This design comes from an exercise in tuning for small area, a short achievable clock period and few clock cycles per item on the open sky130 flow, not from production work. At most, simulation tests tie the RTL to the original design; equivalence was not proved. The series may have gaps, and a smaller design here may also do less where the tests do not look. The RTL of run 11 was laid out without a check of its function.

--- flow/config.mk ---
export PLATFORM = sky130hd
export DESIGN_NAME = onp_calc
export DESIGN_NICKNAME = onp_calc
export VERILOG_FILES = /design/flow/design.v
export SDC_FILE = /design/flow/constraint.sdc
export NUM_CORES = 4
export LEC_CHECK = 0
export CAP_MARGIN = 20
export CORE_MARGIN = 2
export CORE_UTILIZATION = 40
export SLEW_MARGIN = 20
--- flow/constraint.sdc ---
create_clock -name core_clock -period 9.0 [get_ports {clk}]
set_input_delay 1.8000 -clock core_clock [delete_from_list [all_inputs] [get_ports {clk}]]
set_output_delay 1.8000 -clock core_clock [all_outputs]
set_load 0.01 [all_outputs]
--- flow/design.v ---
module fifo	
#(								  	
parameter WIDTH = 8
)
(                               
input  wire        CLK,         
input  wire        RST,         							
input  wire              FI_STB,      
input  wire  [WIDTH-1:0] FI_DAT,      
output wire              FI_BSY,                           
output wire              FO_STB,      
input  wire              FO_ACK,      
output wire  [WIDTH-1:0] FO_DAT    
);                              
reg   [WIDTH-1:0] ff_dat [0:15];
reg   [3:0] ff_sel;
wire		ff_in_busy;
reg         ff_out_stb;
integer     ff_state;
assign FI_BSY     = ff_in_busy;
assign FO_STB     = ff_out_stb;
assign ff_in_busy = (ff_state==4);
always @(posedge CLK or posedge RST)
 if(RST) 
    begin
		ff_state     <= 0;
		ff_sel       <= 4'hF;
		ff_out_stb   <= 1'b0;
	end	
 else casex(ff_state)
0:  begin
	 ff_sel      <=                  4'hF;
	 ff_out_stb  <=                  1'b0;
	 ff_state    <=                     1;
    end
1: if(FI_STB) 		  
	begin
	 ff_sel      <=         ff_sel + 1'b1;
	 ff_out_stb  <=                  1'b1;
	 ff_state    <=                     2;
    end
2: if(FI_STB && FO_ACK) 		  
	begin
	 ff_sel      <=                ff_sel;
	 ff_out_stb  <=                  1'b1;
	 ff_state    <=                     2;
    end
   else if(FI_STB)	
	begin
	 ff_sel      <=         ff_sel + 1'b1;
	 ff_out_stb  <=                  1'b1;
	 ff_state    <=                     3;
    end
   else if(FO_ACK)	
	begin
	 ff_sel      <=         ff_sel - 1'b1;
	 ff_out_stb  <=                  1'b0;
	 ff_state    <=                     1;
    end
3: if(FI_STB && FO_ACK) 		  
	begin
	 ff_sel      <=                ff_sel;
	 ff_out_stb  <=                  1'b1;
	 ff_state    <=                     3;
    end
   else if(FI_STB)	
	begin
	 ff_sel      <=         ff_sel + 1'b1;
	 ff_out_stb  <=                  1'b1;
	 ff_state    <= (ff_sel>=14)? 4:3;
    end
   else if(FO_ACK)	
	begin
	 ff_sel      <=         ff_sel - 1'b1;
	 ff_out_stb  <=                  1'b1;
	 ff_state    <= (ff_sel<=1)?      2:3;
    end
4: if(FI_STB && FO_ACK) 		  
	begin
	 ff_sel      <=                ff_sel;
	 ff_out_stb  <=                  1'b1;
	 ff_state    <=                     4;
    end
   else if(FO_ACK)	
	begin
	 ff_sel      <=         ff_sel - 1'b1;
	 ff_out_stb  <=                  1'b1;
	 ff_state    <= (ff_sel>=14)? 4:3;
    end
default: ff_state <= 0;
endcase
always @(posedge CLK)
 if(FI_STB & ~ff_in_busy) begin 
	                   ff_dat[4'h0] <= FI_DAT;
	                   ff_dat[4'h1] <= ff_dat[4'h0];
	                   ff_dat[4'h2] <= ff_dat[4'h1];
	                   ff_dat[4'h3] <= ff_dat[4'h2];
	                   ff_dat[4'h4] <= ff_dat[4'h3];
	                   ff_dat[4'h5] <= ff_dat[4'h4];
	                   ff_dat[4'h6] <= ff_dat[4'h5];
	                   ff_dat[4'h7] <= ff_dat[4'h6];
	                   ff_dat[4'h8] <= ff_dat[4'h7];
	                   ff_dat[4'h9] <= ff_dat[4'h8];
	                   ff_dat[4'hA] <= ff_dat[4'h9];
	                   ff_dat[4'hB] <= ff_dat[4'hA];
	                   ff_dat[4'hC] <= ff_dat[4'hB];
	                   ff_dat[4'hD] <= ff_dat[4'hC];
	                   ff_dat[4'hE] <= ff_dat[4'hD];
	                   ff_dat[4'hF] <= ff_dat[4'hE];
                      end					   
assign                FO_DAT = ff_dat[ff_sel];
endmodule
module stack
(
	input	wire				CLK,
	input	wire				RST,
	input	wire				PUSH_STB,
	input	wire [31:0]	PUSH_DAT,
	output	wire				PUSH_ACK,
	output	wire				POP_STB,
	output	wire [31:0]	POP_DAT,
	input	wire				POP_ACK
);
reg	[4:0] push_ptr;
reg [31:0]	RAM[0:15];
wire full	= push_ptr[4];
always@(posedge CLK or posedge RST)
	if(RST)
	begin
	push_ptr <= 4'h0;
	end
  else if(PUSH_STB & ~full) 
	begin
	push_ptr <= push_ptr + 4'd1;
	RAM[push_ptr] <= PUSH_DAT;
	end
  else if(POP_STB)
	begin
	push_ptr <= push_ptr - 4'd1;
	end
assign POP_STB		=	POP_ACK;
assign	POP_DAT		=	RAM[push_ptr-1];
assign	PUSH_ACK	=	PUSH_STB & ~full;
endmodule
module M1_ONP(
    input clk, rst,
    input [3:0] in_data,             
    input wr_data,                  
    input rd_data_fifo,             
    output wire ready_fifo,
    output wire [3:0] o_data_fifo
    );
    parameter addition  = 4'hA;          
    parameter subtraction  = 4'hB;        
    parameter multiplication  = 4'hC;           
    parameter equal  = 4'hD;            
    parameter left_bracket  = 4'hE;        
    parameter right_bracket  = 4'hF;       
    parameter idle = 3'd0, out_queue = 3'd1, stack_queue = 3'd2, push_stack = 3'd3, pop_stack = 3'd4; 
    reg [3:0] counter;                    
    reg [2:0] state;  
    reg [2:0] next_state;
	reg [3:0] dane;
    reg [3:0] stos [0:15];
    reg wr_fifo;
    reg [3:0] dane_fifo;
    wire we_fifo_ready;
    reg we_fifo_rd;
    wire [3:0] we_fifo_data;
    reg brackets;    
    always@(posedge clk or posedge rst) begin
        if (rst)
            brackets = 0;
        else if (we_fifo_rd && dane == right_bracket)    
            brackets = 1;
        else if (state == pop_stack)
                if (stos[counter-1] == left_bracket)    
                    brackets = 0;                     
     end
    wire pop_stack_operator = (brackets) || ( 
                                (counter > 0) && ( stos[counter-1] !=left_bracket) && (stos[counter-1][3:1] >= dane[3:1] &&  (dane >= addition || dane <= multiplication) ||  
                                (dane == equal)));
    always@(posedge clk or posedge rst) begin
        if (rst)
            state <= idle;
        else
            state <= next_state;
    end
    always@(posedge clk or posedge rst) begin
        if (rst)
            counter <= 4'd0;
        else
            if (state == push_stack)
                counter <= counter + 1;
            else if(state == pop_stack)
                counter <= counter - 1;
    end
    integer k;   
    always@(posedge clk or posedge rst) begin
        if (rst)
            for(k = 0; k < 16 ; k = k+1)
                stos[k] <= 0;
        else if (state == push_stack) 
            stos[counter] <= dane;
    end
    always@* begin
        case (state)
            idle : 
                if (we_fifo_rd)
                    if (dane < 4'hA)
                        next_state = out_queue;                 
                    else
                        next_state = stack_queue;               
                else
                    next_state = idle;
            out_queue :
                next_state = idle;
            stack_queue :
                if (pop_stack_operator) 
                    next_state = pop_stack;
                else
                    if (dane == equal)
                        next_state = out_queue;
                    else
                        next_state = push_stack;
            push_stack :
                next_state = idle;
            pop_stack :
                if (stos[counter-1] == left_bracket)
                    next_state = idle;
                else
                    next_state = stack_queue;
            default : next_state = idle;
        endcase
    end
    always @(posedge clk or posedge rst) begin
        if (rst)
            wr_fifo <= 0;
        else if (state==out_queue) begin
            dane_fifo <= dane;
            wr_fifo <= 1;
        end
        else if (state==pop_stack) begin
            if (stos[counter-1] != left_bracket) begin
                dane_fifo <= stos[counter-1];
                wr_fifo <= 1;
            end
        end
        else
            wr_fifo <= 0;
    end
    always@(posedge clk or posedge rst) begin
        if (rst) 
            we_fifo_rd <= 0;
        else if (state == idle && next_state == idle && we_fifo_ready) begin
            we_fifo_rd <= 1;
            dane <= we_fifo_data;
        end
        else
            we_fifo_rd <= 0;
    end
fifo 
    #(								  
     .WIDTH(4)
    ) 
    FIFO_WE (
     .CLK(clk),
     .RST(rst),
     .FI_STB(wr_data),
     .FI_DAT(in_data),
     .FI_BSY(),
     .FO_STB(we_fifo_ready),
     .FO_ACK(we_fifo_rd),
     .FO_DAT(we_fifo_data)
    );
fifo 
    #(								  
     .WIDTH(4)
    ) 
    FIFO_WY (
     .CLK(clk),
     .RST(rst),
     .FI_STB(wr_fifo),
     .FI_DAT(dane_fifo),
     .FI_BSY(),
     .FO_STB(ready_fifo),
     .FO_ACK(rd_data_fifo),
     .FO_DAT(o_data_fifo)
    );
endmodule
module M2_ALU(
    input  clk, rst,
    input wire [3:0] i_data,                 
    input wire i_data_ready,                 
    output wire ack_data,                    
    output signed[31:0] o_result,
    output o_result_ready
    );
    parameter addition  = 4'hA;          
    parameter subtraction  = 4'hB;        
    parameter multiplication  = 4'hC;           
    parameter equal  = 4'hD;            
    reg [3:0] actual_operator; 
    reg push_stb_stack ;
	reg pop_ack_stack;
    reg [31:0] push_data_stack;
    wire push_ack_stack;
    wire pop_stb_stack;
    wire [31:0] pop_data_stack;
    parameter sprawdzenie = 3'd0, push_stack = 3'd1, push_stack_ready = 3'd2, pop_stack = 3'd3, pop_stack_ready = 3'd4, calculate = 3'd5;
    reg [2:0] state ;
    reg [2:0] next_state ;
    parameter POP_RESULT = 2'd1, POP_DATA = 2'd2;
    reg [1:0] POP_TYPE;     
    reg [1:0] COUNTER ;
    reg wynik_gotowy; 
    reg signed [31:0] data_a_q, data_b;
    wire signed [31:0] data_a;
    reg signed [31:0] wynik ;
    assign o_result = data_a;
    assign o_result_ready = wynik_gotowy;
    always@(posedge clk or posedge rst) begin
        if (rst)
            state <= sprawdzenie;
        else
            state <= next_state;
    end
    reg ack_fifo; 
    assign ack_data = ack_fifo;
    always@(posedge clk or posedge rst) begin
        if (rst) 
            ack_fifo <= 0;
        else if (state == sprawdzenie && i_data_ready)
            ack_fifo <= 1;
        else
            ack_fifo <= 0;
    end
    always@(posedge clk or posedge rst) begin
        if (rst) begin
            actual_operator <= 4'd0;
            POP_TYPE <= 2'd0;
        end
        else if (state == sprawdzenie && i_data_ready) begin
            if (i_data < addition)
                ;
            else if (i_data < equal) begin
                actual_operator <= i_data;
                POP_TYPE <= POP_DATA;
            end
            else if (i_data == equal)
                POP_TYPE <= POP_RESULT;
        end
    end
    always@* begin
        next_state = state;
        wynik_gotowy = 0;
        case (state)
            sprawdzenie : begin
                if (i_data_ready) begin
                    if (i_data < addition)                       
                        next_state = push_stack;
                    else if ( i_data < equal )begin             
                        next_state = pop_stack;
                    end
                    else if (i_data == equal) begin             
                        next_state = pop_stack;
                    end
                end
            end
            pop_stack :
                next_state = pop_stack_ready;
            pop_stack_ready :
                if (pop_stb_stack)begin                             
                    if (COUNTER == POP_TYPE) begin                  
                        if (POP_TYPE == POP_DATA)                  
                            next_state = calculate;
                        else begin                                
                            wynik_gotowy = 1;
                            next_state = sprawdzenie;
                        end
                    end
                    else
                        next_state = pop_stack;
                end
            push_stack :
                    next_state = push_stack_ready;
            push_stack_ready :
                if (push_ack_stack)
                    next_state = sprawdzenie;
           calculate :
                next_state = push_stack;
            default :
                next_state = sprawdzenie;
        endcase
    end
    always@(posedge clk or posedge rst) begin
        if (rst)
            push_stb_stack <= 0;
        else if (state == push_stack)
            push_stb_stack <= 1;
        else
            push_stb_stack <= 0;
    end
    always@(posedge clk or posedge rst) begin
        if (rst) begin
            COUNTER <= 0;
            pop_ack_stack <= 0;
        end 
        else if (state == pop_stack || state == pop_stack_ready) begin
            if (state == pop_stack) begin
                COUNTER <= COUNTER + 1;
                pop_ack_stack <= 1;
            end
            else
                pop_ack_stack <= 0;
        end
        else begin
            COUNTER <= 0;
            pop_ack_stack <= 0;
        end
    end
    always@(posedge clk) begin
        if (COUNTER == 2'd1 && pop_ack_stack)
            data_a_q <= pop_data_stack;
        else if (COUNTER == 2'd2 && pop_ack_stack) 
            data_b <= pop_data_stack;
    end
    assign data_a = (COUNTER == 2'd1 && pop_ack_stack) ? pop_data_stack : data_a_q;
    always@* begin
        case (actual_operator)
            addition:
                wynik = data_b + data_a_q;
            subtraction :
                wynik = data_b - data_a_q;
            multiplication :
                wynik = data_b * data_a_q;
            default :
                wynik = 0;
        endcase
    end
    always@(posedge clk) begin
        if ( state == sprawdzenie)            
            push_data_stack <= i_data;
        else if ( state == calculate)        
            push_data_stack <= wynik;
     end
    stack stack_inst
        (
         .CLK(clk),
         .RST(rst),
         .PUSH_STB(push_stb_stack),
         .PUSH_DAT(push_data_stack),
         .PUSH_ACK(push_ack_stack),
         .POP_STB(pop_stb_stack),
         .POP_DAT(pop_data_stack),
         .POP_ACK(pop_ack_stack)
        );
endmodule
module onp_calc(
    input clk,
    input rst,
    input [3:0] in_data,
    input wr_data,
    output [31:0] result,
    output result_ready
    );
    wire ready_fifo;
    wire [3:0] onp_data;
    wire rd_data_fifo;
    M1_ONP M1
        (.clk(clk),
         .rst(rst),
         .in_data(in_data),
         .wr_data(wr_data),
         .rd_data_fifo(rd_data_fifo),
         .ready_fifo(ready_fifo),
         .o_data_fifo(onp_data)
        );
    M2_ALU M2
        (.clk(clk),
         .rst(rst),
         .i_data(onp_data),
         .i_data_ready(ready_fifo),
         .ack_data(rd_data_fifo),
         .o_result(result),
         .o_result_ready(result_ready)
        );
endmodule
--- flow/run.sh ---
#!/bin/bash
# synth_recipe.tcl (not shown) runs the flow's synth.tcl, then flattens the netlist and writes it again
# the make line also repeats each setting of config.mk as NAME=value (left out here)
make -C /OpenROAD-flow-scripts/flow DESIGN_CONFIG=/design/flow/config.mk WORK_HOME=/design/flow/orfs CLKGATE_MAP_FILE= SYNTH_SCRIPT=/design/flow/synth_recipe.tcl finish
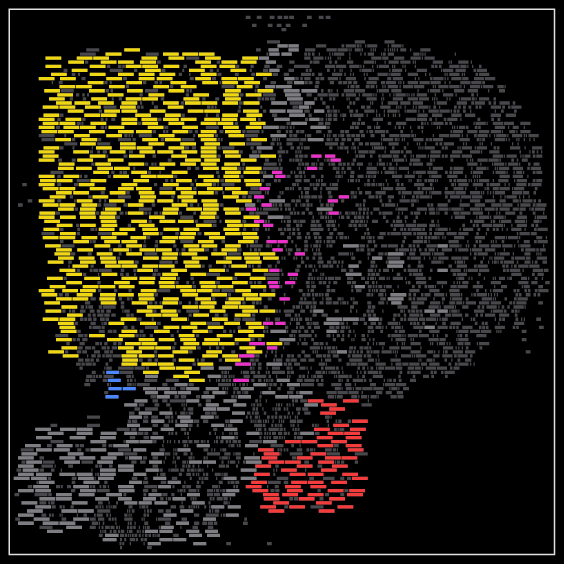
Figure 1: run 1, sequential cells colored by netlist name.
Scale: 1.5 px per um. Other sequential cells in the stronger gray, the rest of the logic in the fainter gray.
legend:
  blue:
    netlist_name: M2.stack_inst.push_ptr
    sequential_cells: 5
  yellow:
    netlist_name: M2.stack_inst.RAM
    sequential_cells: 512
  red:
    netlist_name: M1.FIFO_WY.ff_dat
    sequential_cells: 64
    where: bottom center
  magenta:
    netlist_name: M2.push_data_stack
    sequential_cells: 32
fraction of area in registers: 0.431
Util after Layout: 0.445

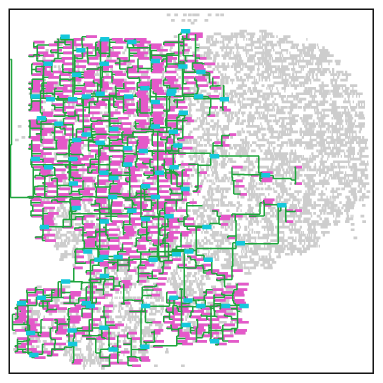
Figure 2: run 1, clock network drawn from the DEF.
Scale: 1 px per um.
legend:
  cyan:
    item: clock-net drivers
    count: 88
  green:
    item: clock wires
    length: 10,300 um
  magenta:
    item: flip-flops
    count: 853
routed clock nets: 89
Clock Skews: 0.0228 ns

==> summary.md, run 1 <==
By area, the combinational part of the netlist is dominated by adder cells. The sink count of the clock tree was 853; the fmax was 131 MHz. The layout cell share with drive strength beyond 1 came out at 0.0895. Normalized max-slew margin: 0.313.

The post-synthesis compound-gate area fraction came out at 0.106. The critical path required time was 9.51 ns; the total via count in the routed design was 33,600. The run finished with no timing, DRC or antenna violations. Counting flops per register, the top entry is M2.stack_inst.RAM. Top cell family by delay on the critical path: adder cells. The die is 363 um wide. The routed wire length came out at 143,000 um. The slack of the critical path was 1.39 ns; the number of resized instances in the post-cts repair step was 0. The post-synthesis register bit count was 853; the number of flip-flops under the largest register name was 512.

Counting every net in the synthesized netlist gives 4,880. The total count of hold-check failures in the final report is 0. Across the whole layout, storage elements account for 24,500 sq um. Wire length on met1: 63,100 um. For this design, the slowest cell found on the critical path is sky130_fd_sc_hd__dfxtp_1. In the layout the commonest cells are sky130_fd_sc_hd__edfxtp_1, sky130_fd_sc_hd__inv_1, sky130_fd_sc_hd__fa_1.

The worst register-to-register path ends at M2.push_data_stack[30]. The synthesized-area fraction occupied by adder cells came out at 0.210. There are 853 flip-flops and latches. Via count of the first global-routing pass: 34,200.

The die covers 131,000 sq um. The worst setup slack for register-to-register paths came out at 1.39 ns. Post-synthesis instance area: 51,400 sq um.

The global routing usage on met3 is 0.0325, and the final HPWL from detailed placement is 93,200 um. The synthesized netlist contains 91 unique library cells. Port buffering added 39 buffers. The run gives 0.347 as the met2 global-route usage.

The number of buffers created by CTS was 88. 40 I/O pins were placed. Compared with the post-synthesis result, the final layout area differs by 10.5%. The combined area of the multi-input logic cells was 24,500 sq um; the initial antenna violation count was 5.

For the met1 capacity usage during global routing, the log shows 0.311. STA classifies the critical path endpoint as a flip-flop.
Testbench counts for the RTL of run 1, summed over its fixed seeds: cycles 147,341, exprs 2,400.
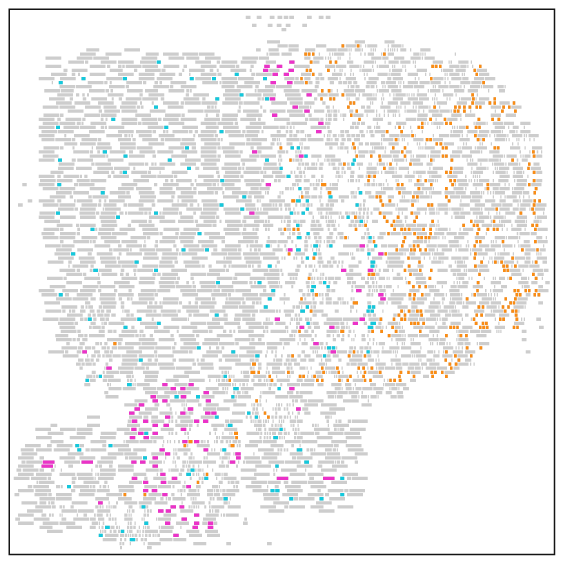
Figure 3: run 1, gate-type map.
Scale: 1.5 px per um.
legend:
  orange:
    family: and/or cells
    cells: 395
    most_used: and2_1
  cyan:
    family: non-inverting ao/oa cells
    cells: 147
    most_used: a22o_1
  magenta:
    family: mux cells
    cells: 108
    most_used: mux2_2
most common cell after layout, fill and taps aside: sky130_fd_sc_hd__edfxtp_1
fraction of area in multi-input gates: 0.432
final non-filler cell total: 5,956

--- run 2 (changed files replaced; the others as in run 1) ---
==> flow/design.v <==
module onp_calc(
    input clk,
    input rst,
    input [3:0] in_data,
    input wr_data,
    output [31:0] result,
    output result_ready
    );
    reg       tv;
    reg [3:0] tok;
    always @(posedge clk or posedge rst)
        if (rst) tv <= 1'b0;
        else     tv <= wr_data;
    always @(posedge clk)
        tok <= in_data;
    wire t_dig = tv & (tok <= 4'd9);
    wire t_pm  = tv & (tok == 4'hA || tok == 4'hB);
    wire t_mul = tv & (tok == 4'hC);
    wire t_eq  = tv & (tok == 4'hD);
    wire t_lp  = tv & (tok == 4'hE);
    wire t_rp  = tv & (tok == 4'hF);
    reg  [23:0] P;
    reg         ps;
    reg  [20:0] S;
    reg  [16:0] M;
    reg         ms;
    reg         szero;    
    reg         mone;     
    reg         pmul;     
    reg         rdy;
    reg         init;
    wire clr = rdy | init;
    reg  [23:0] X, Y;
    reg         cin;
    always @* begin
        X = {{3{S[20]}}, S};
        Y = ps ? ~P : P;
        cin = ps;
        if (t_dig) begin
            cin = 1'b0;
            case (tok)
                4'd0: begin X = 24'd0;             Y = 24'd0; end
                4'd1: begin X = 24'd0;             Y = P; end
                4'd2: begin X = {P[22:0], 1'b0};   Y = 24'd0; end
                4'd3: begin X = {P[22:0], 1'b0};   Y = P; end
                4'd4: begin X = {P[21:0], 2'b0};   Y = 24'd0; end
                4'd5: begin X = {P[21:0], 2'b0};   Y = P; end
                4'd6: begin X = {P[21:0], 2'b0};   Y = {P[22:0], 1'b0}; end
                4'd7: begin X = {P[20:0], 3'b0};   Y = ~P; cin = 1'b1; end
                4'd8: begin X = {P[20:0], 3'b0};   Y = 24'd0; end
                default: begin X = {P[20:0], 3'b0}; Y = P; end
            endcase
        end
    end
    wire [23:0] sum = X + Y + {23'd0, cin};
    reg [3:0] fst [0:5];
    wire inh = ~pmul;
    wire [3:0] ftop = fst[0];
    wire f_szero = ftop[3], f_inh = ftop[2], f_mone = ftop[1], f_ms = ftop[0];
    integer i;
    always @(posedge clk)
        if (t_lp) begin
            fst[0] <= {szero, inh, mone, ms};
            for (i = 1; i < 6; i = i + 1) fst[i] <= fst[i-1];
        end else if (t_rp) begin
            for (i = 0; i < 5; i = i + 1) fst[i] <= fst[i+1];
        end
    reg [16:0] v0;
    reg [10:0] v1;
    reg [4:0]  v2;
    reg [1:0]  vc;
    wire push_s = t_lp & ~szero;
    wire push_m = t_lp & ~inh & ~mone;
    wire pop_m  = t_rp & ~f_inh & ~f_mone;
    wire pop_s  = t_rp & ~f_szero;
    wire [1:0] m_at = vc + {1'b0, push_s};
    always @(posedge clk) begin
        if (push_s && vc == 2'd0) v0 <= S[16:0];
        if (push_m && m_at == 2'd0) v0 <= M;
        if (push_s && vc == 2'd1) v1 <= S[10:0];
        if (push_m && m_at == 2'd1) v1 <= M[10:0];
        if (push_s && vc == 2'd2) v2 <= S[4:0];
        if (push_m && m_at == 2'd2) v2 <= M[4:0];
    end
    function [16:0] rd;
        input [1:0] k;
        case (k)
            2'd0: rd = v0;
            2'd1: rd = {{6{v1[10]}}, v1};
            default: rd = {{12{v2[4]}}, v2};
        endcase
    endfunction
    wire [16:0] top1 = rd(vc - 2'd1);
    wire [16:0] top2 = rd(vc - 2'd2);
    wire [16:0] pop_mv = top1;
    wire [16:0] pop_sv = pop_m ? top2 : top1;
    always @(posedge clk or posedge rst)
        if (rst) vc <= 2'd0;
        else if (clr) vc <= 2'd0;
        else if (t_lp) vc <= vc + {1'b0, push_s} + {1'b0, push_m};
        else if (t_rp) vc <= vc - {1'b0, pop_s} - {1'b0, pop_m};
    always @(posedge clk or posedge rst)
        if (rst) begin
            rdy <= 1'b0;
            init <= 1'b1;
            szero <= 1'b1;
            mone <= 1'b1;
            pmul <= 1'b0;
        end else begin
            init <= 1'b0;
            rdy <= t_eq;
            if (clr) begin
                szero <= 1'b1;
                mone <= 1'b1;
                pmul <= 1'b0;
            end else if (tv) begin
                pmul <= t_mul;
                if (t_pm) szero <= 1'b0;
                if (t_lp) begin
                    szero <= 1'b1;
                    if (~inh) mone <= 1'b0;
                end
                if (t_rp) begin
                    szero <= f_szero;
                    if (~f_inh) mone <= f_mone;
                end
            end
        end
    always @(posedge clk) begin
        if (clr) begin
            P <= 24'd1;
            ps <= 1'b0;
            S <= 21'd0;
            M <= 17'd1;
            ms <= 1'b0;
        end else begin
            if (t_dig) P <= sum;
            if (t_rp | t_eq) begin
                P <= sum;
                ps <= 1'b0;
            end
            if (t_pm) begin
                S <= sum[20:0];
                P <= {{7{M[16]}}, M};
                ps <= ms ^ tok[0];
            end
            if (t_lp) begin
                S <= 21'd0;
                if (~inh) M <= P[16:0];
                ms <= ps;
            end
            if (t_rp) begin
                S <= f_szero ? 21'd0 : {{4{pop_sv[16]}}, pop_sv};
                ms <= f_ms;
                if (~f_inh) M <= f_mone ? 17'd1 : pop_mv;
            end
        end
    end
    assign result = {{8{P[23]}}, P};
    assign result_ready = rdy;
endmodule
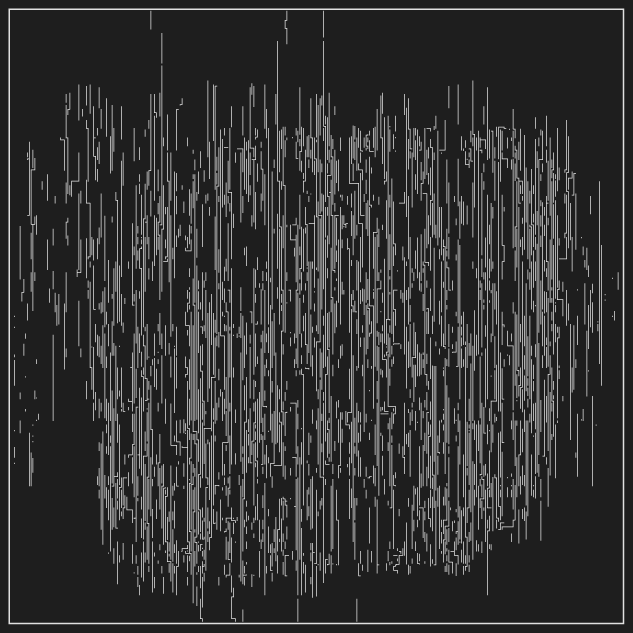
Figure 4: run 2, signal wires on met2.
Scale: 4 px per um.
main direction: vertical
wire length on this layer: 12,700 um
nets with wire on the layer: 861
share of all routed wire: 47%
post-detailed-routing wire length: 27,300 um
vias after detailed routing: 8,035
routing usage on met2: 0.366

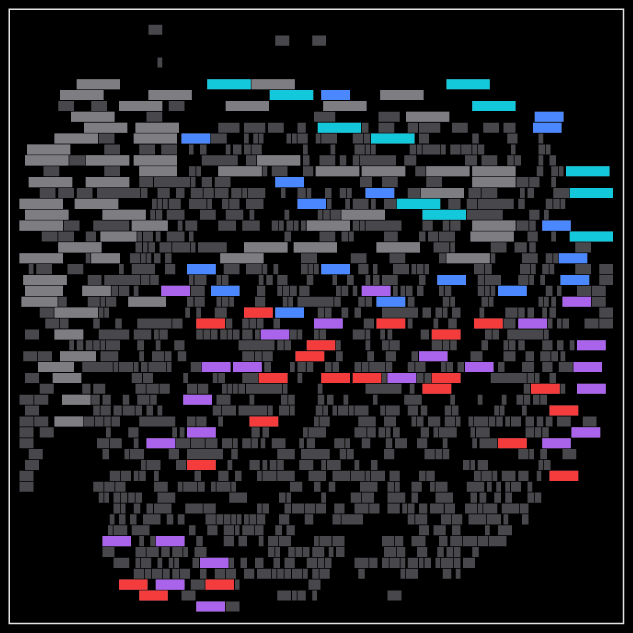
Figure 5: run 2, sequential cells colored by netlist name.
Scale: 4 px per um. Other sequential cells in the stronger gray, the rest of the logic in the fainter gray.
legend:
  purple:
    netlist_name: P
    sequential_cells: 24
  blue:
    netlist_name: M
    sequential_cells: 17
  cyan:
    netlist_name: v1
    sequential_cells: 11
  red:
    netlist_name: S
    sequential_cells: 21
Util after Layout: 0.457
register area: 3280 sq um

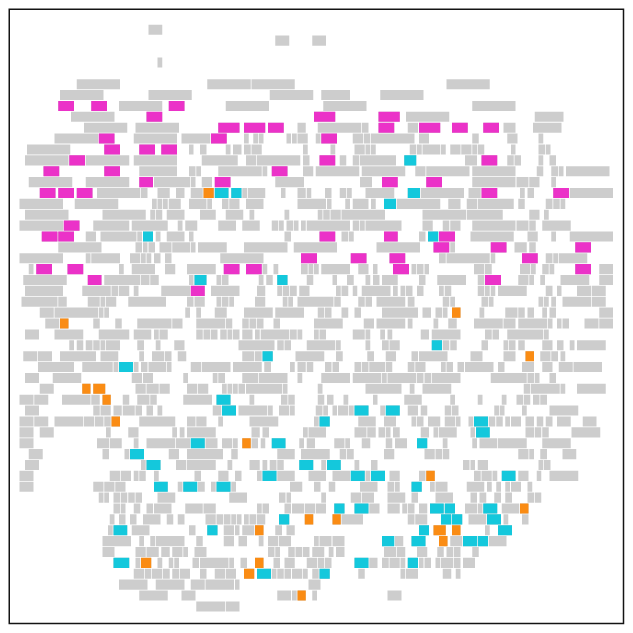
Figure 6: run 2, gate-type map.
Scale: 4 px per um.
legend:
  magenta:
    family: mux cells
    cells: 56
    most_used: mux2_2
    where: a horizontal strip, top
  orange:
    family: and/or cells
    cells: 21
    most_used: and2_1
  cyan:
    family: non-inverting ao/oa cells
    cells: 56
    most_used: a221o_1
final non-filler cell total: 1,323
fraction of area in multi-input gates: 0.519
most common cell after layout, fill and taps aside: sky130_fd_sc_hd__nand2_1

==> run 2 against run 1 <==
Compared with the run above:
- hold slack improved by 0.031 ns
- synthesized cell count is 75% lower
- cell count fell by 78%
- worst setup slack improved by 3.2 ns
- first-iteration DRC count shrank 80%
- critical path type unchanged
- critical endpoint is now P[20]
- highest routed layer is now met4
==> summary.md, run 2 <==
The I/O pin count is 40 (unchanged). Fmax: 228 MHz (+73%). The run finished with no timing, DRC or antenna violations. The post-synthesis instance area was 8900 sq um (-83%); the met1 capacity usage during global routing was 0.321 (+0.0103). The initial antenna violation count is 0 (-5), and the final HPWL from detailed placement is 19,300 um (-79%). The main combinational cell family by area after synthesis is compound AO/OA/AOI/OAI gates. In this run the clock root is driven by a sky130_fd_sc_hd__clkbuf_16. Yosys attributes the largest share of cell area to sky130_fd_sc_hd__edfxtp_1, sky130_fd_sc_hd__dfxtp_1, sky130_fd_sc_hd__a21oi_1, sky130_fd_sc_hd__nand2_1, sky130_fd_sc_hd__o21ai_0.

The layout cell share with drive strength beyond 1 works out to 0.108 (+0.0189). Relative to the synthesized area, the layout overhead comes to 12.1%. The logs give 9980 sq um for the final design area excluding fillers and 0.00963 ns (-0.0132 ns) for the worst clock skew. The post-synthesis register bit count came out at 133 (-84%).

The total setup buffers inserted after CTS is 0. The combined area of the multi-input logic cells was 5180 sq um (-79%); the post-synthesis compound-gate area fraction was 0.279 (+0.173). The number of resized instances in the post-cts repair step came out at 0 (unchanged). The horizontal die dimension is 153 um (-58%). The top cell types in the final layout, fill and taps aside, are sky130_fd_sc_hd__nand2_1, sky130_fd_sc_hd__a21oi_1, sky130_fd_sc_hd__o21ai_0.

The proportion of register bits with asynchronous set or reset after synthesis is 0.0602, and the net count after synthesis is 1,091 (-78%). The critical path required time was 9.32 ns (-0.19 ns). In this run the most used layer during global routing was met2. The run gives 133 (-84%) as the number of flip-flops and latches. The sink count of the clock tree is 133 (-84%). For the initial standard-cell utilization of the core, the log shows 0.408. The slack of the critical path came out at 4.61 ns (+3.22 ns). The global routing usage on met3 was 0.0414 (+0.00891). Worst reg2reg path startpoint: tok[0]. The number of buffers created by CTS is 17 (-81%).

The kind of end point of the critical path was a flip-flop. The fraction of standard cell area that is sequential was 0.328 (-0.103). The synthesized-area fraction occupied by adder cells works out to 0.0503 (-0.160). For the total count of hold-check failures in the final report, the log shows 0 (unchanged). The logs give 23,500 sq um (-82%) for the full die area and 7,482 (-78%) for the via count of the first global-routing pass. The number of logic inverters in the finished layout is 19.

The end of the worst register-to-register path was P[20]. For the worst setup slack for register-to-register paths, the log shows 4.61 ns (+3.22 ns). The register area share after synthesis came out at 0.368.

Slowest library cell on the worst path: sky130_fd_sc_hd__dfxtp_1. The kind of cell with the highest combined delay along the critical path is compound AO/OA/AOI/OAI gates.
Testbench counts for the RTL of run 2, summed over its fixed seeds: cycles 30,450, exprs 2,400.
==> inputs of run 3 (changes only) <==
--- a/flow/design.v
+++ b/flow/design.v
@@ -7,17 +7,4 @@
     output result_ready
     );
-    reg       tv;
-    reg [3:0] tok;
-    always @(posedge clk or posedge rst)
-        if (rst) tv <= 1'b0;
-        else     tv <= wr_data;
-    always @(posedge clk)
-        tok <= in_data;
-    wire t_dig = tv & (tok <= 4'd9);
-    wire t_pm  = tv & (tok == 4'hA || tok == 4'hB);
-    wire t_mul = tv & (tok == 4'hC);
-    wire t_eq  = tv & (tok == 4'hD);
-    wire t_lp  = tv & (tok == 4'hE);
-    wire t_rp  = tv & (tok == 4'hF);
     reg  [23:0] P;
     reg         ps;
@@ -30,28 +17,8 @@
     reg         rdy;
     reg         init;
+    reg t_dig, t_pm, t_sub, t_mul, t_eq, t_lp, t_rp;
+    reg x2, x4, x8, xs, y1, y2, yn;
     wire clr = rdy | init;
-    reg  [23:0] X, Y;
-    reg         cin;
-    always @* begin
-        X = {{3{S[20]}}, S};
-        Y = ps ? ~P : P;
-        cin = ps;
-        if (t_dig) begin
-            cin = 1'b0;
-            case (tok)
-                4'd0: begin X = 24'd0;             Y = 24'd0; end
-                4'd1: begin X = 24'd0;             Y = P; end
-                4'd2: begin X = {P[22:0], 1'b0};   Y = 24'd0; end
-                4'd3: begin X = {P[22:0], 1'b0};   Y = P; end
-                4'd4: begin X = {P[21:0], 2'b0};   Y = 24'd0; end
-                4'd5: begin X = {P[21:0], 2'b0};   Y = P; end
-                4'd6: begin X = {P[21:0], 2'b0};   Y = {P[22:0], 1'b0}; end
-                4'd7: begin X = {P[20:0], 3'b0};   Y = ~P; cin = 1'b1; end
-                4'd8: begin X = {P[20:0], 3'b0};   Y = 24'd0; end
-                default: begin X = {P[20:0], 3'b0}; Y = P; end
-            endcase
-        end
-    end
-    wire [23:0] sum = X + Y + {23'd0, cin};
+    wire tv  = t_dig | t_pm | t_mul | t_eq | t_lp | t_rp;
     reg [3:0] fst [0:5];
     wire inh = ~pmul;
@@ -66,4 +33,45 @@
             for (i = 0; i < 5; i = i + 1) fst[i] <= fst[i+1];
         end
+    reg ps_nx;
+    always @* begin
+        ps_nx = ps;
+        if (clr | t_rp | t_eq) ps_nx = 1'b0;
+        else if (t_pm) ps_nx = ms ^ t_sub;
+    end
+    wire [3:0] d = in_data;
+    wire w_dig = wr_data & ~(d[3] & (d[2] | d[1]));
+    wire w_as  = wr_data & (d == 4'hA || d == 4'hB || d == 4'hD || d == 4'hF);
+    always @(posedge clk or posedge rst)
+        if (rst) begin
+            t_dig <= 1'b0; t_pm <= 1'b0; t_mul <= 1'b0; t_eq <= 1'b0;
+            t_lp <= 1'b0; t_rp <= 1'b0;
+            x2 <= 1'b0; x4 <= 1'b0; x8 <= 1'b0; xs <= 1'b0;
+            y1 <= 1'b0; y2 <= 1'b0; yn <= 1'b0;
+        end else begin
+            t_dig <= w_dig;
+            t_pm  <= wr_data & (d == 4'hA || d == 4'hB);
+            t_mul <= wr_data & (d == 4'hC);
+            t_eq  <= wr_data & (d == 4'hD);
+            t_lp  <= wr_data & (d == 4'hE);
+            t_rp  <= wr_data & (d == 4'hF);
+            x2 <= w_dig & (d == 4'd2 || d == 4'd3);
+            x4 <= w_dig & (d == 4'd4 || d == 4'd5 || d == 4'd6);
+            x8 <= w_dig & (d == 4'd7 || d == 4'd8 || d == 4'd9);
+            xs <= w_as;
+            y1 <= (w_dig & (d == 4'd1 || d == 4'd3 || d == 4'd5 || d == 4'd9)) | (w_as & ~ps_nx);
+            y2 <= w_dig & (d == 4'd6);
+            yn <= (w_dig & (d == 4'd7)) | (w_as & ps_nx);
+        end
+    always @(posedge clk)
+        t_sub <= d[0];
+    wire [23:0] X = ({24{x2}} & {P[22:0], 1'b0})
+                  | ({24{x4}} & {P[21:0], 2'b0})
+                  | ({24{x8}} & {P[20:0], 3'b0})
+                  | ({24{xs}} & {{3{S[20]}}, S});
+    wire [23:0] Y = ({24{y1}} & P)
+                  | ({24{y2}} & {P[22:0], 1'b0})
+                  | ({24{yn}} & ~P);
+    wire [24:0] sum1 = {X, 1'b1} + {Y, yn};
+    wire [23:0] sum = sum1[24:1];
     reg [16:0] v0;
     reg [10:0] v1;
@@ -128,20 +136,15 @@
         end
     always @(posedge clk) begin
+        ps <= ps_nx;
         if (clr) begin
             P <= 24'd1;
-            ps <= 1'b0;
             S <= 21'd0;
             M <= 17'd1;
             ms <= 1'b0;
         end else begin
-            if (t_dig) P <= sum;
-            if (t_rp | t_eq) begin
-                P <= sum;
-                ps <= 1'b0;
-            end
+            if (t_dig | t_rp | t_eq) P <= sum;
             if (t_pm) begin
                 S <= sum[20:0];
                 P <= {{7{M[16]}}, M};
-                ps <= ms ^ tok[0];
             end
             if (t_lp) begin
--- a/flow/config.mk
+++ b/flow/config.mk
@@ -9,3 +9,3 @@
 export CORE_MARGIN = 2
 export CORE_UTILIZATION = 40
-export SLEW_MARGIN = 20
+export SLEW_MARGIN = 70
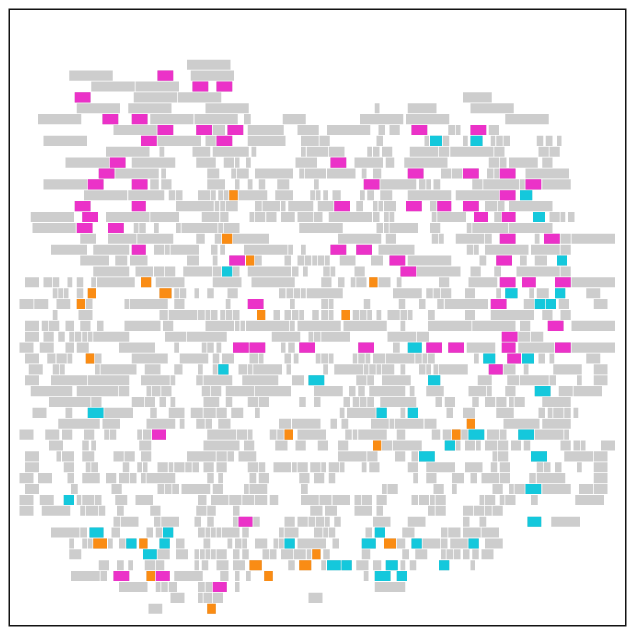
Figure 7: run 3, gate-type map.
Scale: 4 px per um.
legend:
  orange:
    family: and/or cells
    cells: 24
    most_used: and2_1
  cyan:
    family: non-inverting ao/oa cells
    cells: 44
    most_used: a21o_1
  magenta:
    family: mux cells
    cells: 66
    most_used: mux2_2
final non-filler cell total: 1,287
fraction of area in multi-input gates: 0.501

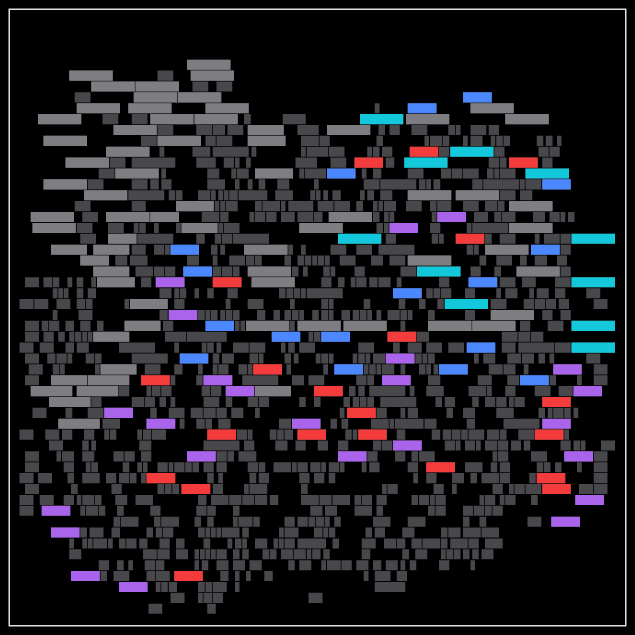
Figure 8: run 3, sequential cells colored by netlist name.
Scale: 4 px per um. Other sequential cells in the stronger gray, the rest of the logic in the fainter gray.
legend:
  red:
    netlist_name: S
    sequential_cells: 21
  cyan:
    netlist_name: v1
    sequential_cells: 11
  blue:
    netlist_name: M
    sequential_cells: 17
  purple:
    netlist_name: P
    sequential_cells: 24
not colored: 69
register area: 3540 sq um
fraction of area in registers: 0.346
Util after Layout: 0.468

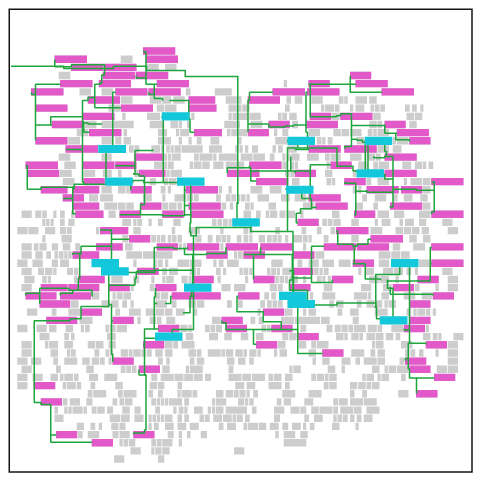
Figure 9: run 3, clock network drawn from the DEF.
Scale: 3 px per um.
legend:
  green:
    item: clock wires
    length: 1,940 um
  magenta:
    item: flip-flops
    count: 142
  cyan:
    item: clock-net drivers
    count: 17
routed clock nets: 18
Clock Skews: 0.00927 ns
clock latency reported for the late side of the worst-skew pair: 0.43 ns

==> run 3 against run 2 <==
Compared with the run above:
- still clean
- sequential share of layout area rose by 1.7 points
- utilization rose by 1.0 points
- synthesized cell count fell by 3.9%
- register-to-register slack improved by 1.2 ns
- synthesized area rose by 0.77%
- worst setup slack improved by 0.94 ns
- clock skew barely moved
- critical path type is now flip-flop to output pin
==> summary.md, run 3 <==
The number of combinational gates with multiple inputs is 758, and the full die area is 23,600 sq um (+0.75%). The fmax is 290 MHz (+27%). The most numerous cell in the Yosys netlist is sky130_fd_sc_hd__nand2_1. The min-delay analysis places its worst path in the category flip-flop to flip-flop. The post-synthesis register bit count was 142 (+6.8%); the global routing usage on met3 was 0.0392 (-0.00222).

By area the synthesized netlist is led by sky130_fd_sc_hd__edfxtp_1, sky130_fd_sc_hd__dfxtp_1, sky130_fd_sc_hd__a22oi_1, sky130_fd_sc_hd__mux2_2, sky130_fd_sc_hd__a21oi_1. The critical path required time is 7.20 ns (-2.12 ns).

The run gives 40 (unchanged) as the I/O pin count. The tools report the via count of the first global-routing pass as 7,448 (-0.45%). The final design area excluding fillers was 10,200 sq um (+2.5%); the layout cell share with drive strength beyond 1 was 0.160 (+0.0515). The run gives 18,100 um (-6.3%) as the final HPWL from detailed placement. The post-synthesis compound-gate area fraction is 0.268 (-0.0112).

Entering global routing, the biggest net connects 40 pins. The total setup buffers inserted after CTS was 0 (unchanged). Most congested layer reported by global routing: met2. Once detail routing completed, the nets flagged for antenna violations numbered 0.

The slack of the critical path is 5.55 ns (+0.942 ns). The number of buffers created by CTS is 17 (unchanged). The run gives 1780 um as the total met3 wirelength after detailed routing. The slowest stage of the critical path belongs to the cell sky130_fd_sc_hd__clkdlybuf4s50_1. The horizontal die dimension is 154 um (+0.38%), and the post-synthesis instance area is 8970 sq um (+0.77%). The net count after synthesis is 1,050 (-3.8%), and the total via count in the routed design is 7,947 (-1.1%). The number of flip-flops and latches came out at 142 (+6.8%). In this run the critical register-to-register path is captured at S[16]. The startpoint identified for the worst register-to-register timing path is x2. The kind of cell with the highest combined delay along the critical path is buffers and inverters. The flow ran to the end and the layout has no timing, DRC or antenna violations. The combined area of the multi-input logic cells is 5130 sq um (-1.1%). Kind of end point of the critical path: an output pin.

Met1 capacity usage during global routing: 0.322 (+0.000363). For the routed wire length, the log shows 27,000 um (-1.1%). After layout, the minimum clock period comes to 3.45 ns. Leaving out fill and tap cells, the most frequent cells in the layout are sky130_fd_sc_hd__a21oi_1, sky130_fd_sc_hd__nand2_1, sky130_fd_sc_hd__a22oi_1. The initial standard-cell utilization of the core was 0.410 (+0.00188); the number of logic inverters in the finished layout was 17 (-2). The setup TNS was 0 ns; the synthesized-area fraction occupied by adder cells was 0.0491 (-0.00122). The run gives 0 (unchanged) as the total count of hold-check failures in the final report. The logs give 0.392 (+0.0240) for the register area share after synthesis and 0 (unchanged) for the number of resized instances in the post-cts repair step. The proportion of register bits with asynchronous set or reset after synthesis is 0.141 (+0.0807). The worst setup slack for register-to-register paths was 5.76 ns (+1.15 ns); the count of unique library cells instantiated by Yosys was 70.

In the final layout, the registers with the most flip-flops are P: 24 flops, fst: 24 flops, S: 21 flops. The critical path goes through clkdlybuf4s50_1. The initial antenna violation count was 0 (unchanged); the layout overhead on the synthesized area was 14.1%.

The total overflow left after global routing is 0.
Testbench counts for the RTL of run 3, summed over its fixed seeds: cycles 30,450, exprs 2,400.
==> inputs of run 4 (changes only) <==
--- a/flow/config.mk
+++ b/flow/config.mk
@@ -6,6 +6,7 @@
 export NUM_CORES = 4
 export LEC_CHECK = 0
+export ABC_AREA = 1
 export CAP_MARGIN = 20
 export CORE_MARGIN = 2
 export CORE_UTILIZATION = 40
-export SLEW_MARGIN = 70
+export SLEW_MARGIN = 20
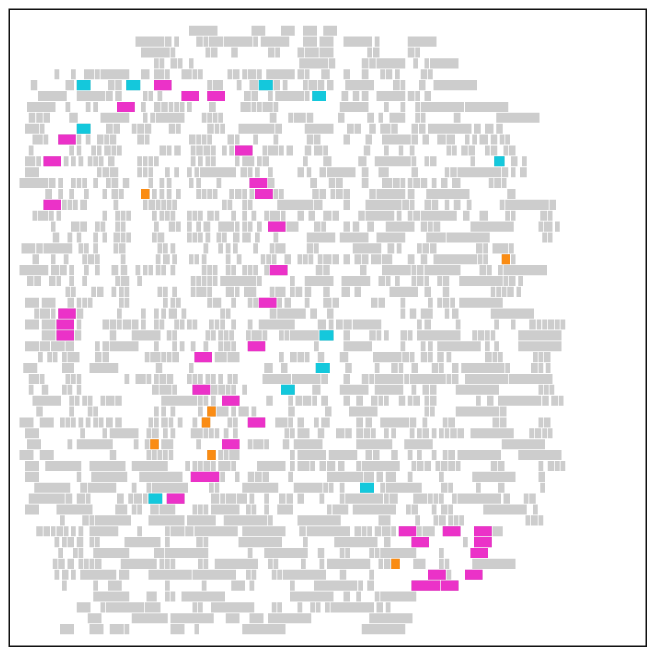
Figure 10: run 4, gate-type map.
Scale: 4 px per um.
legend:
  orange:
    family: and/or cells
    cells: 7
  cyan:
    family: non-inverting ao/oa cells
    cells: 11
    most_used: a221o_1
  magenta:
    family: fa/ha/maj cells
    cells: 34
    most_used: ha_1
    where: spread over the die
final non-filler cell total: 1,744
fraction of area in multi-input gates: 0.475

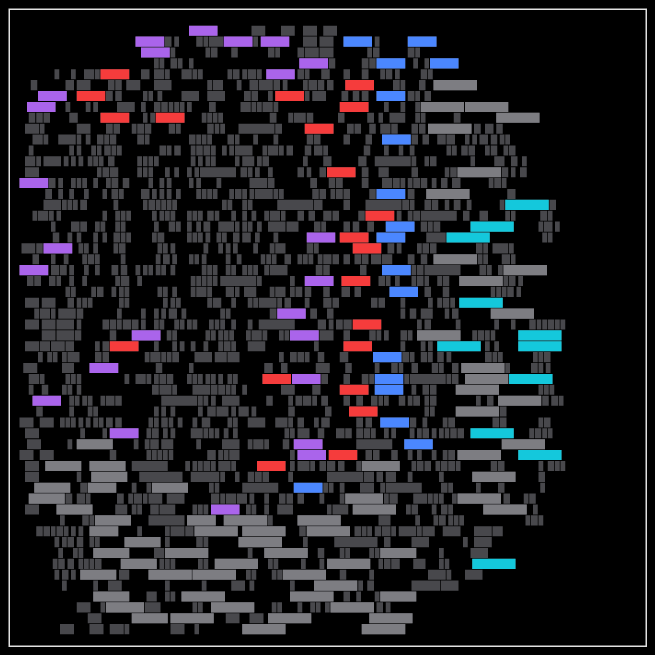
Figure 11: run 4, sequential cells colored by netlist name.
Scale: 4 px per um. Other sequential cells in the stronger gray, the rest of the logic in the fainter gray.
legend:
  blue:
    netlist_name: M
    sequential_cells: 17
  cyan:
    netlist_name: v1
    sequential_cells: 11
    where: middle right
  purple:
    netlist_name: P
    sequential_cells: 24
  red:
    netlist_name: S
    sequential_cells: 21
not colored: 69
fraction of area in registers: 0.330
Util after Layout: 0.452
register area: 3520 sq um

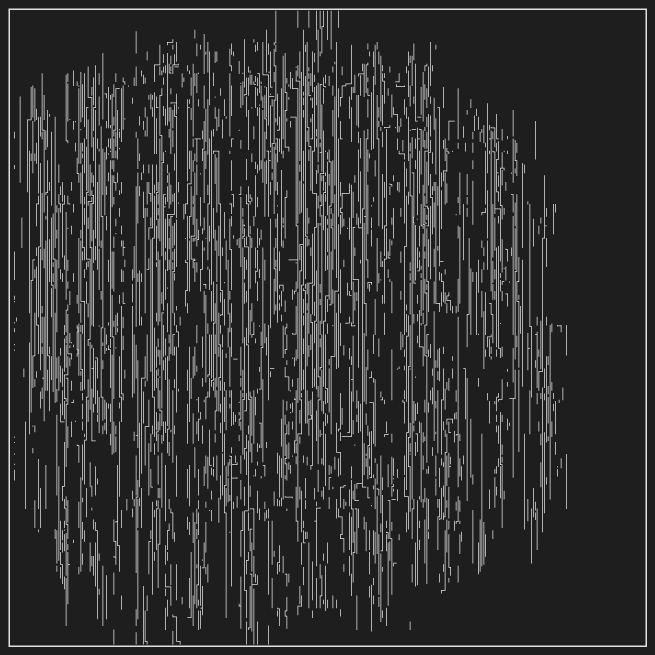
Figure 12: run 4, signal wires on met2.
Scale: 4 px per um.
nets with wire on the layer: 1,051
longest straight run: 75.8 um
wire length on this layer: 13,300 um
vias after detailed routing: 9,228
routing usage on met2: 0.370

==> run 4 against run 3 <==
Compared with the run above:
- cell count grew 36%
- die area grew 6.8%
- flip-flop and latch count is the same
- utilization shrank 1.5 points
- critical path type is now flip-flop to flip-flop
==> summary.md, run 4 <==
The worst setup slack for register-to-register paths was 5.49 ns (-0.27 ns); the proportion of register bits with asynchronous set or reset after synthesis was 0.141 (unchanged).

For the register area share after synthesis, the log shows 0.367 (-0.0255). The number of buffers created by CTS came out at 17 (unchanged). The post-synthesis instance area was 9590 sq um (+6.9%). Layout overhead on the synthesized area: 11.0%. After synthesis, the cell types taking the most area are sky130_fd_sc_hd__nand2_1, sky130_fd_sc_hd__edfxtp_1, sky130_fd_sc_hd__dfxtp_1, sky130_fd_sc_hd__o21ai_0, sky130_fd_sc_hd__inv_1.

Number of combinational gates with multiple inputs: 1,030 (+36%). Net count after synthesis: 1,464 (+39%). Top cell family by delay on the critical path: simple AND/OR/NAND/NOR gates. Slack of the critical path: 5.49 ns (-0.0604 ns).

The worst clock skew was 0.0167 ns (+0.00743 ns); the horizontal die dimension was 159 um (+3.3%). The pin count of the biggest net entering global routing was 55 (+38%); the count of unique library cells instantiated by Yosys was 51 (-27%). The total setup buffers inserted after CTS is 0 (unchanged).

The post-route minimum period works out to 3.51 ns (+0.0604 ns). The initial standard-cell utilization of the core was 0.408 (-0.00228); the critical path required time was 9.30 ns (+2.10 ns). The via count of the first global-routing pass is 8,627 (+16%), and the post-synthesis compound-gate area fraction is 0.188 (-0.0800). The run finished with no timing, DRC or antenna violations.

The routed wire length was 29,300 um (+8.8%). The tools report the number of resized instances in the post-cts repair step as 0 (unchanged). The global routing usage on met3 is 0.0321 (-0.00705), and the met1 capacity usage during global routing is 0.324 (+0.00198).
==> inputs of run 5 (changes only) <==
--- a/flow/config.mk
+++ b/flow/config.mk
@@ -6,5 +6,4 @@
 export NUM_CORES = 4
 export LEC_CHECK = 0
-export ABC_AREA = 1
 export CAP_MARGIN = 20
 export CORE_MARGIN = 2
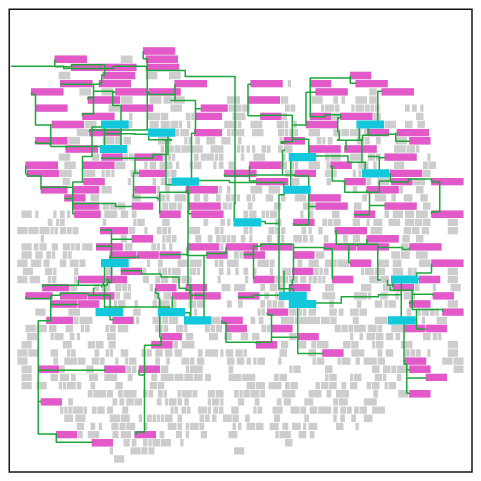
Figure 13: run 5, clock network drawn from the DEF.
Scale: 3 px per um.
legend:
  cyan:
    item: clock-net drivers
    count: 17
  magenta:
    item: flip-flops
    count: 142
  green:
    item: clock wires
    length: 1,990 um
routed clock nets: 18
Clock Skews: 0.0105 ns
clock latency reported for the late side of the worst-skew pair: 0.44 ns

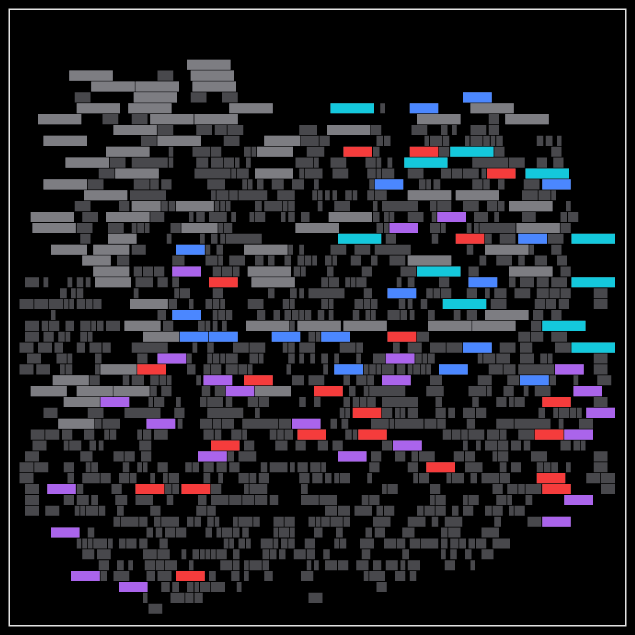
Figure 14: run 5, sequential cells colored by netlist name.
Scale: 4 px per um. Other sequential cells in the stronger gray, the rest of the logic in the fainter gray.
legend:
  purple:
    netlist_name: P
    sequential_cells: 24
  blue:
    netlist_name: M
    sequential_cells: 17
  cyan:
    netlist_name: v1
    sequential_cells: 11
  red:
    netlist_name: S
    sequential_cells: 21
not colored: 69
fraction of area in registers: 0.353
Util after Layout: 0.455

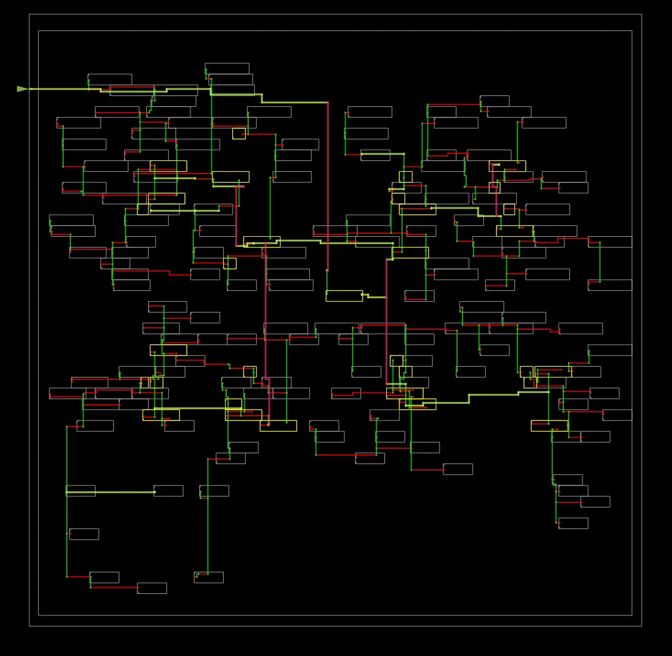
Figure 15: run 5, clock wiring as the flow saved it.
clock buffer instance count of the final layout: 17
Seq cells: 142

==> run 5 against run 4 <==
Compared with the run above:
- synthesized cell count shrank 29%
- wire length down 8.5%
- flip-flop and latch count unchanged
- design area decreased by 6.5%
- still clean on timing, DRC and antenna
- global-route usage shrank 0.63 points
- largest cell class unchanged
==> summary.md, run 5 <==
The run gives 0 (unchanged) as the total setup buffers inserted after CTS. Counting instances in the post-synthesis netlist gives the leading cell types as sky130_fd_sc_hd__nand2_1, sky130_fd_sc_hd__a21oi_1, sky130_fd_sc_hd__a22oi_1. The number of combinational gates with multiple inputs is 758 (-26%). The number of resized instances in the post-cts repair step was 0 (unchanged); the non-clock buffer contribution to total cell area was 0.0497. For the pin with the worst max-slew slack, the measured transition is 1.07 ns. The critical path ends at v0[1]. The final instance count without filler cells is 1,282 (-26%). Setup repair after global routing left no endpoint under its margin. The critical path required time is 9.06 ns (-0.24 ns).

The logs give 7,970 (-14%) for the total via count in the routed design and 0 for the max-cap violation count. For the total count of hold-check failures in the final report, the log shows 0.

The count of unique library cells instantiated by Yosys is 70 (+37%). The synthesized-area fraction occupied by xor and xnor cells was 0.0234; the wire length per cell after detailed routing was 21.0 um. The slack of the critical path was 5.29 ns (-0.202 ns). The main combinational cell family by area after synthesis is compound AO/OA/AOI/OAI gates. In this design, the largest share of critical-path delay is due to simple AND/OR/NAND/NOR gates. The horizontal die dimension was 154 um (-3.2%).

Fmax: 269 MHz. The run gives 0 ns as the setup TNS. The proportion of register bits with asynchronous set or reset after synthesis was 0.141 (unchanged); the worst setup slack for register-to-register paths was 5.29 ns (-0.20 ns). Buffers placed on the I/O ports in this run total 39. The buffering stage count on the worst path with inverters included is 1, and the number of buffers created by CTS is 17 (unchanged). The leading cell category by total area was multi-input gates. For this run the aggregate overflow at the end of global routing stands at 0. Pin count of the biggest net entering global routing: 40 (-27%). The post-route minimum period came out at 3.71 ns (+0.202 ns). The global routing usage on met3 came out at 0.0347 (+0.00254). The register area share after synthesis is 0.392 (+0.0255), and the combined area of the multi-input logic cells is 4980 sq um. For this design, the slowest cell found on the critical path is sky130_fd_sc_hd__nand2_1. The tools report the initial standard-cell utilization of the core as 0.410 (+0.00228). The run gives 26,900 um (-8.5%) as the routed wire length.

The post-synthesis compound-gate area fraction came out at 0.268 (+0.0800). TritonCTS built the clock tree. The met1 capacity usage during global routing is 0.322 (-0.00169).

The run finished with no timing, DRC or antenna violations. The layout overhead on the synthesized area is 11.0% (about the same), and the met2 global-route usage is 0.350 (-0.0199). For the sequential standard cell area, the log shows 3520 sq um (unchanged). Yosys attributes the largest share of cell area to sky130_fd_sc_hd__edfxtp_1, sky130_fd_sc_hd__dfxtp_1, sky130_fd_sc_hd__a22oi_1, sky130_fd_sc_hd__mux2_2, sky130_fd_sc_hd__a21oi_1. The multi-input combinational area share came out at 0.500 (+0.0250). The tools report the via count of the first global-routing pass as 7,419 (-14%).

The logs give 1,050 (-28%) for the net count after synthesis and 8970 sq um (-6.5%) for the post-synthesis instance area.
==> inputs of run 6 (changes only) <==
--- a/flow/config.mk
+++ b/flow/config.mk
@@ -9,3 +9,4 @@
 export CORE_MARGIN = 2
 export CORE_UTILIZATION = 40
-export SLEW_MARGIN = 20
+export SETUP_SLACK_MARGIN = 5
+export SLEW_MARGIN = 50
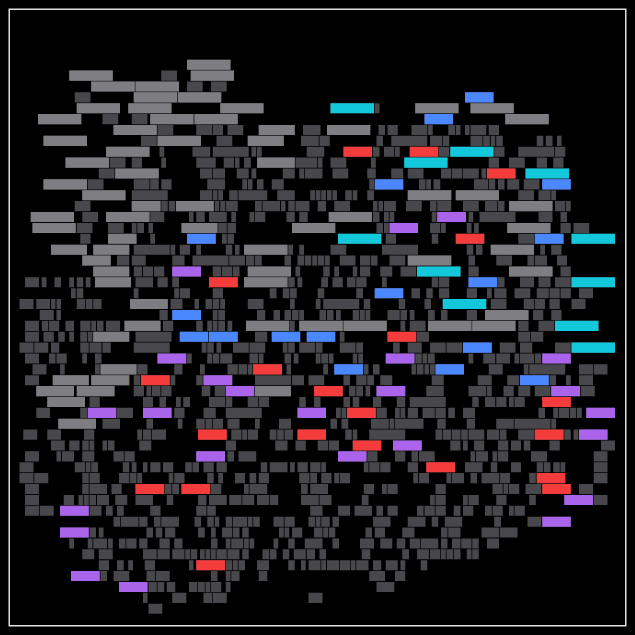
Figure 16: run 6, sequential cells colored by netlist name.
Scale: 4 px per um. Other sequential cells in the stronger gray, the rest of the logic in the fainter gray.
legend:
  red:
    netlist_name: S
    sequential_cells: 21
  cyan:
    netlist_name: v1
    sequential_cells: 11
  blue:
    netlist_name: M
    sequential_cells: 17
  purple:
    netlist_name: P
    sequential_cells: 24
fraction of area in registers: 0.352
Util after Layout: 0.457
register area: 3520 sq um

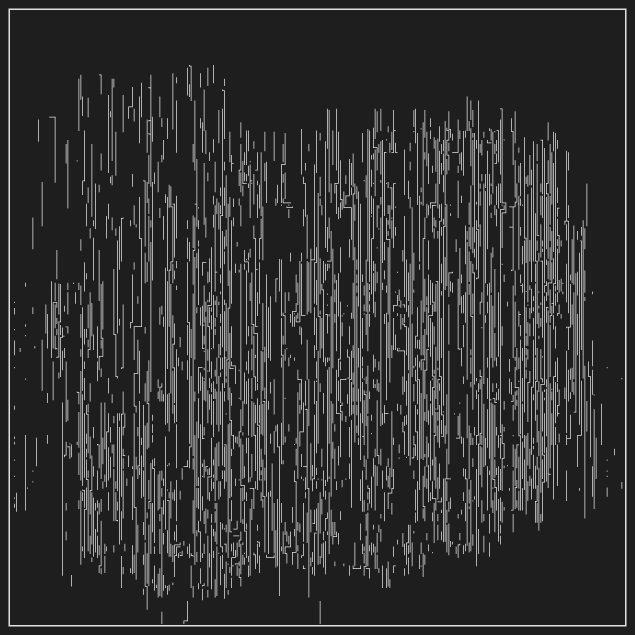
Figure 17: run 6, signal wires on met2.
Scale: 4 px per um.
nets with wire on the layer: 840
main direction: vertical
routing usage on met2: 0.343
vias after detailed routing: 7,953
post-detailed-routing wire length: 26,700 um

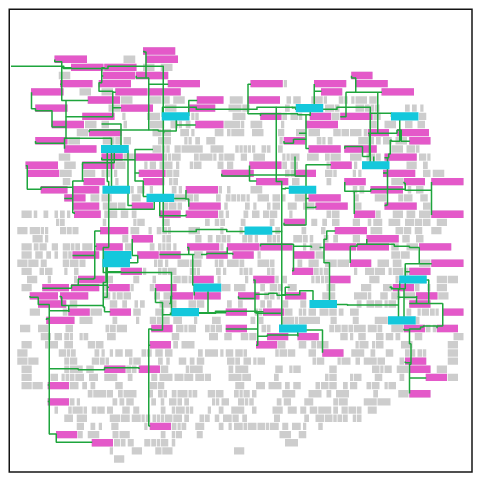
Figure 18: run 6, clock network drawn from the DEF.
Scale: 3 px per um.
legend:
  magenta:
    item: flip-flops
    count: 142
  green:
    item: clock wires
    length: 1,980 um
  cyan:
    item: clock-net drivers
    count: 17
routed clock nets: 18
Clock Skews: 0.0152 ns

==> run 6 against run 5 <==
Compared with the run above:
- die area is the same
- critical path depth shrank 4
- utilization rose by 0.21 points
- sequential share of layout area fell by 0.10 points
- wire length shrank 0.52%
- first-iteration DRC count is 16% lower
- worst setup slack gained 0.26 ns
- global-route usage down 0.18 points
- hold slack worse by 0.0031 ns
- cell count stayed put
- critical path type is now flip-flop to output pin
==> summary.md, run 6 <==
The number of flip-flops and latches came out at 142 (unchanged). The worst setup slack for register-to-register paths was 5.75 ns (+0.46 ns). The run gives 8970 sq um (unchanged) as the post-synthesis instance area.

The slack of the critical path came out at 5.55 ns (+0.260 ns). Setup repair after global routing left no endpoint under its margin. The buffering stage count on the worst path with inverters included was 1 (unchanged). For the max-cap violation count, the log shows 0 (unchanged). The main combinational cell family by area after synthesis is compound AO/OA/AOI/OAI gates. The global route total overflow is 0 (unchanged), and the multi-input combinational area share is 0.501 (+0.00131).

The leading cell category by total area is multi-input gates. The tools report the number of combinational gates with multiple inputs as 758 (unchanged). The setup TNS came out at 0 ns (unchanged). The met1 capacity usage during global routing is 0.314 (-0.00758).

The flow ran to the end and the layout has no timing, DRC or antenna violations. The number of resized instances in the post-cts repair step is 0 (unchanged).

The logs give 1,050 (unchanged) for the net count after synthesis and 7,347 (-0.97%) for the via count of the first global-routing pass. The post-route minimum period is 3.45 ns (-0.260 ns), and the pin count of the biggest net entering global routing is 40 (unchanged). The insertion delay to the later sink of the worst-skew pair came out at 0.44 ns (about the same).

The register area share after synthesis is 0.392 (unchanged). TritonCTS built the clock tree. Initial standard-cell utilization of the core: 0.410 (unchanged).
==> inputs of run 7 (changes only) <==
==> flow/flow/run.sh (new file) <==
#!/bin/bash
set -euo pipefail
bash standard.sh synth > synth.log 2>&1
bash standard.sh SETUP_SLACK_MARGIN=6.0 "BUFFER_PORTS_ARGS=-buffer_cell sky130_fd_sc_hd__buf_2" finish > layout.log 2>&1
==> flow/standard.sh (new file) <==
#!/bin/bash
# synth_recipe.tcl (not shown) runs the flow's synth.tcl, then flattens the netlist and writes it again
# the make line also repeats each setting of config.mk as NAME=value (left out here)
make -C /OpenROAD-flow-scripts/flow DESIGN_CONFIG=/design/flow/config.mk WORK_HOME=/design/flow/orfs CLKGATE_MAP_FILE= SYNTH_SCRIPT=/design/flow/synth_recipe.tcl "${@:-finish}"
--- a/flow/config.mk
+++ b/flow/config.mk
@@ -9,4 +9,3 @@
 export CORE_MARGIN = 2
 export CORE_UTILIZATION = 40
-export SETUP_SLACK_MARGIN = 5
-export SLEW_MARGIN = 50
+export SLEW_MARGIN = 20
removed: flow/run.sh
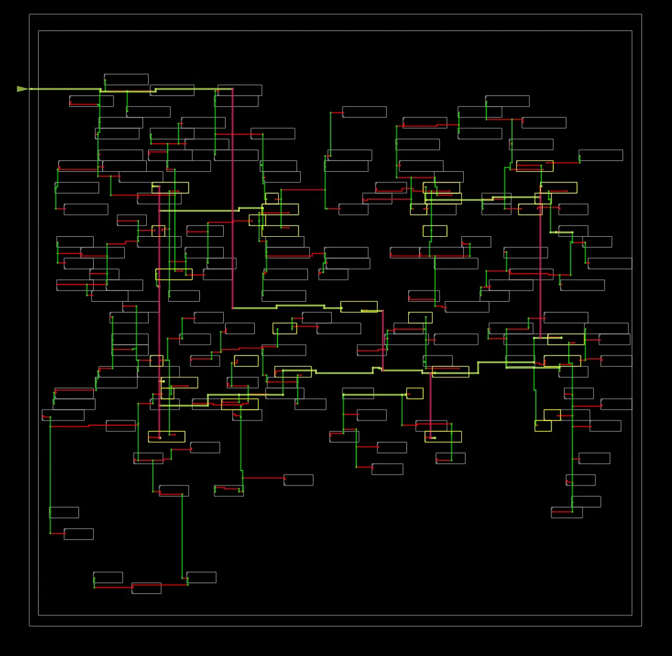
Figure 19: run 7, clock wiring as the flow saved it.
clock buffer count from CTS: 17
number of sinks handled by clock tree synthesis: 142
clock latency reported for the late side of the worst-skew pair: 0.45 ns

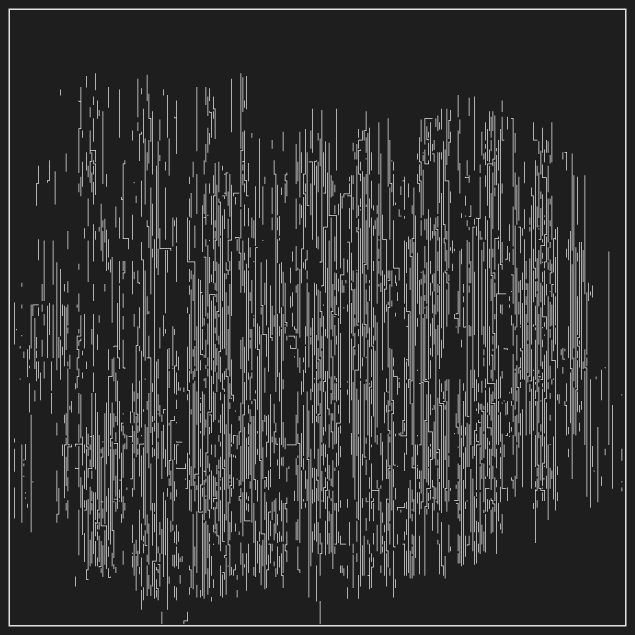
Figure 20: run 7, signal wires on met2.
Scale: 4 px per um.
wire length on this layer: 13,500 um
main direction: vertical
post-detailed-routing wire length: 29,200 um
routing usage on met2: 0.368

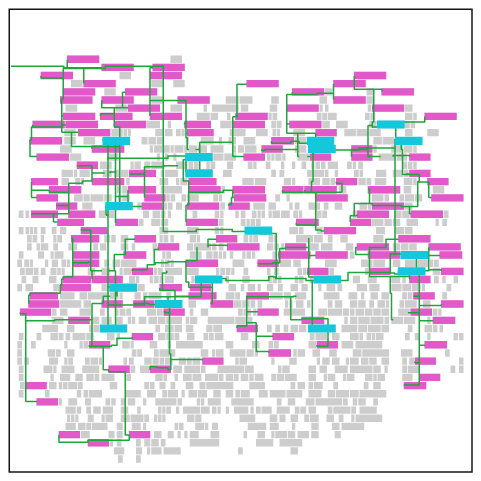
Figure 21: run 7, clock network drawn from the DEF.
Scale: 3 px per um.
legend:
  magenta:
    item: flip-flops
    count: 142
  green:
    item: clock wires
    length: 2,010 um
  cyan:
    item: clock-net drivers
    count: 17
routed clock nets: 18
Clock Skews: 0.0201 ns

==> run 7 against run 6 <==
Compared with the run above:
- wire length up 9.4%
- sequential share of layout area decreased by 2.0 points
- fmax is 13% higher
- via count up 4.7%
- global-route usage grew 1.2 points
==> summary.md, run 7 <==
The net count after synthesis was 1,050 (unchanged). The run gives 0.489 (+0.0318) as the final design utilization. The initial standard-cell utilization of the core is 0.410 (unchanged). The main combinational cell family by area after synthesis is compound AO/OA/AOI/OAI gates. The slack of the critical path was 5.93 ns (+0.388 ns); the global route total overflow was 0 (unchanged). The pin count of the biggest net entering global routing is 36 (-10%), and the setup TNS is 0 ns (unchanged).

The number of resized instances in the post-cts repair step was 46 (+46); the number of tap cells added at floorplan was 280. Fraction of area in clock buffers and inverters: 0.0569. The met1 capacity usage during global routing was 0.333 (+0.0185); the post-route minimum period was 3.07 ns (-0.388 ns). The normalized max-slew margin was 0.417; the final RePlAce weighted congestion was 0.883. The number of combinational gates with multiple inputs is 758 (unchanged). The flow ran to the end and the layout has no timing, DRC or antenna violations. TritonCTS built the clock tree. The end of the critical path was P[16]. Prior to clock tree synthesis, the placed netlist has a worst setup slack of 5.31 ns. The via count of the first global-routing pass is 7,633 (+3.9%), and the fraction of standard cell area that is sequential is 0.332 (-0.0200).

In the layout the commonest cells are sky130_fd_sc_hd__nand2_1, sky130_fd_sc_hd__a21oi_1, sky130_fd_sc_hd__a22oi_1. The run gives 8,326 (+4.7%) as the total via count in the routed design. The post-synthesis compound-gate area fraction was 0.268. The wire length per cell after detailed routing is 22.1 um.

The register area share after synthesis is 0.392 (unchanged), and the arrival time of data at the critical path endpoint is 3.37 ns. Port buffering added 39 buffers. Leading cell category by total area: multi-input gates. For the post-synthesis instance area, the log shows 8970 sq um (unchanged). The hold-critical path depth is 0, and the max-cap violation count is 0 (unchanged).

The multi-input combinational area share is 0.505 (+0.00318). Number of flip-flops and latches: 142 (unchanged). The buffering stage count on the worst path with inverters included is 1 (unchanged). The sequential standard cell area is 3550 sq um (+0.89%). Worst setup slack for register-to-register paths: 5.93 ns (+0.18 ns). Setup repair after global routing could not meet its margin everywhere.
==> inputs of run 8 (changes only) <==
==> flow/flow/run.sh (replaced) <==
#!/bin/bash
# Standard synthesis, then the standard layout with repair_timing aiming for
# 6 ns of setup slack (the clock and constraints are the design's own).
set -euo pipefail
bash standard.sh synth > synth.log 2>&1
bash standard.sh SETUP_SLACK_MARGIN=6.0 finish > layout.log 2>&1
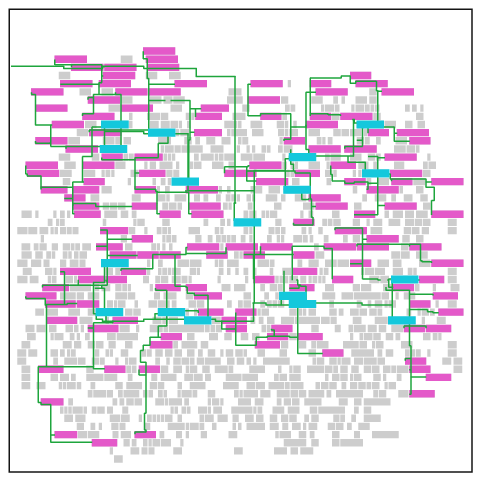
Figure 22: run 8, clock network drawn from the DEF.
Scale: 3 px per um.
legend:
  cyan:
    item: clock-net drivers
    count: 17
  green:
    item: clock wires
    length: 1,980 um
  magenta:
    item: flip-flops
    count: 142
routed clock nets: 18
clock latency reported for the late side of the worst-skew pair: 0.43 ns
Clock Skews: 0.0123 ns

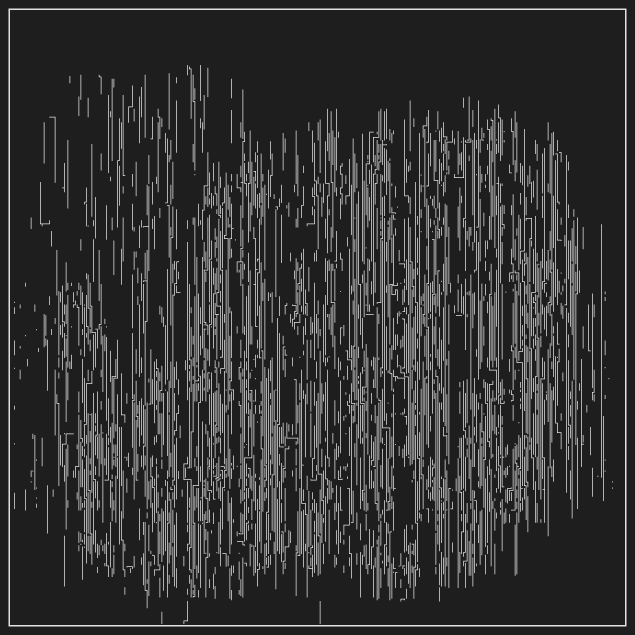
Figure 23: run 8, signal wires on met2.
Scale: 4 px per um.
wire length on this layer: 13,600 um
longest straight run: 63.2 um
post-detailed-routing wire length: 29,500 um
vias after detailed routing: 8,309
routing usage on met2: 0.374

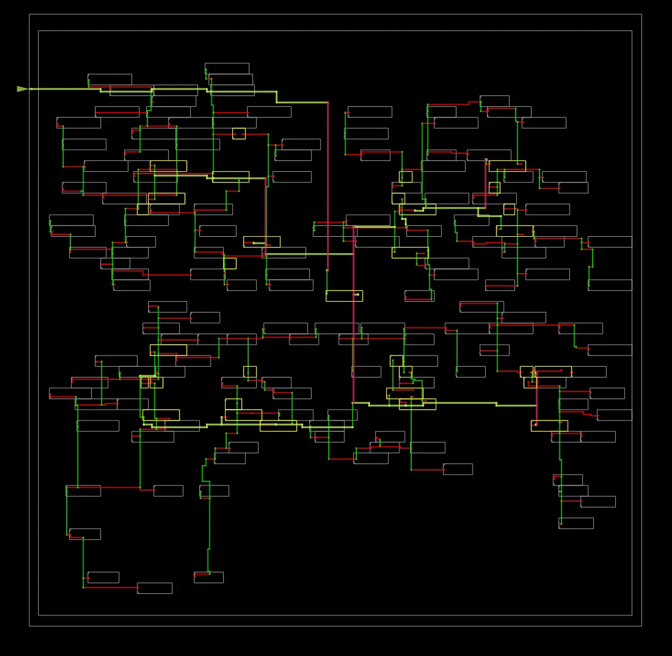
Figure 24: run 8, clock wiring as the flow saved it.

==> run 8 against run 7 <==
Compared with the run above:
- utilization grew 0.66 points
- worst setup slack lost 0.0049 ns
- via count shrank 0.20%
- synthesized cell count is the same
- hold slack lost 0.0042 ns
- fmax shrank 0.16%
- cell count grew 0.53%
- global-route usage grew 0.36 points
- critical path type unchanged
- critical endpoint is now P[20]
==> summary.md, run 8 <==
The run finished with no timing, DRC or antenna violations. The final RePlAce weighted congestion was 0.882 (-0.15%); the setup TNS was 0 ns (unchanged). The arrival time of data at the critical path endpoint is 3.44 ns (+0.07 ns), and the number of resized instances in the post-cts repair step is 123 (+170%).

The max-cap violation count is 0 (unchanged). The run gives 0 (unchanged) as the global route total overflow. TritonCTS built the clock tree. The pin count of the biggest net entering global routing is 40 (+11%). Number of buffer cells added on primary ports: 39 (unchanged).

Following the worst setup path forward leads to its endpoint at P[20]. The net count after synthesis is 1,050 (unchanged), and the buffering stage count on the worst path with inverters included is 3 (+2). The multi-input combinational area share was 0.492 (-0.0122); the number of tap cells added at floorplan was 280 (unchanged).

For the final design utilization, the log shows 0.495 (+0.00657). For the sequential standard cell area, the log shows 3620 sq um (+1.8%). The number of combinational gates with multiple inputs is 758 (unchanged), and the sink count of the clock tree is 142 (unchanged). The fraction of standard cell area that is sequential works out to 0.334 (+0.00148).

The post-synthesis compound-gate area fraction is 0.268 (unchanged), and the met1 capacity usage during global routing is 0.340 (+0.00716). The leading cell category by total area was multi-input gates.
==> inputs of run 9 (changes only) <==
--- a/flow/design.v
+++ b/flow/design.v
@@ -10,8 +10,8 @@
     reg         ps;
     reg  [20:0] S;
-    reg  [16:0] M;
+    reg  [13:0] M;
     reg         ms;
     reg         szero;    
-    reg         mone;     
+    reg   [1:0] nic;      
     reg         pmul;     
     reg         rdy;
@@ -21,12 +21,12 @@
     wire clr = rdy | init;
     wire tv  = t_dig | t_pm | t_mul | t_eq | t_lp | t_rp;
-    reg [3:0] fst [0:5];
+    reg [2:0] fst [0:5];
     wire inh = ~pmul;
-    wire [3:0] ftop = fst[0];
-    wire f_szero = ftop[3], f_inh = ftop[2], f_mone = ftop[1], f_ms = ftop[0];
+    wire [2:0] ftop = fst[0];
+    wire f_szero = ftop[2], f_inh = ftop[1], f_ms = ftop[0];
     integer i;
     always @(posedge clk)
         if (t_lp) begin
-            fst[0] <= {szero, inh, mone, ms};
+            fst[0] <= {szero, inh, ms};
             for (i = 1; i < 6; i = i + 1) fst[i] <= fst[i-1];
         end else if (t_rp) begin
@@ -74,38 +74,23 @@
     wire [24:0] sum1 = {X, 1'b1} + {Y, yn};
     wire [23:0] sum = sum1[24:1];
-    reg [16:0] v0;
-    reg [10:0] v1;
-    reg [4:0]  v2;
-    reg [1:0]  vc;
+    reg [16:0] s0;
+    reg [10:0] s1;
+    reg [4:0]  s2;
+    reg [1:0]  sc;
+    reg [7:0]  msave;
     wire push_s = t_lp & ~szero;
-    wire push_m = t_lp & ~inh & ~mone;
-    wire pop_m  = t_rp & ~f_inh & ~f_mone;
     wire pop_s  = t_rp & ~f_szero;
-    wire [1:0] m_at = vc + {1'b0, push_s};
     always @(posedge clk) begin
-        if (push_s && vc == 2'd0) v0 <= S[16:0];
-        if (push_m && m_at == 2'd0) v0 <= M;
-        if (push_s && vc == 2'd1) v1 <= S[10:0];
-        if (push_m && m_at == 2'd1) v1 <= M[10:0];
-        if (push_s && vc == 2'd2) v2 <= S[4:0];
-        if (push_m && m_at == 2'd2) v2 <= M[4:0];
+        if (push_s && sc == 2'd0) s0 <= S[16:0];
+        if (push_s && sc == 2'd1) s1 <= S[10:0];
+        if (push_s && sc == 2'd2) s2 <= S[4:0];
+        if (t_lp & ~inh) msave <= M[7:0];
     end
-    function [16:0] rd;
-        input [1:0] k;
-        case (k)
-            2'd0: rd = v0;
-            2'd1: rd = {{6{v1[10]}}, v1};
-            default: rd = {{12{v2[4]}}, v2};
-        endcase
-    endfunction
-    wire [16:0] top1 = rd(vc - 2'd1);
-    wire [16:0] top2 = rd(vc - 2'd2);
-    wire [16:0] pop_mv = top1;
-    wire [16:0] pop_sv = pop_m ? top2 : top1;
+    wire [16:0] pop_sv = sc == 2'd1 ? s0 : sc == 2'd2 ? {{6{s1[10]}}, s1} : {{12{s2[4]}}, s2};
     always @(posedge clk or posedge rst)
-        if (rst) vc <= 2'd0;
-        else if (clr) vc <= 2'd0;
-        else if (t_lp) vc <= vc + {1'b0, push_s} + {1'b0, push_m};
-        else if (t_rp) vc <= vc - {1'b0, pop_s} - {1'b0, pop_m};
+        if (rst) sc <= 2'd0;
+        else if (clr) sc <= 2'd0;
+        else if (push_s) sc <= sc + 2'd1;
+        else if (pop_s) sc <= sc - 2'd1;
     always @(posedge clk or posedge rst)
         if (rst) begin
@@ -113,5 +98,5 @@
             init <= 1'b1;
             szero <= 1'b1;
-            mone <= 1'b1;
+            nic <= 2'd0;
             pmul <= 1'b0;
         end else begin
@@ -120,5 +105,5 @@
             if (clr) begin
                 szero <= 1'b1;
-                mone <= 1'b1;
+                nic <= 2'd0;
                 pmul <= 1'b0;
             end else if (tv) begin
@@ -127,9 +112,9 @@
                 if (t_lp) begin
                     szero <= 1'b1;
-                    if (~inh) mone <= 1'b0;
+                    if (~inh) nic <= nic + 2'd1;
                 end
                 if (t_rp) begin
                     szero <= f_szero;
-                    if (~f_inh) mone <= f_mone;
+                    if (~f_inh) nic <= nic - 2'd1;
                 end
             end
@@ -140,5 +125,5 @@
             P <= 24'd1;
             S <= 21'd0;
-            M <= 17'd1;
+            M <= 14'd1;
             ms <= 1'b0;
         end else begin
@@ -146,9 +131,9 @@
             if (t_pm) begin
                 S <= sum[20:0];
-                P <= {{7{M[16]}}, M};
+                P <= {{10{M[13]}}, M};
             end
             if (t_lp) begin
                 S <= 21'd0;
-                if (~inh) M <= P[16:0];
+                if (~inh) M <= P[13:0];
                 ms <= ps;
             end
@@ -156,5 +141,5 @@
                 S <= f_szero ? 21'd0 : {{4{pop_sv[16]}}, pop_sv};
                 ms <= f_ms;
-                if (~f_inh) M <= f_mone ? 17'd1 : pop_mv;
+                if (~f_inh) M <= (nic == 2'd1) ? 14'd1 : {{6{msave[7]}}, msave};
             end
         end
==> flow/flow/run.sh (replaced) <==
#!/bin/bash
set -euo pipefail
bash standard.sh synth > synth.log 2>&1
bash standard.sh SETUP_SLACK_MARGIN=6.5 finish > layout.log 2>&1
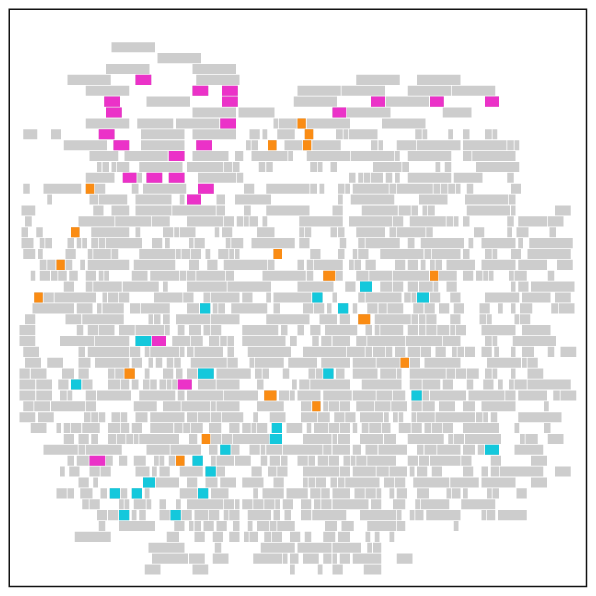
Figure 25: run 9, gate-type map.
Scale: 4 px per um.
legend:
  magenta:
    family: mux cells
    cells: 23
    most_used: mux2_2
  cyan:
    family: non-inverting ao/oa cells
    cells: 22
    most_used: a21o_1
  orange:
    family: and/or cells
    cells: 18
    most_used: and2_1
fraction of area in multi-input gates: 0.433
final non-filler cell total: 1,227

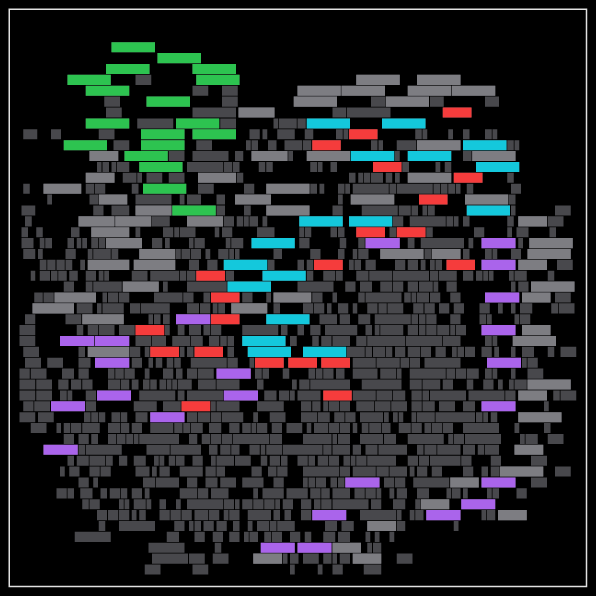
Figure 26: run 9, sequential cells colored by netlist name.
Scale: 4 px per um. Other sequential cells in the stronger gray, the rest of the logic in the fainter gray.
legend:
  purple:
    netlist_name: P
    sequential_cells: 24
  red:
    netlist_name: S
    sequential_cells: 21
  green:
    netlist_name: fst
    sequential_cells: 18
    where: upper left
  cyan:
    netlist_name: s0
    sequential_cells: 17
register area: 3660 sq um
fraction of area in registers: 0.341

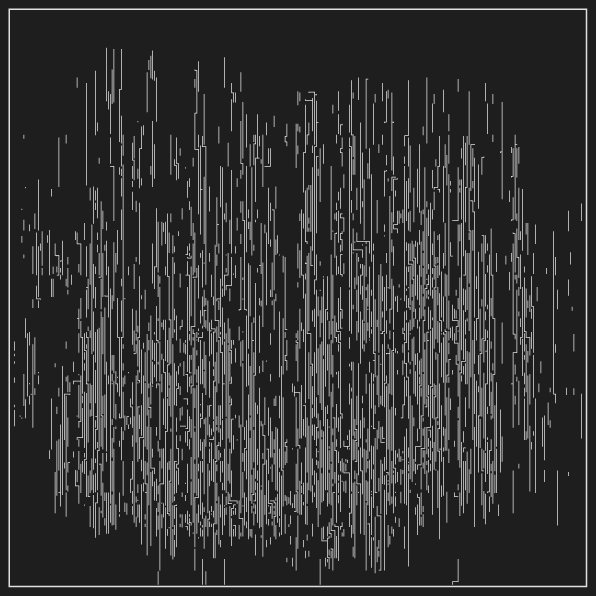
Figure 27: run 9, signal wires on met2.
Scale: 4 px per um.
wire length on this layer: 11,500 um
main direction: vertical
share of all routed wire: 45%
nets with wire on the layer: 836
longest straight run: 53.7 um
routing usage on met2: 0.376
post-detailed-routing wire length: 25,800 um
vias after detailed routing: 7,397

==> run 9 against run 8 <==
Compared with the run above:
- synthesized cell count decreased by 15%
- register-to-register slack improved by 0.15 ns
- synthesized area decreased by 13%
- worst setup slack improved by 0.15 ns
- via count decreased by 11%
- flip-flop and latch count unchanged
- cell count decreased by 7.8%
- hold slack improved by 0.0072 ns
- first-iteration DRC count unchanged
- die area decreased by 12%
- critical path type unchanged
- largest cell class unchanged
==> summary.md, run 9 <==
The overall track demand over capacity in global routing was 0.247; the post-synthesis compound-gate area fraction was 0.267 (-0.000775). Fill cells in the final layout number 1,629.

The library cell used most frequently in the layout, excluding fill and tap cells, is sky130_fd_sc_hd__nand2_1. For this design, the slowest cell found on the critical path is sky130_fd_sc_hd__dfrtp_4. The setup TNS was 0 ns (unchanged); the synthesized-area fraction occupied by adder cells was 0.0457. Number of combinational gates with multiple inputs: 620 (-18%). The sink count of the clock tree came out at 142 (unchanged). The path class of the lowest-slack min-delay path was flip-flop to flip-flop. Max-cap violation count: 0 (unchanged). The number of setup buffers added after CTS is 79. TritonCTS built the clock tree. Number of tap cells added at floorplan: 265 (-5.4%).

The synthesized-area fraction occupied by xor and xnor cells came out at 0.0268. Critical path launch point: xs. Final hold analysis gives a worst-case slack of 0.453 ns. The worst reg2reg path startpoint is xs. The critical path's most frequent cell is sky130_fd_sc_hd__buf_12. The pin count of the biggest net entering global routing was 37 (-7.5%); the worst clock skew was 0.00850 ns (-0.00384 ns). The register area share after synthesis was 0.452.

The global route total overflow is 0 (unchanged). Subtracting the final worst setup slack from the clock period gives 2.92 ns. The run gives 7840 sq um as the post-synthesis instance area. No sink is reached through more buffers than the 2 on the longest clock path.

The tools report the insertion delay to the later sink of the worst-skew pair as 0.43 ns (about the same). Wire segments on met3 add up to 2230 um in the final route. The largest registers in the layout are P: 24 flops, S: 21 flops, fst: 18 flops. Net count after synthesis: 892 (-15%). The worst setup path is captured at a flip-flop. The initial antenna violation count is 0. The tools report the end of the critical path as P[19]. The arrival time of data at the critical path endpoint came out at 3.19 ns (-0.25 ns). The logs give 0.555 (+0.0598) for the final design utilization and 8300 sq um for the cell area after placement. The run gives 0.342 (+0.00191) as the met1 capacity usage during global routing. The placement-stage worst setup slack was 5.66 ns. The most congested layer reported by global routing was met2. Slack of the critical path: 6.08 ns.

The end of the worst register-to-register path is P[19]. The logs give 0 for the total count of hold-check failures in the final report and 0.918 (+4.1%) for the final RePlAce weighted congestion. For the remaining design rule violation count, the log shows 0.

The run finished with no timing, DRC or antenna violations. Setup repair after global routing could not meet its margin everywhere. The run gives 891 as the violation count after the first detailed-route iteration. The buffering stage count on the worst path with inverters included was 3 (unchanged); the number of resized instances in the post-cts repair step was 351 (+190%). By area, multi-input gates come first.

Once detail routing completed, the nets flagged for antenna violations numbered 0. Top cell family by delay on the critical path: compound AO/OA/AOI/OAI gates. The non-clock buffer contribution to total cell area is 0.129. The number of buffer cells added on primary ports was 39 (unchanged). Clock-pin slew was measured on the worst setup and hold paths at 0.07 ns.
Testbench counts for the RTL of run 9, summed over its fixed seeds: cycles 30,450, exprs 2,400.
==> inputs of run 10 (changes only) <==
==> flow/flow/run.sh (replaced) <==
#!/bin/bash
set -euo pipefail
bash standard.sh synth > synth.log 2>&1
bash standard.sh SETUP_SLACK_MARGIN=6.0 finish > layout.log 2>&1
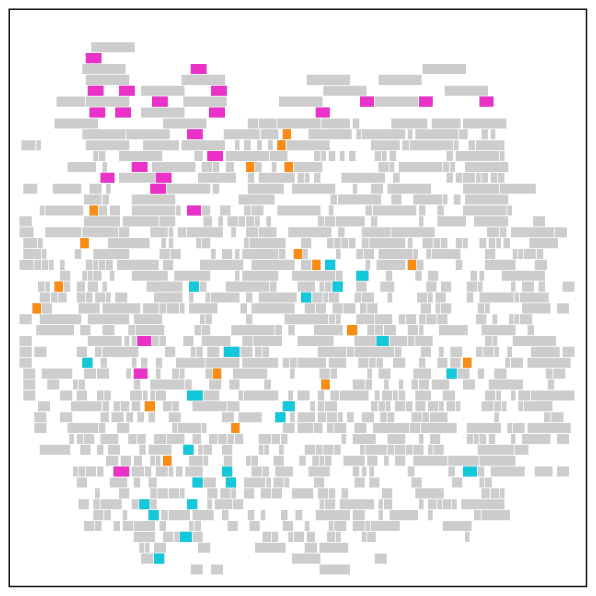
Figure 28: run 10, gate-type map.
Scale: 4 px per um.
legend:
  magenta:
    family: mux cells
    cells: 23
    most_used: mux2_2
  orange:
    family: and/or cells
    cells: 18
    most_used: and2_1
  cyan:
    family: non-inverting ao/oa cells
    cells: 22
    most_used: a21o_1
fraction of area in multi-input gates: 0.435
final non-filler cell total: 1,137

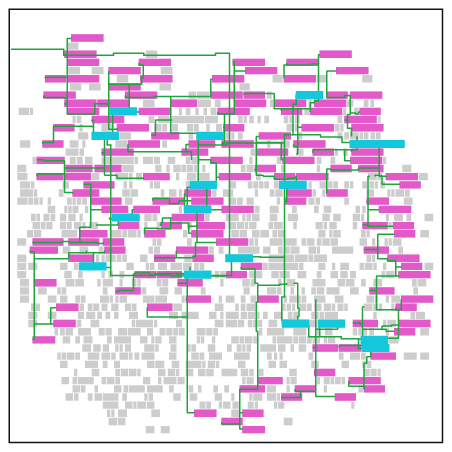
Figure 29: run 10, clock network drawn from the DEF.
Scale: 3 px per um.
legend:
  magenta:
    item: flip-flops
    count: 142
  cyan:
    item: clock-net drivers
    count: 17
  green:
    item: clock wires
    length: 1,890 um
routed clock nets: 18
clock latency reported for the late side of the worst-skew pair: 0.42 ns
Clock Skews: 0.00788 ns

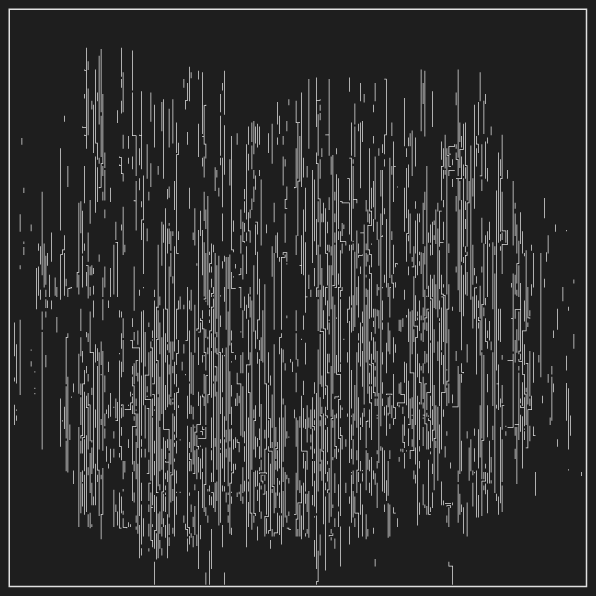
Figure 30: run 10, signal wires on met2.
Scale: 4 px per um.
wire length on this layer: 10,000 um
nets with wire on the layer: 718
share of all routed wire: 45%
longest straight run: 54.7 um
main direction: vertical
post-detailed-routing wire length: 22,200 um
routing usage on met2: 0.338
vias after detailed routing: 6,790

==> run 10 against run 9 <==
Compared with the run above:
- sequential share of layout area up 5.6 points
- global-route usage down 3.0 points
- hold slack worse by 0.0045 ns
- first-iteration DRC count down 37%
- fmax down 1.2%
- non-clock buffer count down 89
- largest cell class unchanged
==> summary.md, run 10 <==
The final RePlAce weighted congestion is 0.949 (+3.4%), and the register area share after synthesis is 0.452 (unchanged). Slowest library cell on the worst path: sky130_fd_sc_hd__dfrtp_2. The tools report the post-synthesis instance area as 7840 sq um (unchanged). The sink count of the clock tree is 142 (unchanged). The total setup buffers inserted after CTS came out at 3 (-96%). The number of filler cells placed in the layout was 1,856 (+14%); the final design utilization was 0.474 (-0.0817). For the global route total overflow, the log shows 0 (unchanged).

The post-synthesis compound-gate area fraction works out to 0.267 (unchanged). The tools report the end of the critical path as P[16]. The buffering stage count on the worst path with inverters included came out at 0 (-3). The end of the worst register-to-register path was P[16]. Non-clock buffer contribution to total cell area: 0.0583 (-0.0709). The tools report the max-cap violation count as 0 (unchanged). The tools report the cell area after placement as 8280 sq um (-0.29%). The tools report the slack of the critical path as 6.05 ns (-0.0342 ns). STA classifies the critical path endpoint as a flip-flop.

The fraction of standard cell area that is sequential came out at 0.396 (+0.0559). met2 is the most crowded layer. The worst hold path belongs to the class flip-flop to flip-flop. The maximum clock insertion buffer count came out at 2 (unchanged). In the final design, more cell area goes to multi-input gates than to any other class. The number of combinational gates with multiple inputs is 620 (unchanged), and the initial antenna violation count is 0 (unchanged). The tools report the number of tap cells added at floorplan as 265 (unchanged). The run gives 562 (-37%) as the violation count after the first detailed-route iteration. The flow ran to the end and the layout has no timing, DRC or antenna violations. The logs give 0 (unchanged) for the number of routed nets with antenna violations and 5.67 ns (+0.0109 ns) for the placement-stage worst setup slack.

Leaving out fill and tap cells, the most frequent cell in the layout is sky130_fd_sc_hd__nand2_1. TritonCTS built the clock tree. Setup repair after global routing could not meet its margin everywhere.

Sequential standard cell area: 3630 sq um (-0.72%). The number of resized instances in the post-cts repair step is 82 (-77%). The arrival time of data at the critical path endpoint was 3.25 ns (+0.06 ns). The synthesized-area fraction occupied by adder cells is 0.0457 (unchanged).

Grouping stages by cell kind, the critical path spends the most delay in compound AO/OA/AOI/OAI gates. The total met3 wirelength after detailed routing is 1340 um (-40%), and the overall track demand over capacity in global routing is 0.217 (-0.0298).
==> inputs of run 11 (changes only) <==
--- a/flow/design.v
+++ b/flow/design.v
@@ -42,25 +42,19 @@
     wire w_dig = wr_data & ~(d[3] & (d[2] | d[1]));
     wire w_as  = wr_data & (d == 4'hA || d == 4'hB || d == 4'hD || d == 4'hF);
-    always @(posedge clk or posedge rst)
-        if (rst) begin
-            t_dig <= 1'b0; t_pm <= 1'b0; t_mul <= 1'b0; t_eq <= 1'b0;
-            t_lp <= 1'b0; t_rp <= 1'b0;
-            x2 <= 1'b0; x4 <= 1'b0; x8 <= 1'b0; xs <= 1'b0;
-            y1 <= 1'b0; y2 <= 1'b0; yn <= 1'b0;
-        end else begin
-            t_dig <= w_dig;
-            t_pm  <= wr_data & (d == 4'hA || d == 4'hB);
-            t_mul <= wr_data & (d == 4'hC);
-            t_eq  <= wr_data & (d == 4'hD);
-            t_lp  <= wr_data & (d == 4'hE);
-            t_rp  <= wr_data & (d == 4'hF);
-            x2 <= w_dig & (d == 4'd2 || d == 4'd3);
-            x4 <= w_dig & (d == 4'd4 || d == 4'd5 || d == 4'd6);
-            x8 <= w_dig & (d == 4'd7 || d == 4'd8 || d == 4'd9);
-            xs <= w_as;
-            y1 <= (w_dig & (d == 4'd1 || d == 4'd3 || d == 4'd5 || d == 4'd9)) | (w_as & ~ps_nx);
-            y2 <= w_dig & (d == 4'd6);
-            yn <= (w_dig & (d == 4'd7)) | (w_as & ps_nx);
-        end
+    always @(posedge clk) begin
+        t_dig <= w_dig;
+        t_pm  <= wr_data & (d == 4'hA || d == 4'hB);
+        t_mul <= wr_data & (d == 4'hC);
+        t_eq  <= wr_data & (d == 4'hD);
+        t_lp  <= wr_data & (d == 4'hE);
+        t_rp  <= wr_data & (d == 4'hF);
+        x2 <= w_dig & (d == 4'd2 || d == 4'd3);
+        x4 <= w_dig & (d == 4'd4 || d == 4'd5 || d == 4'd6);
+        x8 <= w_dig & (d == 4'd7 || d == 4'd8 || d == 4'd9);
+        xs <= w_as;
+        y1 <= (w_dig & (d == 4'd1 || d == 4'd3 || d == 4'd5 || d == 4'd9)) | (w_as & ~ps_nx);
+        y2 <= w_dig & (d == 4'd6);
+        yn <= (w_dig & (d == 4'd7)) | (w_as & ps_nx);
+    end
     always @(posedge clk)
         t_sub <= d[0];
@@ -88,7 +82,6 @@
     end
     wire [16:0] pop_sv = sc == 2'd1 ? s0 : sc == 2'd2 ? {{6{s1[10]}}, s1} : {{12{s2[4]}}, s2};
-    always @(posedge clk or posedge rst)
-        if (rst) sc <= 2'd0;
-        else if (clr) sc <= 2'd0;
+    always @(posedge clk)
+        if (clr) sc <= 2'd0;
         else if (push_s) sc <= sc + 2'd1;
         else if (pop_s) sc <= sc - 2'd1;
@@ -97,25 +90,23 @@
             rdy <= 1'b0;
             init <= 1'b1;
+        end else begin
+            init <= 1'b0;
+            rdy <= t_eq;
+        end
+    always @(posedge clk)
+        if (clr) begin
             szero <= 1'b1;
             nic <= 2'd0;
             pmul <= 1'b0;
-        end else begin
-            init <= 1'b0;
-            rdy <= t_eq;
-            if (clr) begin
+        end else if (tv) begin
+            pmul <= t_mul;
+            if (t_pm) szero <= 1'b0;
+            if (t_lp) begin
                 szero <= 1'b1;
-                nic <= 2'd0;
-                pmul <= 1'b0;
-            end else if (tv) begin
-                pmul <= t_mul;
-                if (t_pm) szero <= 1'b0;
-                if (t_lp) begin
-                    szero <= 1'b1;
-                    if (~inh) nic <= nic + 2'd1;
-                end
-                if (t_rp) begin
-                    szero <= f_szero;
-                    if (~f_inh) nic <= nic - 2'd1;
-                end
+                if (~inh) nic <= nic + 2'd1;
+            end
+            if (t_rp) begin
+                szero <= f_szero;
+                if (~f_inh) nic <= nic - 2'd1;
             end
         end
==> flow/flow/run.sh (replaced) <==
#!/bin/bash
set -euo pipefail
bash standard.sh synth > synth.log 2>&1
bash standard.sh SETUP_SLACK_MARGIN=6.0 "BUFFER_PORTS_ARGS=-buffer_cell sky130_fd_sc_hd__buf_2" finish > layout.log 2>&1
--- a/flow/config.mk
+++ b/flow/config.mk
@@ -8,4 +8,4 @@
 export CAP_MARGIN = 20
 export CORE_MARGIN = 2
-export CORE_UTILIZATION = 40
+export CORE_UTILIZATION = 60
 export SLEW_MARGIN = 20
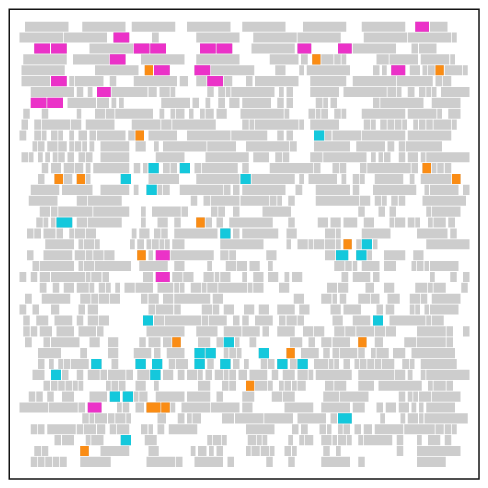
Figure 31: run 11, gate-type map.
Scale: 4 px per um.
legend:
  orange:
    family: and/or cells
    cells: 18
    most_used: and2_1
    where: spread over the die
  magenta:
    family: mux cells
    cells: 22
    most_used: mux2_2
  cyan:
    family: non-inverting ao/oa cells
    cells: 30
    most_used: a21o_1
fraction of area in multi-input gates: 0.451
final non-filler cell total: 1,043

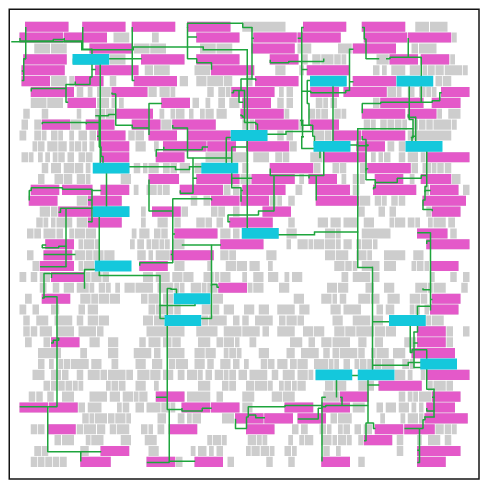
Figure 32: run 11, clock network drawn from the DEF.
Scale: 4 px per um.
legend:
  cyan:
    item: clock-net drivers
    count: 17
  green:
    item: clock wires
    length: 1,660 um
  magenta:
    item: flip-flops
    count: 142
flops lie: spread over the die
routed clock nets: 18
clock latency reported for the late side of the worst-skew pair: 0.44 ns
Clock Skews: 0.0172 ns

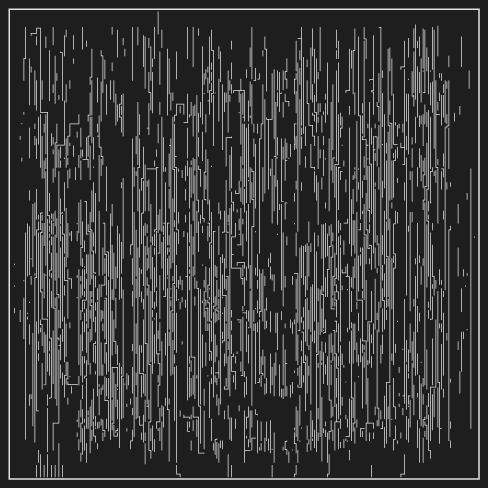
Figure 33: run 11, signal wires on met2.
Scale: 4 px per um.
wire length on this layer: 10,000 um
longest straight run: 70.0 um
post-detailed-routing wire length: 20,400 um
vias after detailed routing: 6,565
routing usage on met2: 0.497

==> run 11 against run 10 <==
Compared with the run above:
- register-to-register slack better by 0.03 ns
- clock skew up 0.0093 ns
- sequential share of layout area up 0.77 points
- critical path depth down 9
- largest cell class unchanged
- via count down 3.3%
- utilization up 21 points
- non-clock buffer count down 3
- wire length down 8.0%
- fmax down 0.63%
==> summary.md, run 11 <==
The run gives 0.684 (+0.211) as the final design utilization. Sequential standard cell area: 3470 sq um (-4.3%).

For the global routing usage on met3, the log shows 0.0597. The number of tap cells added at floorplan was 172 (-35%); the non-clock buffer contribution to total cell area was 0.0375 (-0.0208). For the initial antenna violation count, the log shows 0 (unchanged).

The worst setup path is captured at an output pin. Post-synthesis compound-gate area fraction: 0.270 (+0.00335). Register area share after synthesis: 0.449 (-0.00276). Met1 capacity usage during global routing: 0.378. The run gives 6.03 ns (-0.0188 ns) as the slack of the critical path. The run gives 1280 um (-4.6%) as the total met3 wirelength after detailed routing.

The end of the critical path is result[15]. The run gives 0.907 (-4.4%) as the final RePlAce weighted congestion. In the final routing, the length of wire on met1 measures 8510 um. The worst setup slack for register-to-register paths was 6.08 ns. The synthesized-area fraction occupied by adder cells is 0.0467 (+0.000991). For the sink count of the clock tree, the log shows 142 (unchanged). The number of resized instances in the post-cts repair step came out at 9 (-89%). The tools report the end of the worst register-to-register path as S[15]. Number of filler cells placed in the layout: 1,040 (-44%). The register clock-pin slew on the reported worst setup and hold paths is 0.06 ns.

The most congested layer reported by global routing is met2. The max-cap violation count came out at 0 (unchanged).

The run finished with no timing, DRC or antenna violations. Proportion of register bits with asynchronous set or reset after synthesis: 0.0141. Global route total overflow: 0 (unchanged). The number of routed nets with antenna violations is 0 (unchanged).

The number of combinational gates with multiple inputs was 623 (+0.48%); the buffering stage count on the worst path with inverters included was 1 (+1). The simple-gate portion of the synthesized area came out at 0.127. The arrival time of data at the critical path endpoint came out at 1.17 ns (-2.08 ns). The top cell family by delay on the critical path was flip-flops. For the maximum clock insertion buffer count, the log shows 2 (unchanged). After detailed routing, the number of vias per cell comes to 6.29.

Slowest library cell on the worst path: sky130_fd_sc_hd__dfxtp_1. The most common cell after layout, fill and taps aside is sky130_fd_sc_hd__nand2_1. The fraction of standard cell area that is sequential works out to 0.404 (+0.00768). The placement-stage worst setup slack came out at 5.71 ns (+0.0468 ns). The biggest slice of the area belongs to multi-input gates.

The total setup buffers inserted after CTS is 5 (+2). TritonCTS built the clock tree. The min-delay analysis places its worst path in the category flip-flop to flip-flop. From left edge to right edge, the die measures 117 um.

The tools report the full die area as 13,700 sq um. First-pass GRT wire length: 31,000 um. For the cell area after placement, the log shows 7810 sq um (-5.7%). Violation count after the first detailed-route iteration: 624 (+11%). Sorting the synthesized cells by area gives the leading types as sky130_fd_sc_hd__edfxtp_1, sky130_fd_sc_hd__dfxtp_1, sky130_fd_sc_hd__o21ai_0, sky130_fd_sc_hd__a22oi_1, sky130_fd_sc_hd__a21oi_1. The overall track demand over capacity in global routing was 0.300 (+0.0827).
==> inputs of run 12 (changes only) <==
--- a/flow/design.v
+++ b/flow/design.v
@@ -21,5 +21,5 @@
     wire clr = rdy | init;
     wire tv  = t_dig | t_pm | t_mul | t_eq | t_lp | t_rp;
-    reg [2:0] fst [0:5];
+    reg [2:0] fst [0:4];
     wire inh = ~pmul;
     wire [2:0] ftop = fst[0];
@@ -29,7 +29,7 @@
         if (t_lp) begin
             fst[0] <= {szero, inh, ms};
-            for (i = 1; i < 6; i = i + 1) fst[i] <= fst[i-1];
+            for (i = 1; i < 5; i = i + 1) fst[i] <= fst[i-1];
         end else if (t_rp) begin
-            for (i = 0; i < 5; i = i + 1) fst[i] <= fst[i+1];
+            for (i = 0; i < 4; i = i + 1) fst[i] <= fst[i+1];
         end
     reg ps_nx;
==> flow/flow/run.sh (replaced) <==
#!/bin/bash
set -euo pipefail
MARGIN=${MARGIN:-6.0}
bash standard.sh synth > synth.log 2>&1
bash standard.sh SETUP_SLACK_MARGIN=$MARGIN "BUFFER_PORTS_ARGS=-buffer_cell sky130_fd_sc_hd__buf_2" finish > layout.log 2>&1
--- a/flow/config.mk
+++ b/flow/config.mk
@@ -8,4 +8,4 @@
 export CAP_MARGIN = 20
 export CORE_MARGIN = 2
-export CORE_UTILIZATION = 60
+export CORE_UTILIZATION = 40
 export SLEW_MARGIN = 20
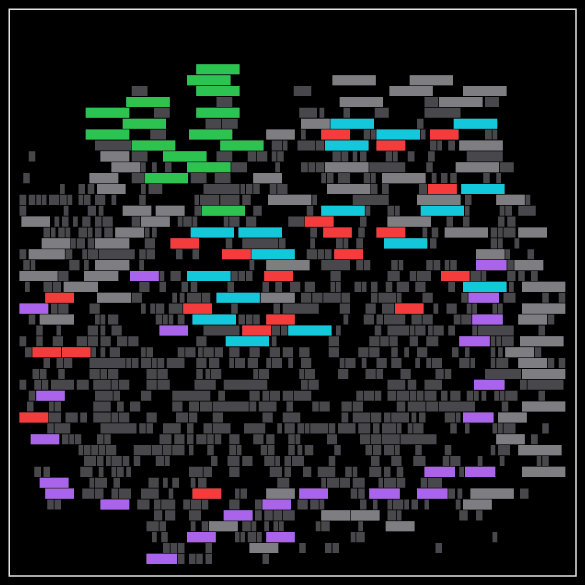
Figure 34: run 12, sequential cells colored by netlist name.
Scale: 4 px per um. Other sequential cells in the stronger gray, the rest of the logic in the fainter gray.
legend:
  red:
    netlist_name: S
    sequential_cells: 21
  purple:
    netlist_name: P
    sequential_cells: 24
  green:
    netlist_name: fst
    sequential_cells: 15
  cyan:
    netlist_name: s0
    sequential_cells: 17
not colored: 62
Util after Layout: 0.456
register area: 3390 sq um

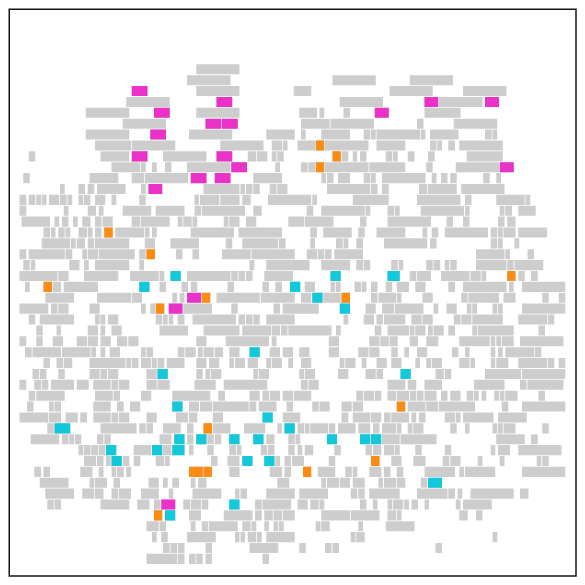
Figure 35: run 12, gate-type map.
Scale: 4 px per um.
legend:
  magenta:
    family: mux cells
    cells: 19
    most_used: mux2_2
  cyan:
    family: non-inverting ao/oa cells
    cells: 30
    most_used: a21o_1
  orange:
    family: and/or cells
    cells: 17
    most_used: and2_1
fraction of area in multi-input gates: 0.454
final non-filler cell total: 1,095

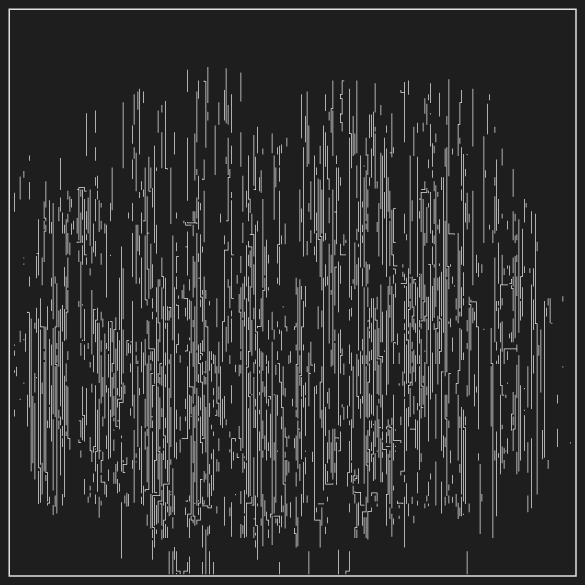
Figure 36: run 12, signal wires on met2.
Scale: 4 px per um.
main direction: vertical
share of all routed wire: 46%
wire length on this layer: 9,380 um
longest straight run: 53.0 um
routing usage on met2: 0.323
vias after detailed routing: 6,344
post-detailed-routing wire length: 20,500 um

==> run 12 against run 11 <==
Compared with the run above:
- synthesized cell count shrank 0.70%
- utilization shrank 23 points
- critical path type unchanged
==> summary.md, run 12 <==
The proportion of register bits with asynchronous set or reset after synthesis was 0.0144 (+0.000304); the number of combinational gates with multiple inputs was 620 (-0.48%). For the violation count after the first detailed-route iteration, the log shows 624 (unchanged). Number of flip-flops and latches: 139. The number of resized instances in the post-cts repair step is 9 (unchanged). The post-synthesis compound-gate area fraction is 0.275 (+0.00491). The tools report the placement-stage worst setup slack as 5.66 ns (-0.0501 ns). The slack of the critical path is 6.03 ns (+0.00300 ns), and the max-cap violation count is 0 (unchanged). The total met3 wirelength after detailed routing is 932 um (-27%). The most congested layer reported by global routing is met2.

By area the synthesized netlist is led by sky130_fd_sc_hd__edfxtp_1, sky130_fd_sc_hd__dfxtp_1, sky130_fd_sc_hd__o21ai_0, sky130_fd_sc_hd__a22oi_1, sky130_fd_sc_hd__a21oi_1. The end of the critical path is result[15]. The fraction of standard cell area that is sequential works out to 0.401 (-0.00325). For the cell area after placement, the log shows 7770 sq um (-0.48%).

In this run the worst hold path is classified as flip-flop to flip-flop. The wire length on met1 was 9590 um (+13%). The detailed-route vias per instance works out to 5.79 (-8.0%). For the global routing usage on met3, the log shows 0.0472 (-0.0125). Leaving out fill and tap cells, the most frequent cell in the layout is sky130_fd_sc_hd__nand2_1. The number of tap cells added at floorplan is 234 (+36%). The initial antenna violation count is 0 (unchanged). The global route total overflow is 0 (unchanged).

The worst register-to-register path ends at P[14]. The logs give 6.07 ns (about the same) for the worst setup slack for register-to-register paths and 7540 sq um for the post-synthesis instance area. The insertion delay to the later sink of the worst-skew pair is 0.43 ns (about the same). The synthesized-area fraction occupied by adder cells was 0.0475 (+0.000790); the count of final setup violators was 0. The number of routed nets with antenna violations came out at 0 (unchanged).

The worst hold slack across all endpoints was 0.404 ns. The register clock-pin slew on the reported worst setup and hold paths works out to 0.06 ns (about the same). Horizontal die dimension: 141 um (+21%). Non-clock buffer contribution to total cell area: 0.0337 (-0.00386). The logs give 1,798 (+73%) for the number of filler cells placed in the layout and 0.207 (-0.0929) for the overall track demand over capacity in global routing. The final RePlAce weighted congestion was 0.888 (-2.1%).

The slowest library cell on the worst path is sky130_fd_sc_hd__dfxtp_1. The first-pass GRT wire length is 32,000 um (+3.3%), and the buffering stage count on the worst path with inverters included is 1 (unchanged). TritonCTS built the clock tree. The run gives 20,000 sq um (+46%) as the full die area. The simple-gate portion of the synthesized area came out at 0.129 (+0.00149). The tools report the arrival time of data at the critical path endpoint as 1.17 ns (about the same). The register area share after synthesis is 0.445 (-0.00434). In this design, the largest share of critical-path delay is due to flip-flops. The run finished with no timing, DRC or antenna violations.
Testbench counts for the RTL of run 12, summed over its fixed seeds: cycles 30,450, exprs 2,400.
==> inputs of run 13 (changes only) <==
==> flow/flow/run.sh (replaced) <==
#!/bin/bash
set -euo pipefail
MARGIN=6.0
bash standard.sh synth > synth.log 2>&1
bash standard.sh SETUP_SLACK_MARGIN=$MARGIN "BUFFER_PORTS_ARGS=-buffer_cell sky130_fd_sc_hd__buf_2" finish > layout.log 2>&1
--- a/flow/config.mk
+++ b/flow/config.mk
@@ -8,4 +8,4 @@
 export CAP_MARGIN = 20
 export CORE_MARGIN = 2
-export CORE_UTILIZATION = 40
+export CORE_UTILIZATION = 70
 export SLEW_MARGIN = 20
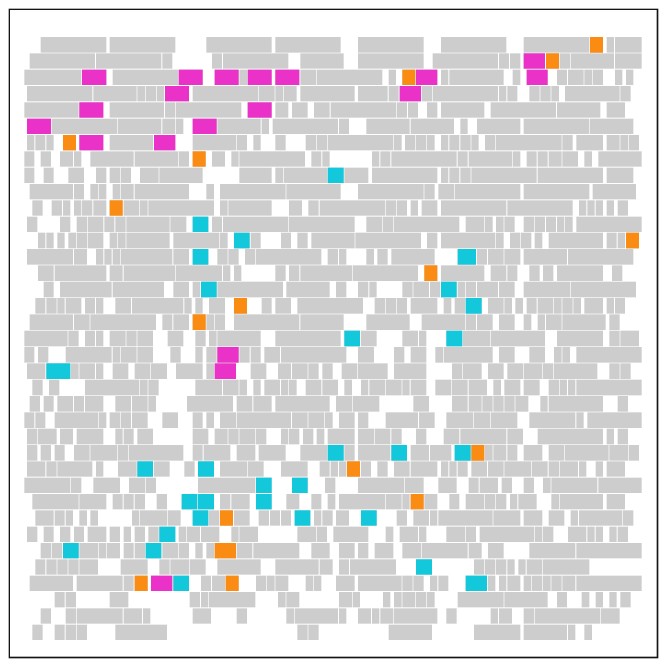
Figure 37: run 13, gate-type map.
Scale: 6 px per um.
legend:
  magenta:
    family: mux cells
    cells: 19
    most_used: mux2_2
  cyan:
    family: non-inverting ao/oa cells
    cells: 30
    most_used: a21o_1
  orange:
    family: and/or cells
    cells: 17
    most_used: and2_1
    where: spread over the die
fraction of area in multi-input gates: 0.457
final non-filler cell total: 1,004

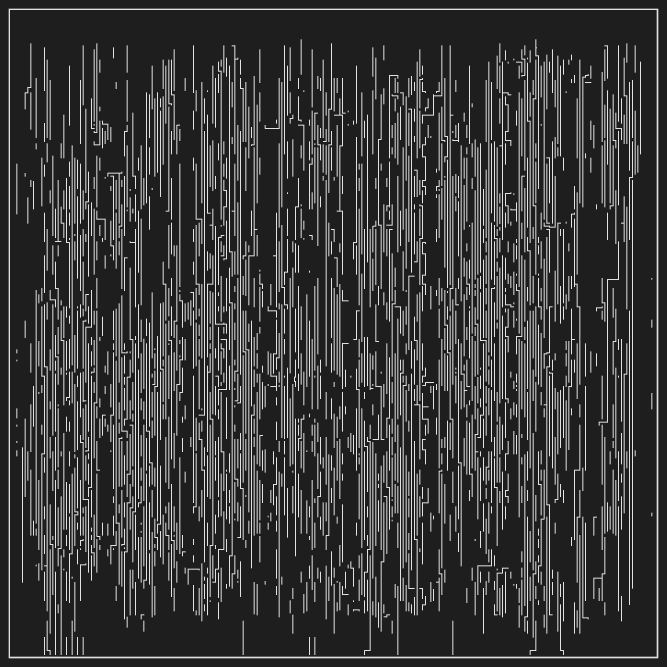
Figure 38: run 13, signal wires on met2.
Scale: 6 px per um.
main direction: vertical
longest straight run: 68.0 um
wire length on this layer: 10,100 um
nets with wire on the layer: 763
post-detailed-routing wire length: 21,300 um
vias after detailed routing: 6,962
routing usage on met2: 0.586

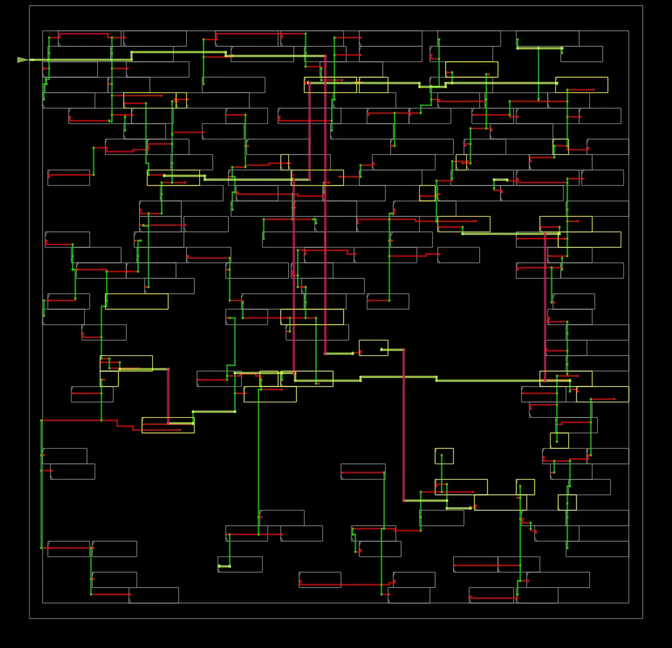
Figure 39: run 13, clock wiring as the flow saved it.
Seq cells: 139
Clock Skews: 0.00723 ns
clock latency reported for the late side of the worst-skew pair: 0.54 ns

==> run 13 against run 12 <==
Compared with the run above:
- critical path depth unchanged
- via count rose by 9.7%
- hold slack better by 0.0022 ns
- worst setup slack better by 0.0089 ns
- largest cell class unchanged
==> summary.md, run 13 <==
The flow ran to the end and the layout has no timing, DRC or antenna violations. The run gives 0.445 (unchanged) as the register area share after synthesis. The simple-gate portion of the synthesized area came out at 0.129 (unchanged).

The run gives 1.16 ns (about the same) as the arrival time of data at the critical path endpoint. The run gives 0.952 (+7.2%) as the final RePlAce weighted congestion. The fraction of area in clock buffers and inverters is 0.0704.

Broken down by cell family, the worst path's largest delay share belongs to flip-flops. Total met3 wirelength after detailed routing: 2030 um (+120%). The tree is rooted in a sky130_fd_sc_hd__clkbuf_8.

The number of resized instances in the post-cts repair step is 34 (+25). The non-clock buffer contribution to total cell area is 0.0420 (+0.00835), and the number of routed nets with antenna violations is 0 (unchanged). The path class of the lowest-slack min-delay path was flip-flop to flip-flop. The placement-stage worst setup slack is 5.67 ns (+0.00239 ns). For the overall track demand over capacity in global routing, the log shows 0.370 (+0.163). The violation count after the first detailed-route iteration is 949 (+52%).

TritonCTS built the clock tree. The wire length on met1 came out at 8160 um (-15%). The run gives 636 (-65%) as the number of filler cells placed in the layout. The max-cap violation count was 0 (unchanged); the proportion of register bits with asynchronous set or reset after synthesis was 0.0144 (unchanged).

The post-synthesis instance area was 7540 sq um (unchanged); the synthesized-area fraction occupied by adder cells was 0.0475 (unchanged). The logs give 0.0914 (+0.0442) for the global routing usage on met3 and 6,329 for the via count of the first global-routing pass. The initial antenna violation count was 0 (unchanged); the count of final setup violators was 0 (unchanged). The register clock-pin slew on the reported worst setup and hold paths is 0.06 ns (about the same), and the number of buffer cells added on primary ports is 39. The run gives 6.04 ns (+0.00889 ns) as the slack of the critical path. Slowest library cell on the worst path: sky130_fd_sc_hd__dfxtp_2.

Number of combinational gates with multiple inputs: 620 (unchanged). The first-pass GRT wire length is 32,800 um (+2.5%). The post-synthesis compound-gate area fraction is 0.275 (unchanged). The global route total overflow came out at 0 (unchanged). The cell area after placement was 7640 sq um (-1.7%); the detailed-route vias per instance was 6.93 (+20%). Pin count of the biggest net entering global routing: 45. The number of core rows was 37; the slew at the pin with the worst max-slew slack was 0.939 ns.

For the final design utilization, the log shows 0.821 (+0.365). The fraction of standard cell area that is sequential works out to 0.401 (about the same). The tools report the sequential standard cell area as 3410 sq um (+0.55%). By area the synthesized netlist is led by sky130_fd_sc_hd__edfxtp_1, sky130_fd_sc_hd__dfxtp_1, sky130_fd_sc_hd__o21ai_0, sky130_fd_sc_hd__a22oi_1, sky130_fd_sc_hd__a21oi_1. The worst hold slack across all endpoints was 0.406 ns (+0.00217 ns). The end of the critical path was result[15].

The end of the worst register-to-register path is S[15]. sky130_fd_sc_hd__edfxtp_1 takes more of the synthesized area than any other cell. The number of tap cells added at floorplan was 136 (-42%); the buffering stage count on the worst path with inverters included was 1 (unchanged).

The fmax was 338 MHz. The full die area is 11,600 sq um (-42%).

## Gallery

Clock wiring as the flow saved it.
Plate I
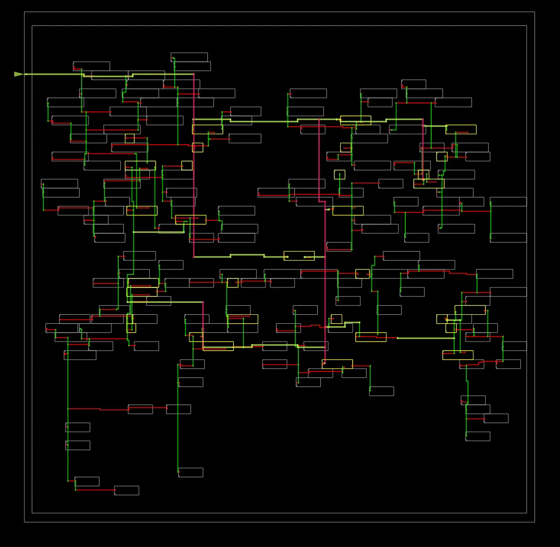
Plate II
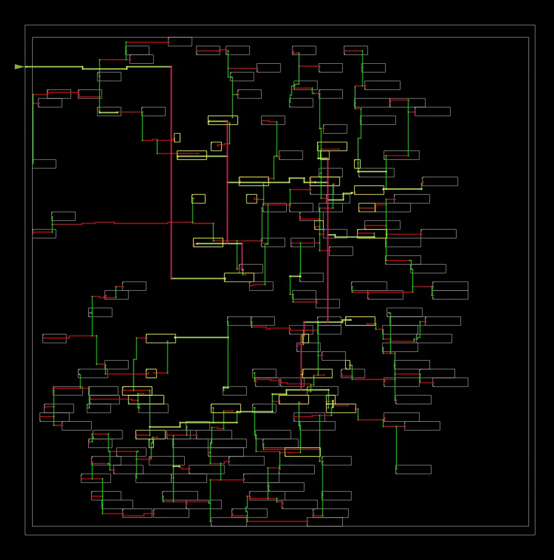
Plate III
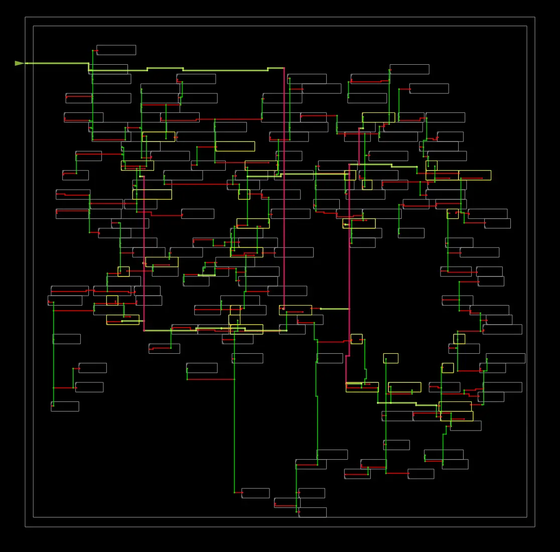
Plate IV
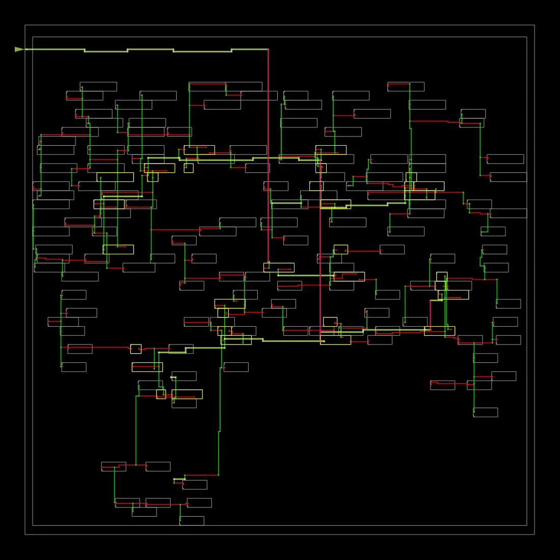
Plate V
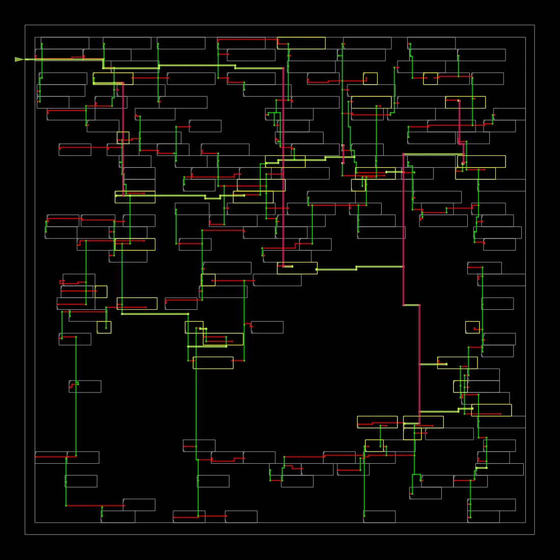
Plate VI
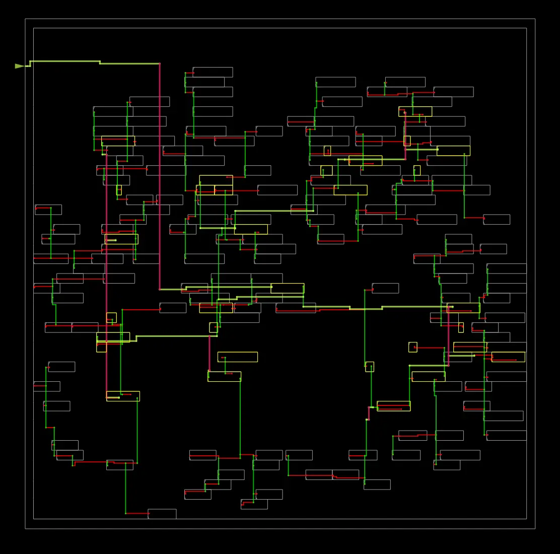
Plate VI is run 12.
Plate IV is run 2.
Plate I is run 6.
Plate III is run 10.
Plate V is run 11.
Plate II is run 4.

-- static timing again, ports no longer ideal --
How much do the figures lean on ideal ports? The routed layouts below were timed once more, with nothing changed but the port constraints. Step 1: set_driving_cell puts a clkbuf_16 on clk and a buf_2 on each other input, an assumption about the parent block. Step 2 also shifts input and output timing later by t, the mid clock arrival at the registers, as if the neighbouring blocks saw the same clock. Three values: ideal, step 1, step 2; two values: the first two.
run | shift t [ns] | slack for setup (ns) | worst setup path after step 2 | clock arrival spread, ns | slew at the worst register clock pin (ns)
run 1 | 0.700 | 1.387 / 1.387 / 1.387 | register to register | 0.024 / 0.024 | 0.07 / 0.07
run 2 | 0.472 | 4.606 / 4.606 / 4.606 | register to register | 0.011 / 0.010 | 0.07 / 0.07
run 3 | 0.473 | 5.548 / 5.505 / 5.765 | register to register | 0.010 / 0.010 | 0.07 / 0.07
run 4 | 0.475 | 5.488 / 5.488 / 5.488 | register to register | 0.017 / 0.016 | 0.07 / 0.07
run 5 | 0.474 | 5.286 / 5.286 / 5.286 | register to register | 0.012 / 0.012 | 0.07 / 0.07
run 6 | 0.480 | 5.546 / 5.500 / 5.746 | register to register | 0.015 / 0.015 | 0.07 / 0.07
run 7 | 0.482 | 5.934 / 5.934 / 5.934 | register to register | 0.021 / 0.020 | 0.08 / 0.08
run 8 | 0.470 | 5.929 / 5.929 / 5.847 | input to register | 0.013 / 0.014 | 0.07 / 0.07
run 9 | 0.466 | 6.081 / 6.081 / 6.081 | register to register | 0.009 / 0.009 | 0.07 / 0.07
run 10 | 0.467 | 6.047 / 6.008 / 5.865 | input to register | 0.009 / 0.009 | 0.07 / 0.07
run 11 | 0.471 | 6.028 / 5.985 / 6.081 | register to register | 0.017 / 0.017 | 0.07 / 0.07
run 12 | 0.472 | 6.031 / 5.988 / 6.072 | register to register | 0.013 / 0.013 | 0.06 / 0.06
run 13 | 0.579 | 6.040 / 6.003 / 6.057 | register to register | 0.007 / 0.008 | 0.06 / 0.06
After both steps setup and hold are still met in every run listed. The setup slack of run 10, which loses most, moves by -0.039 ns with the drivers and by -0.182 ns with both steps.
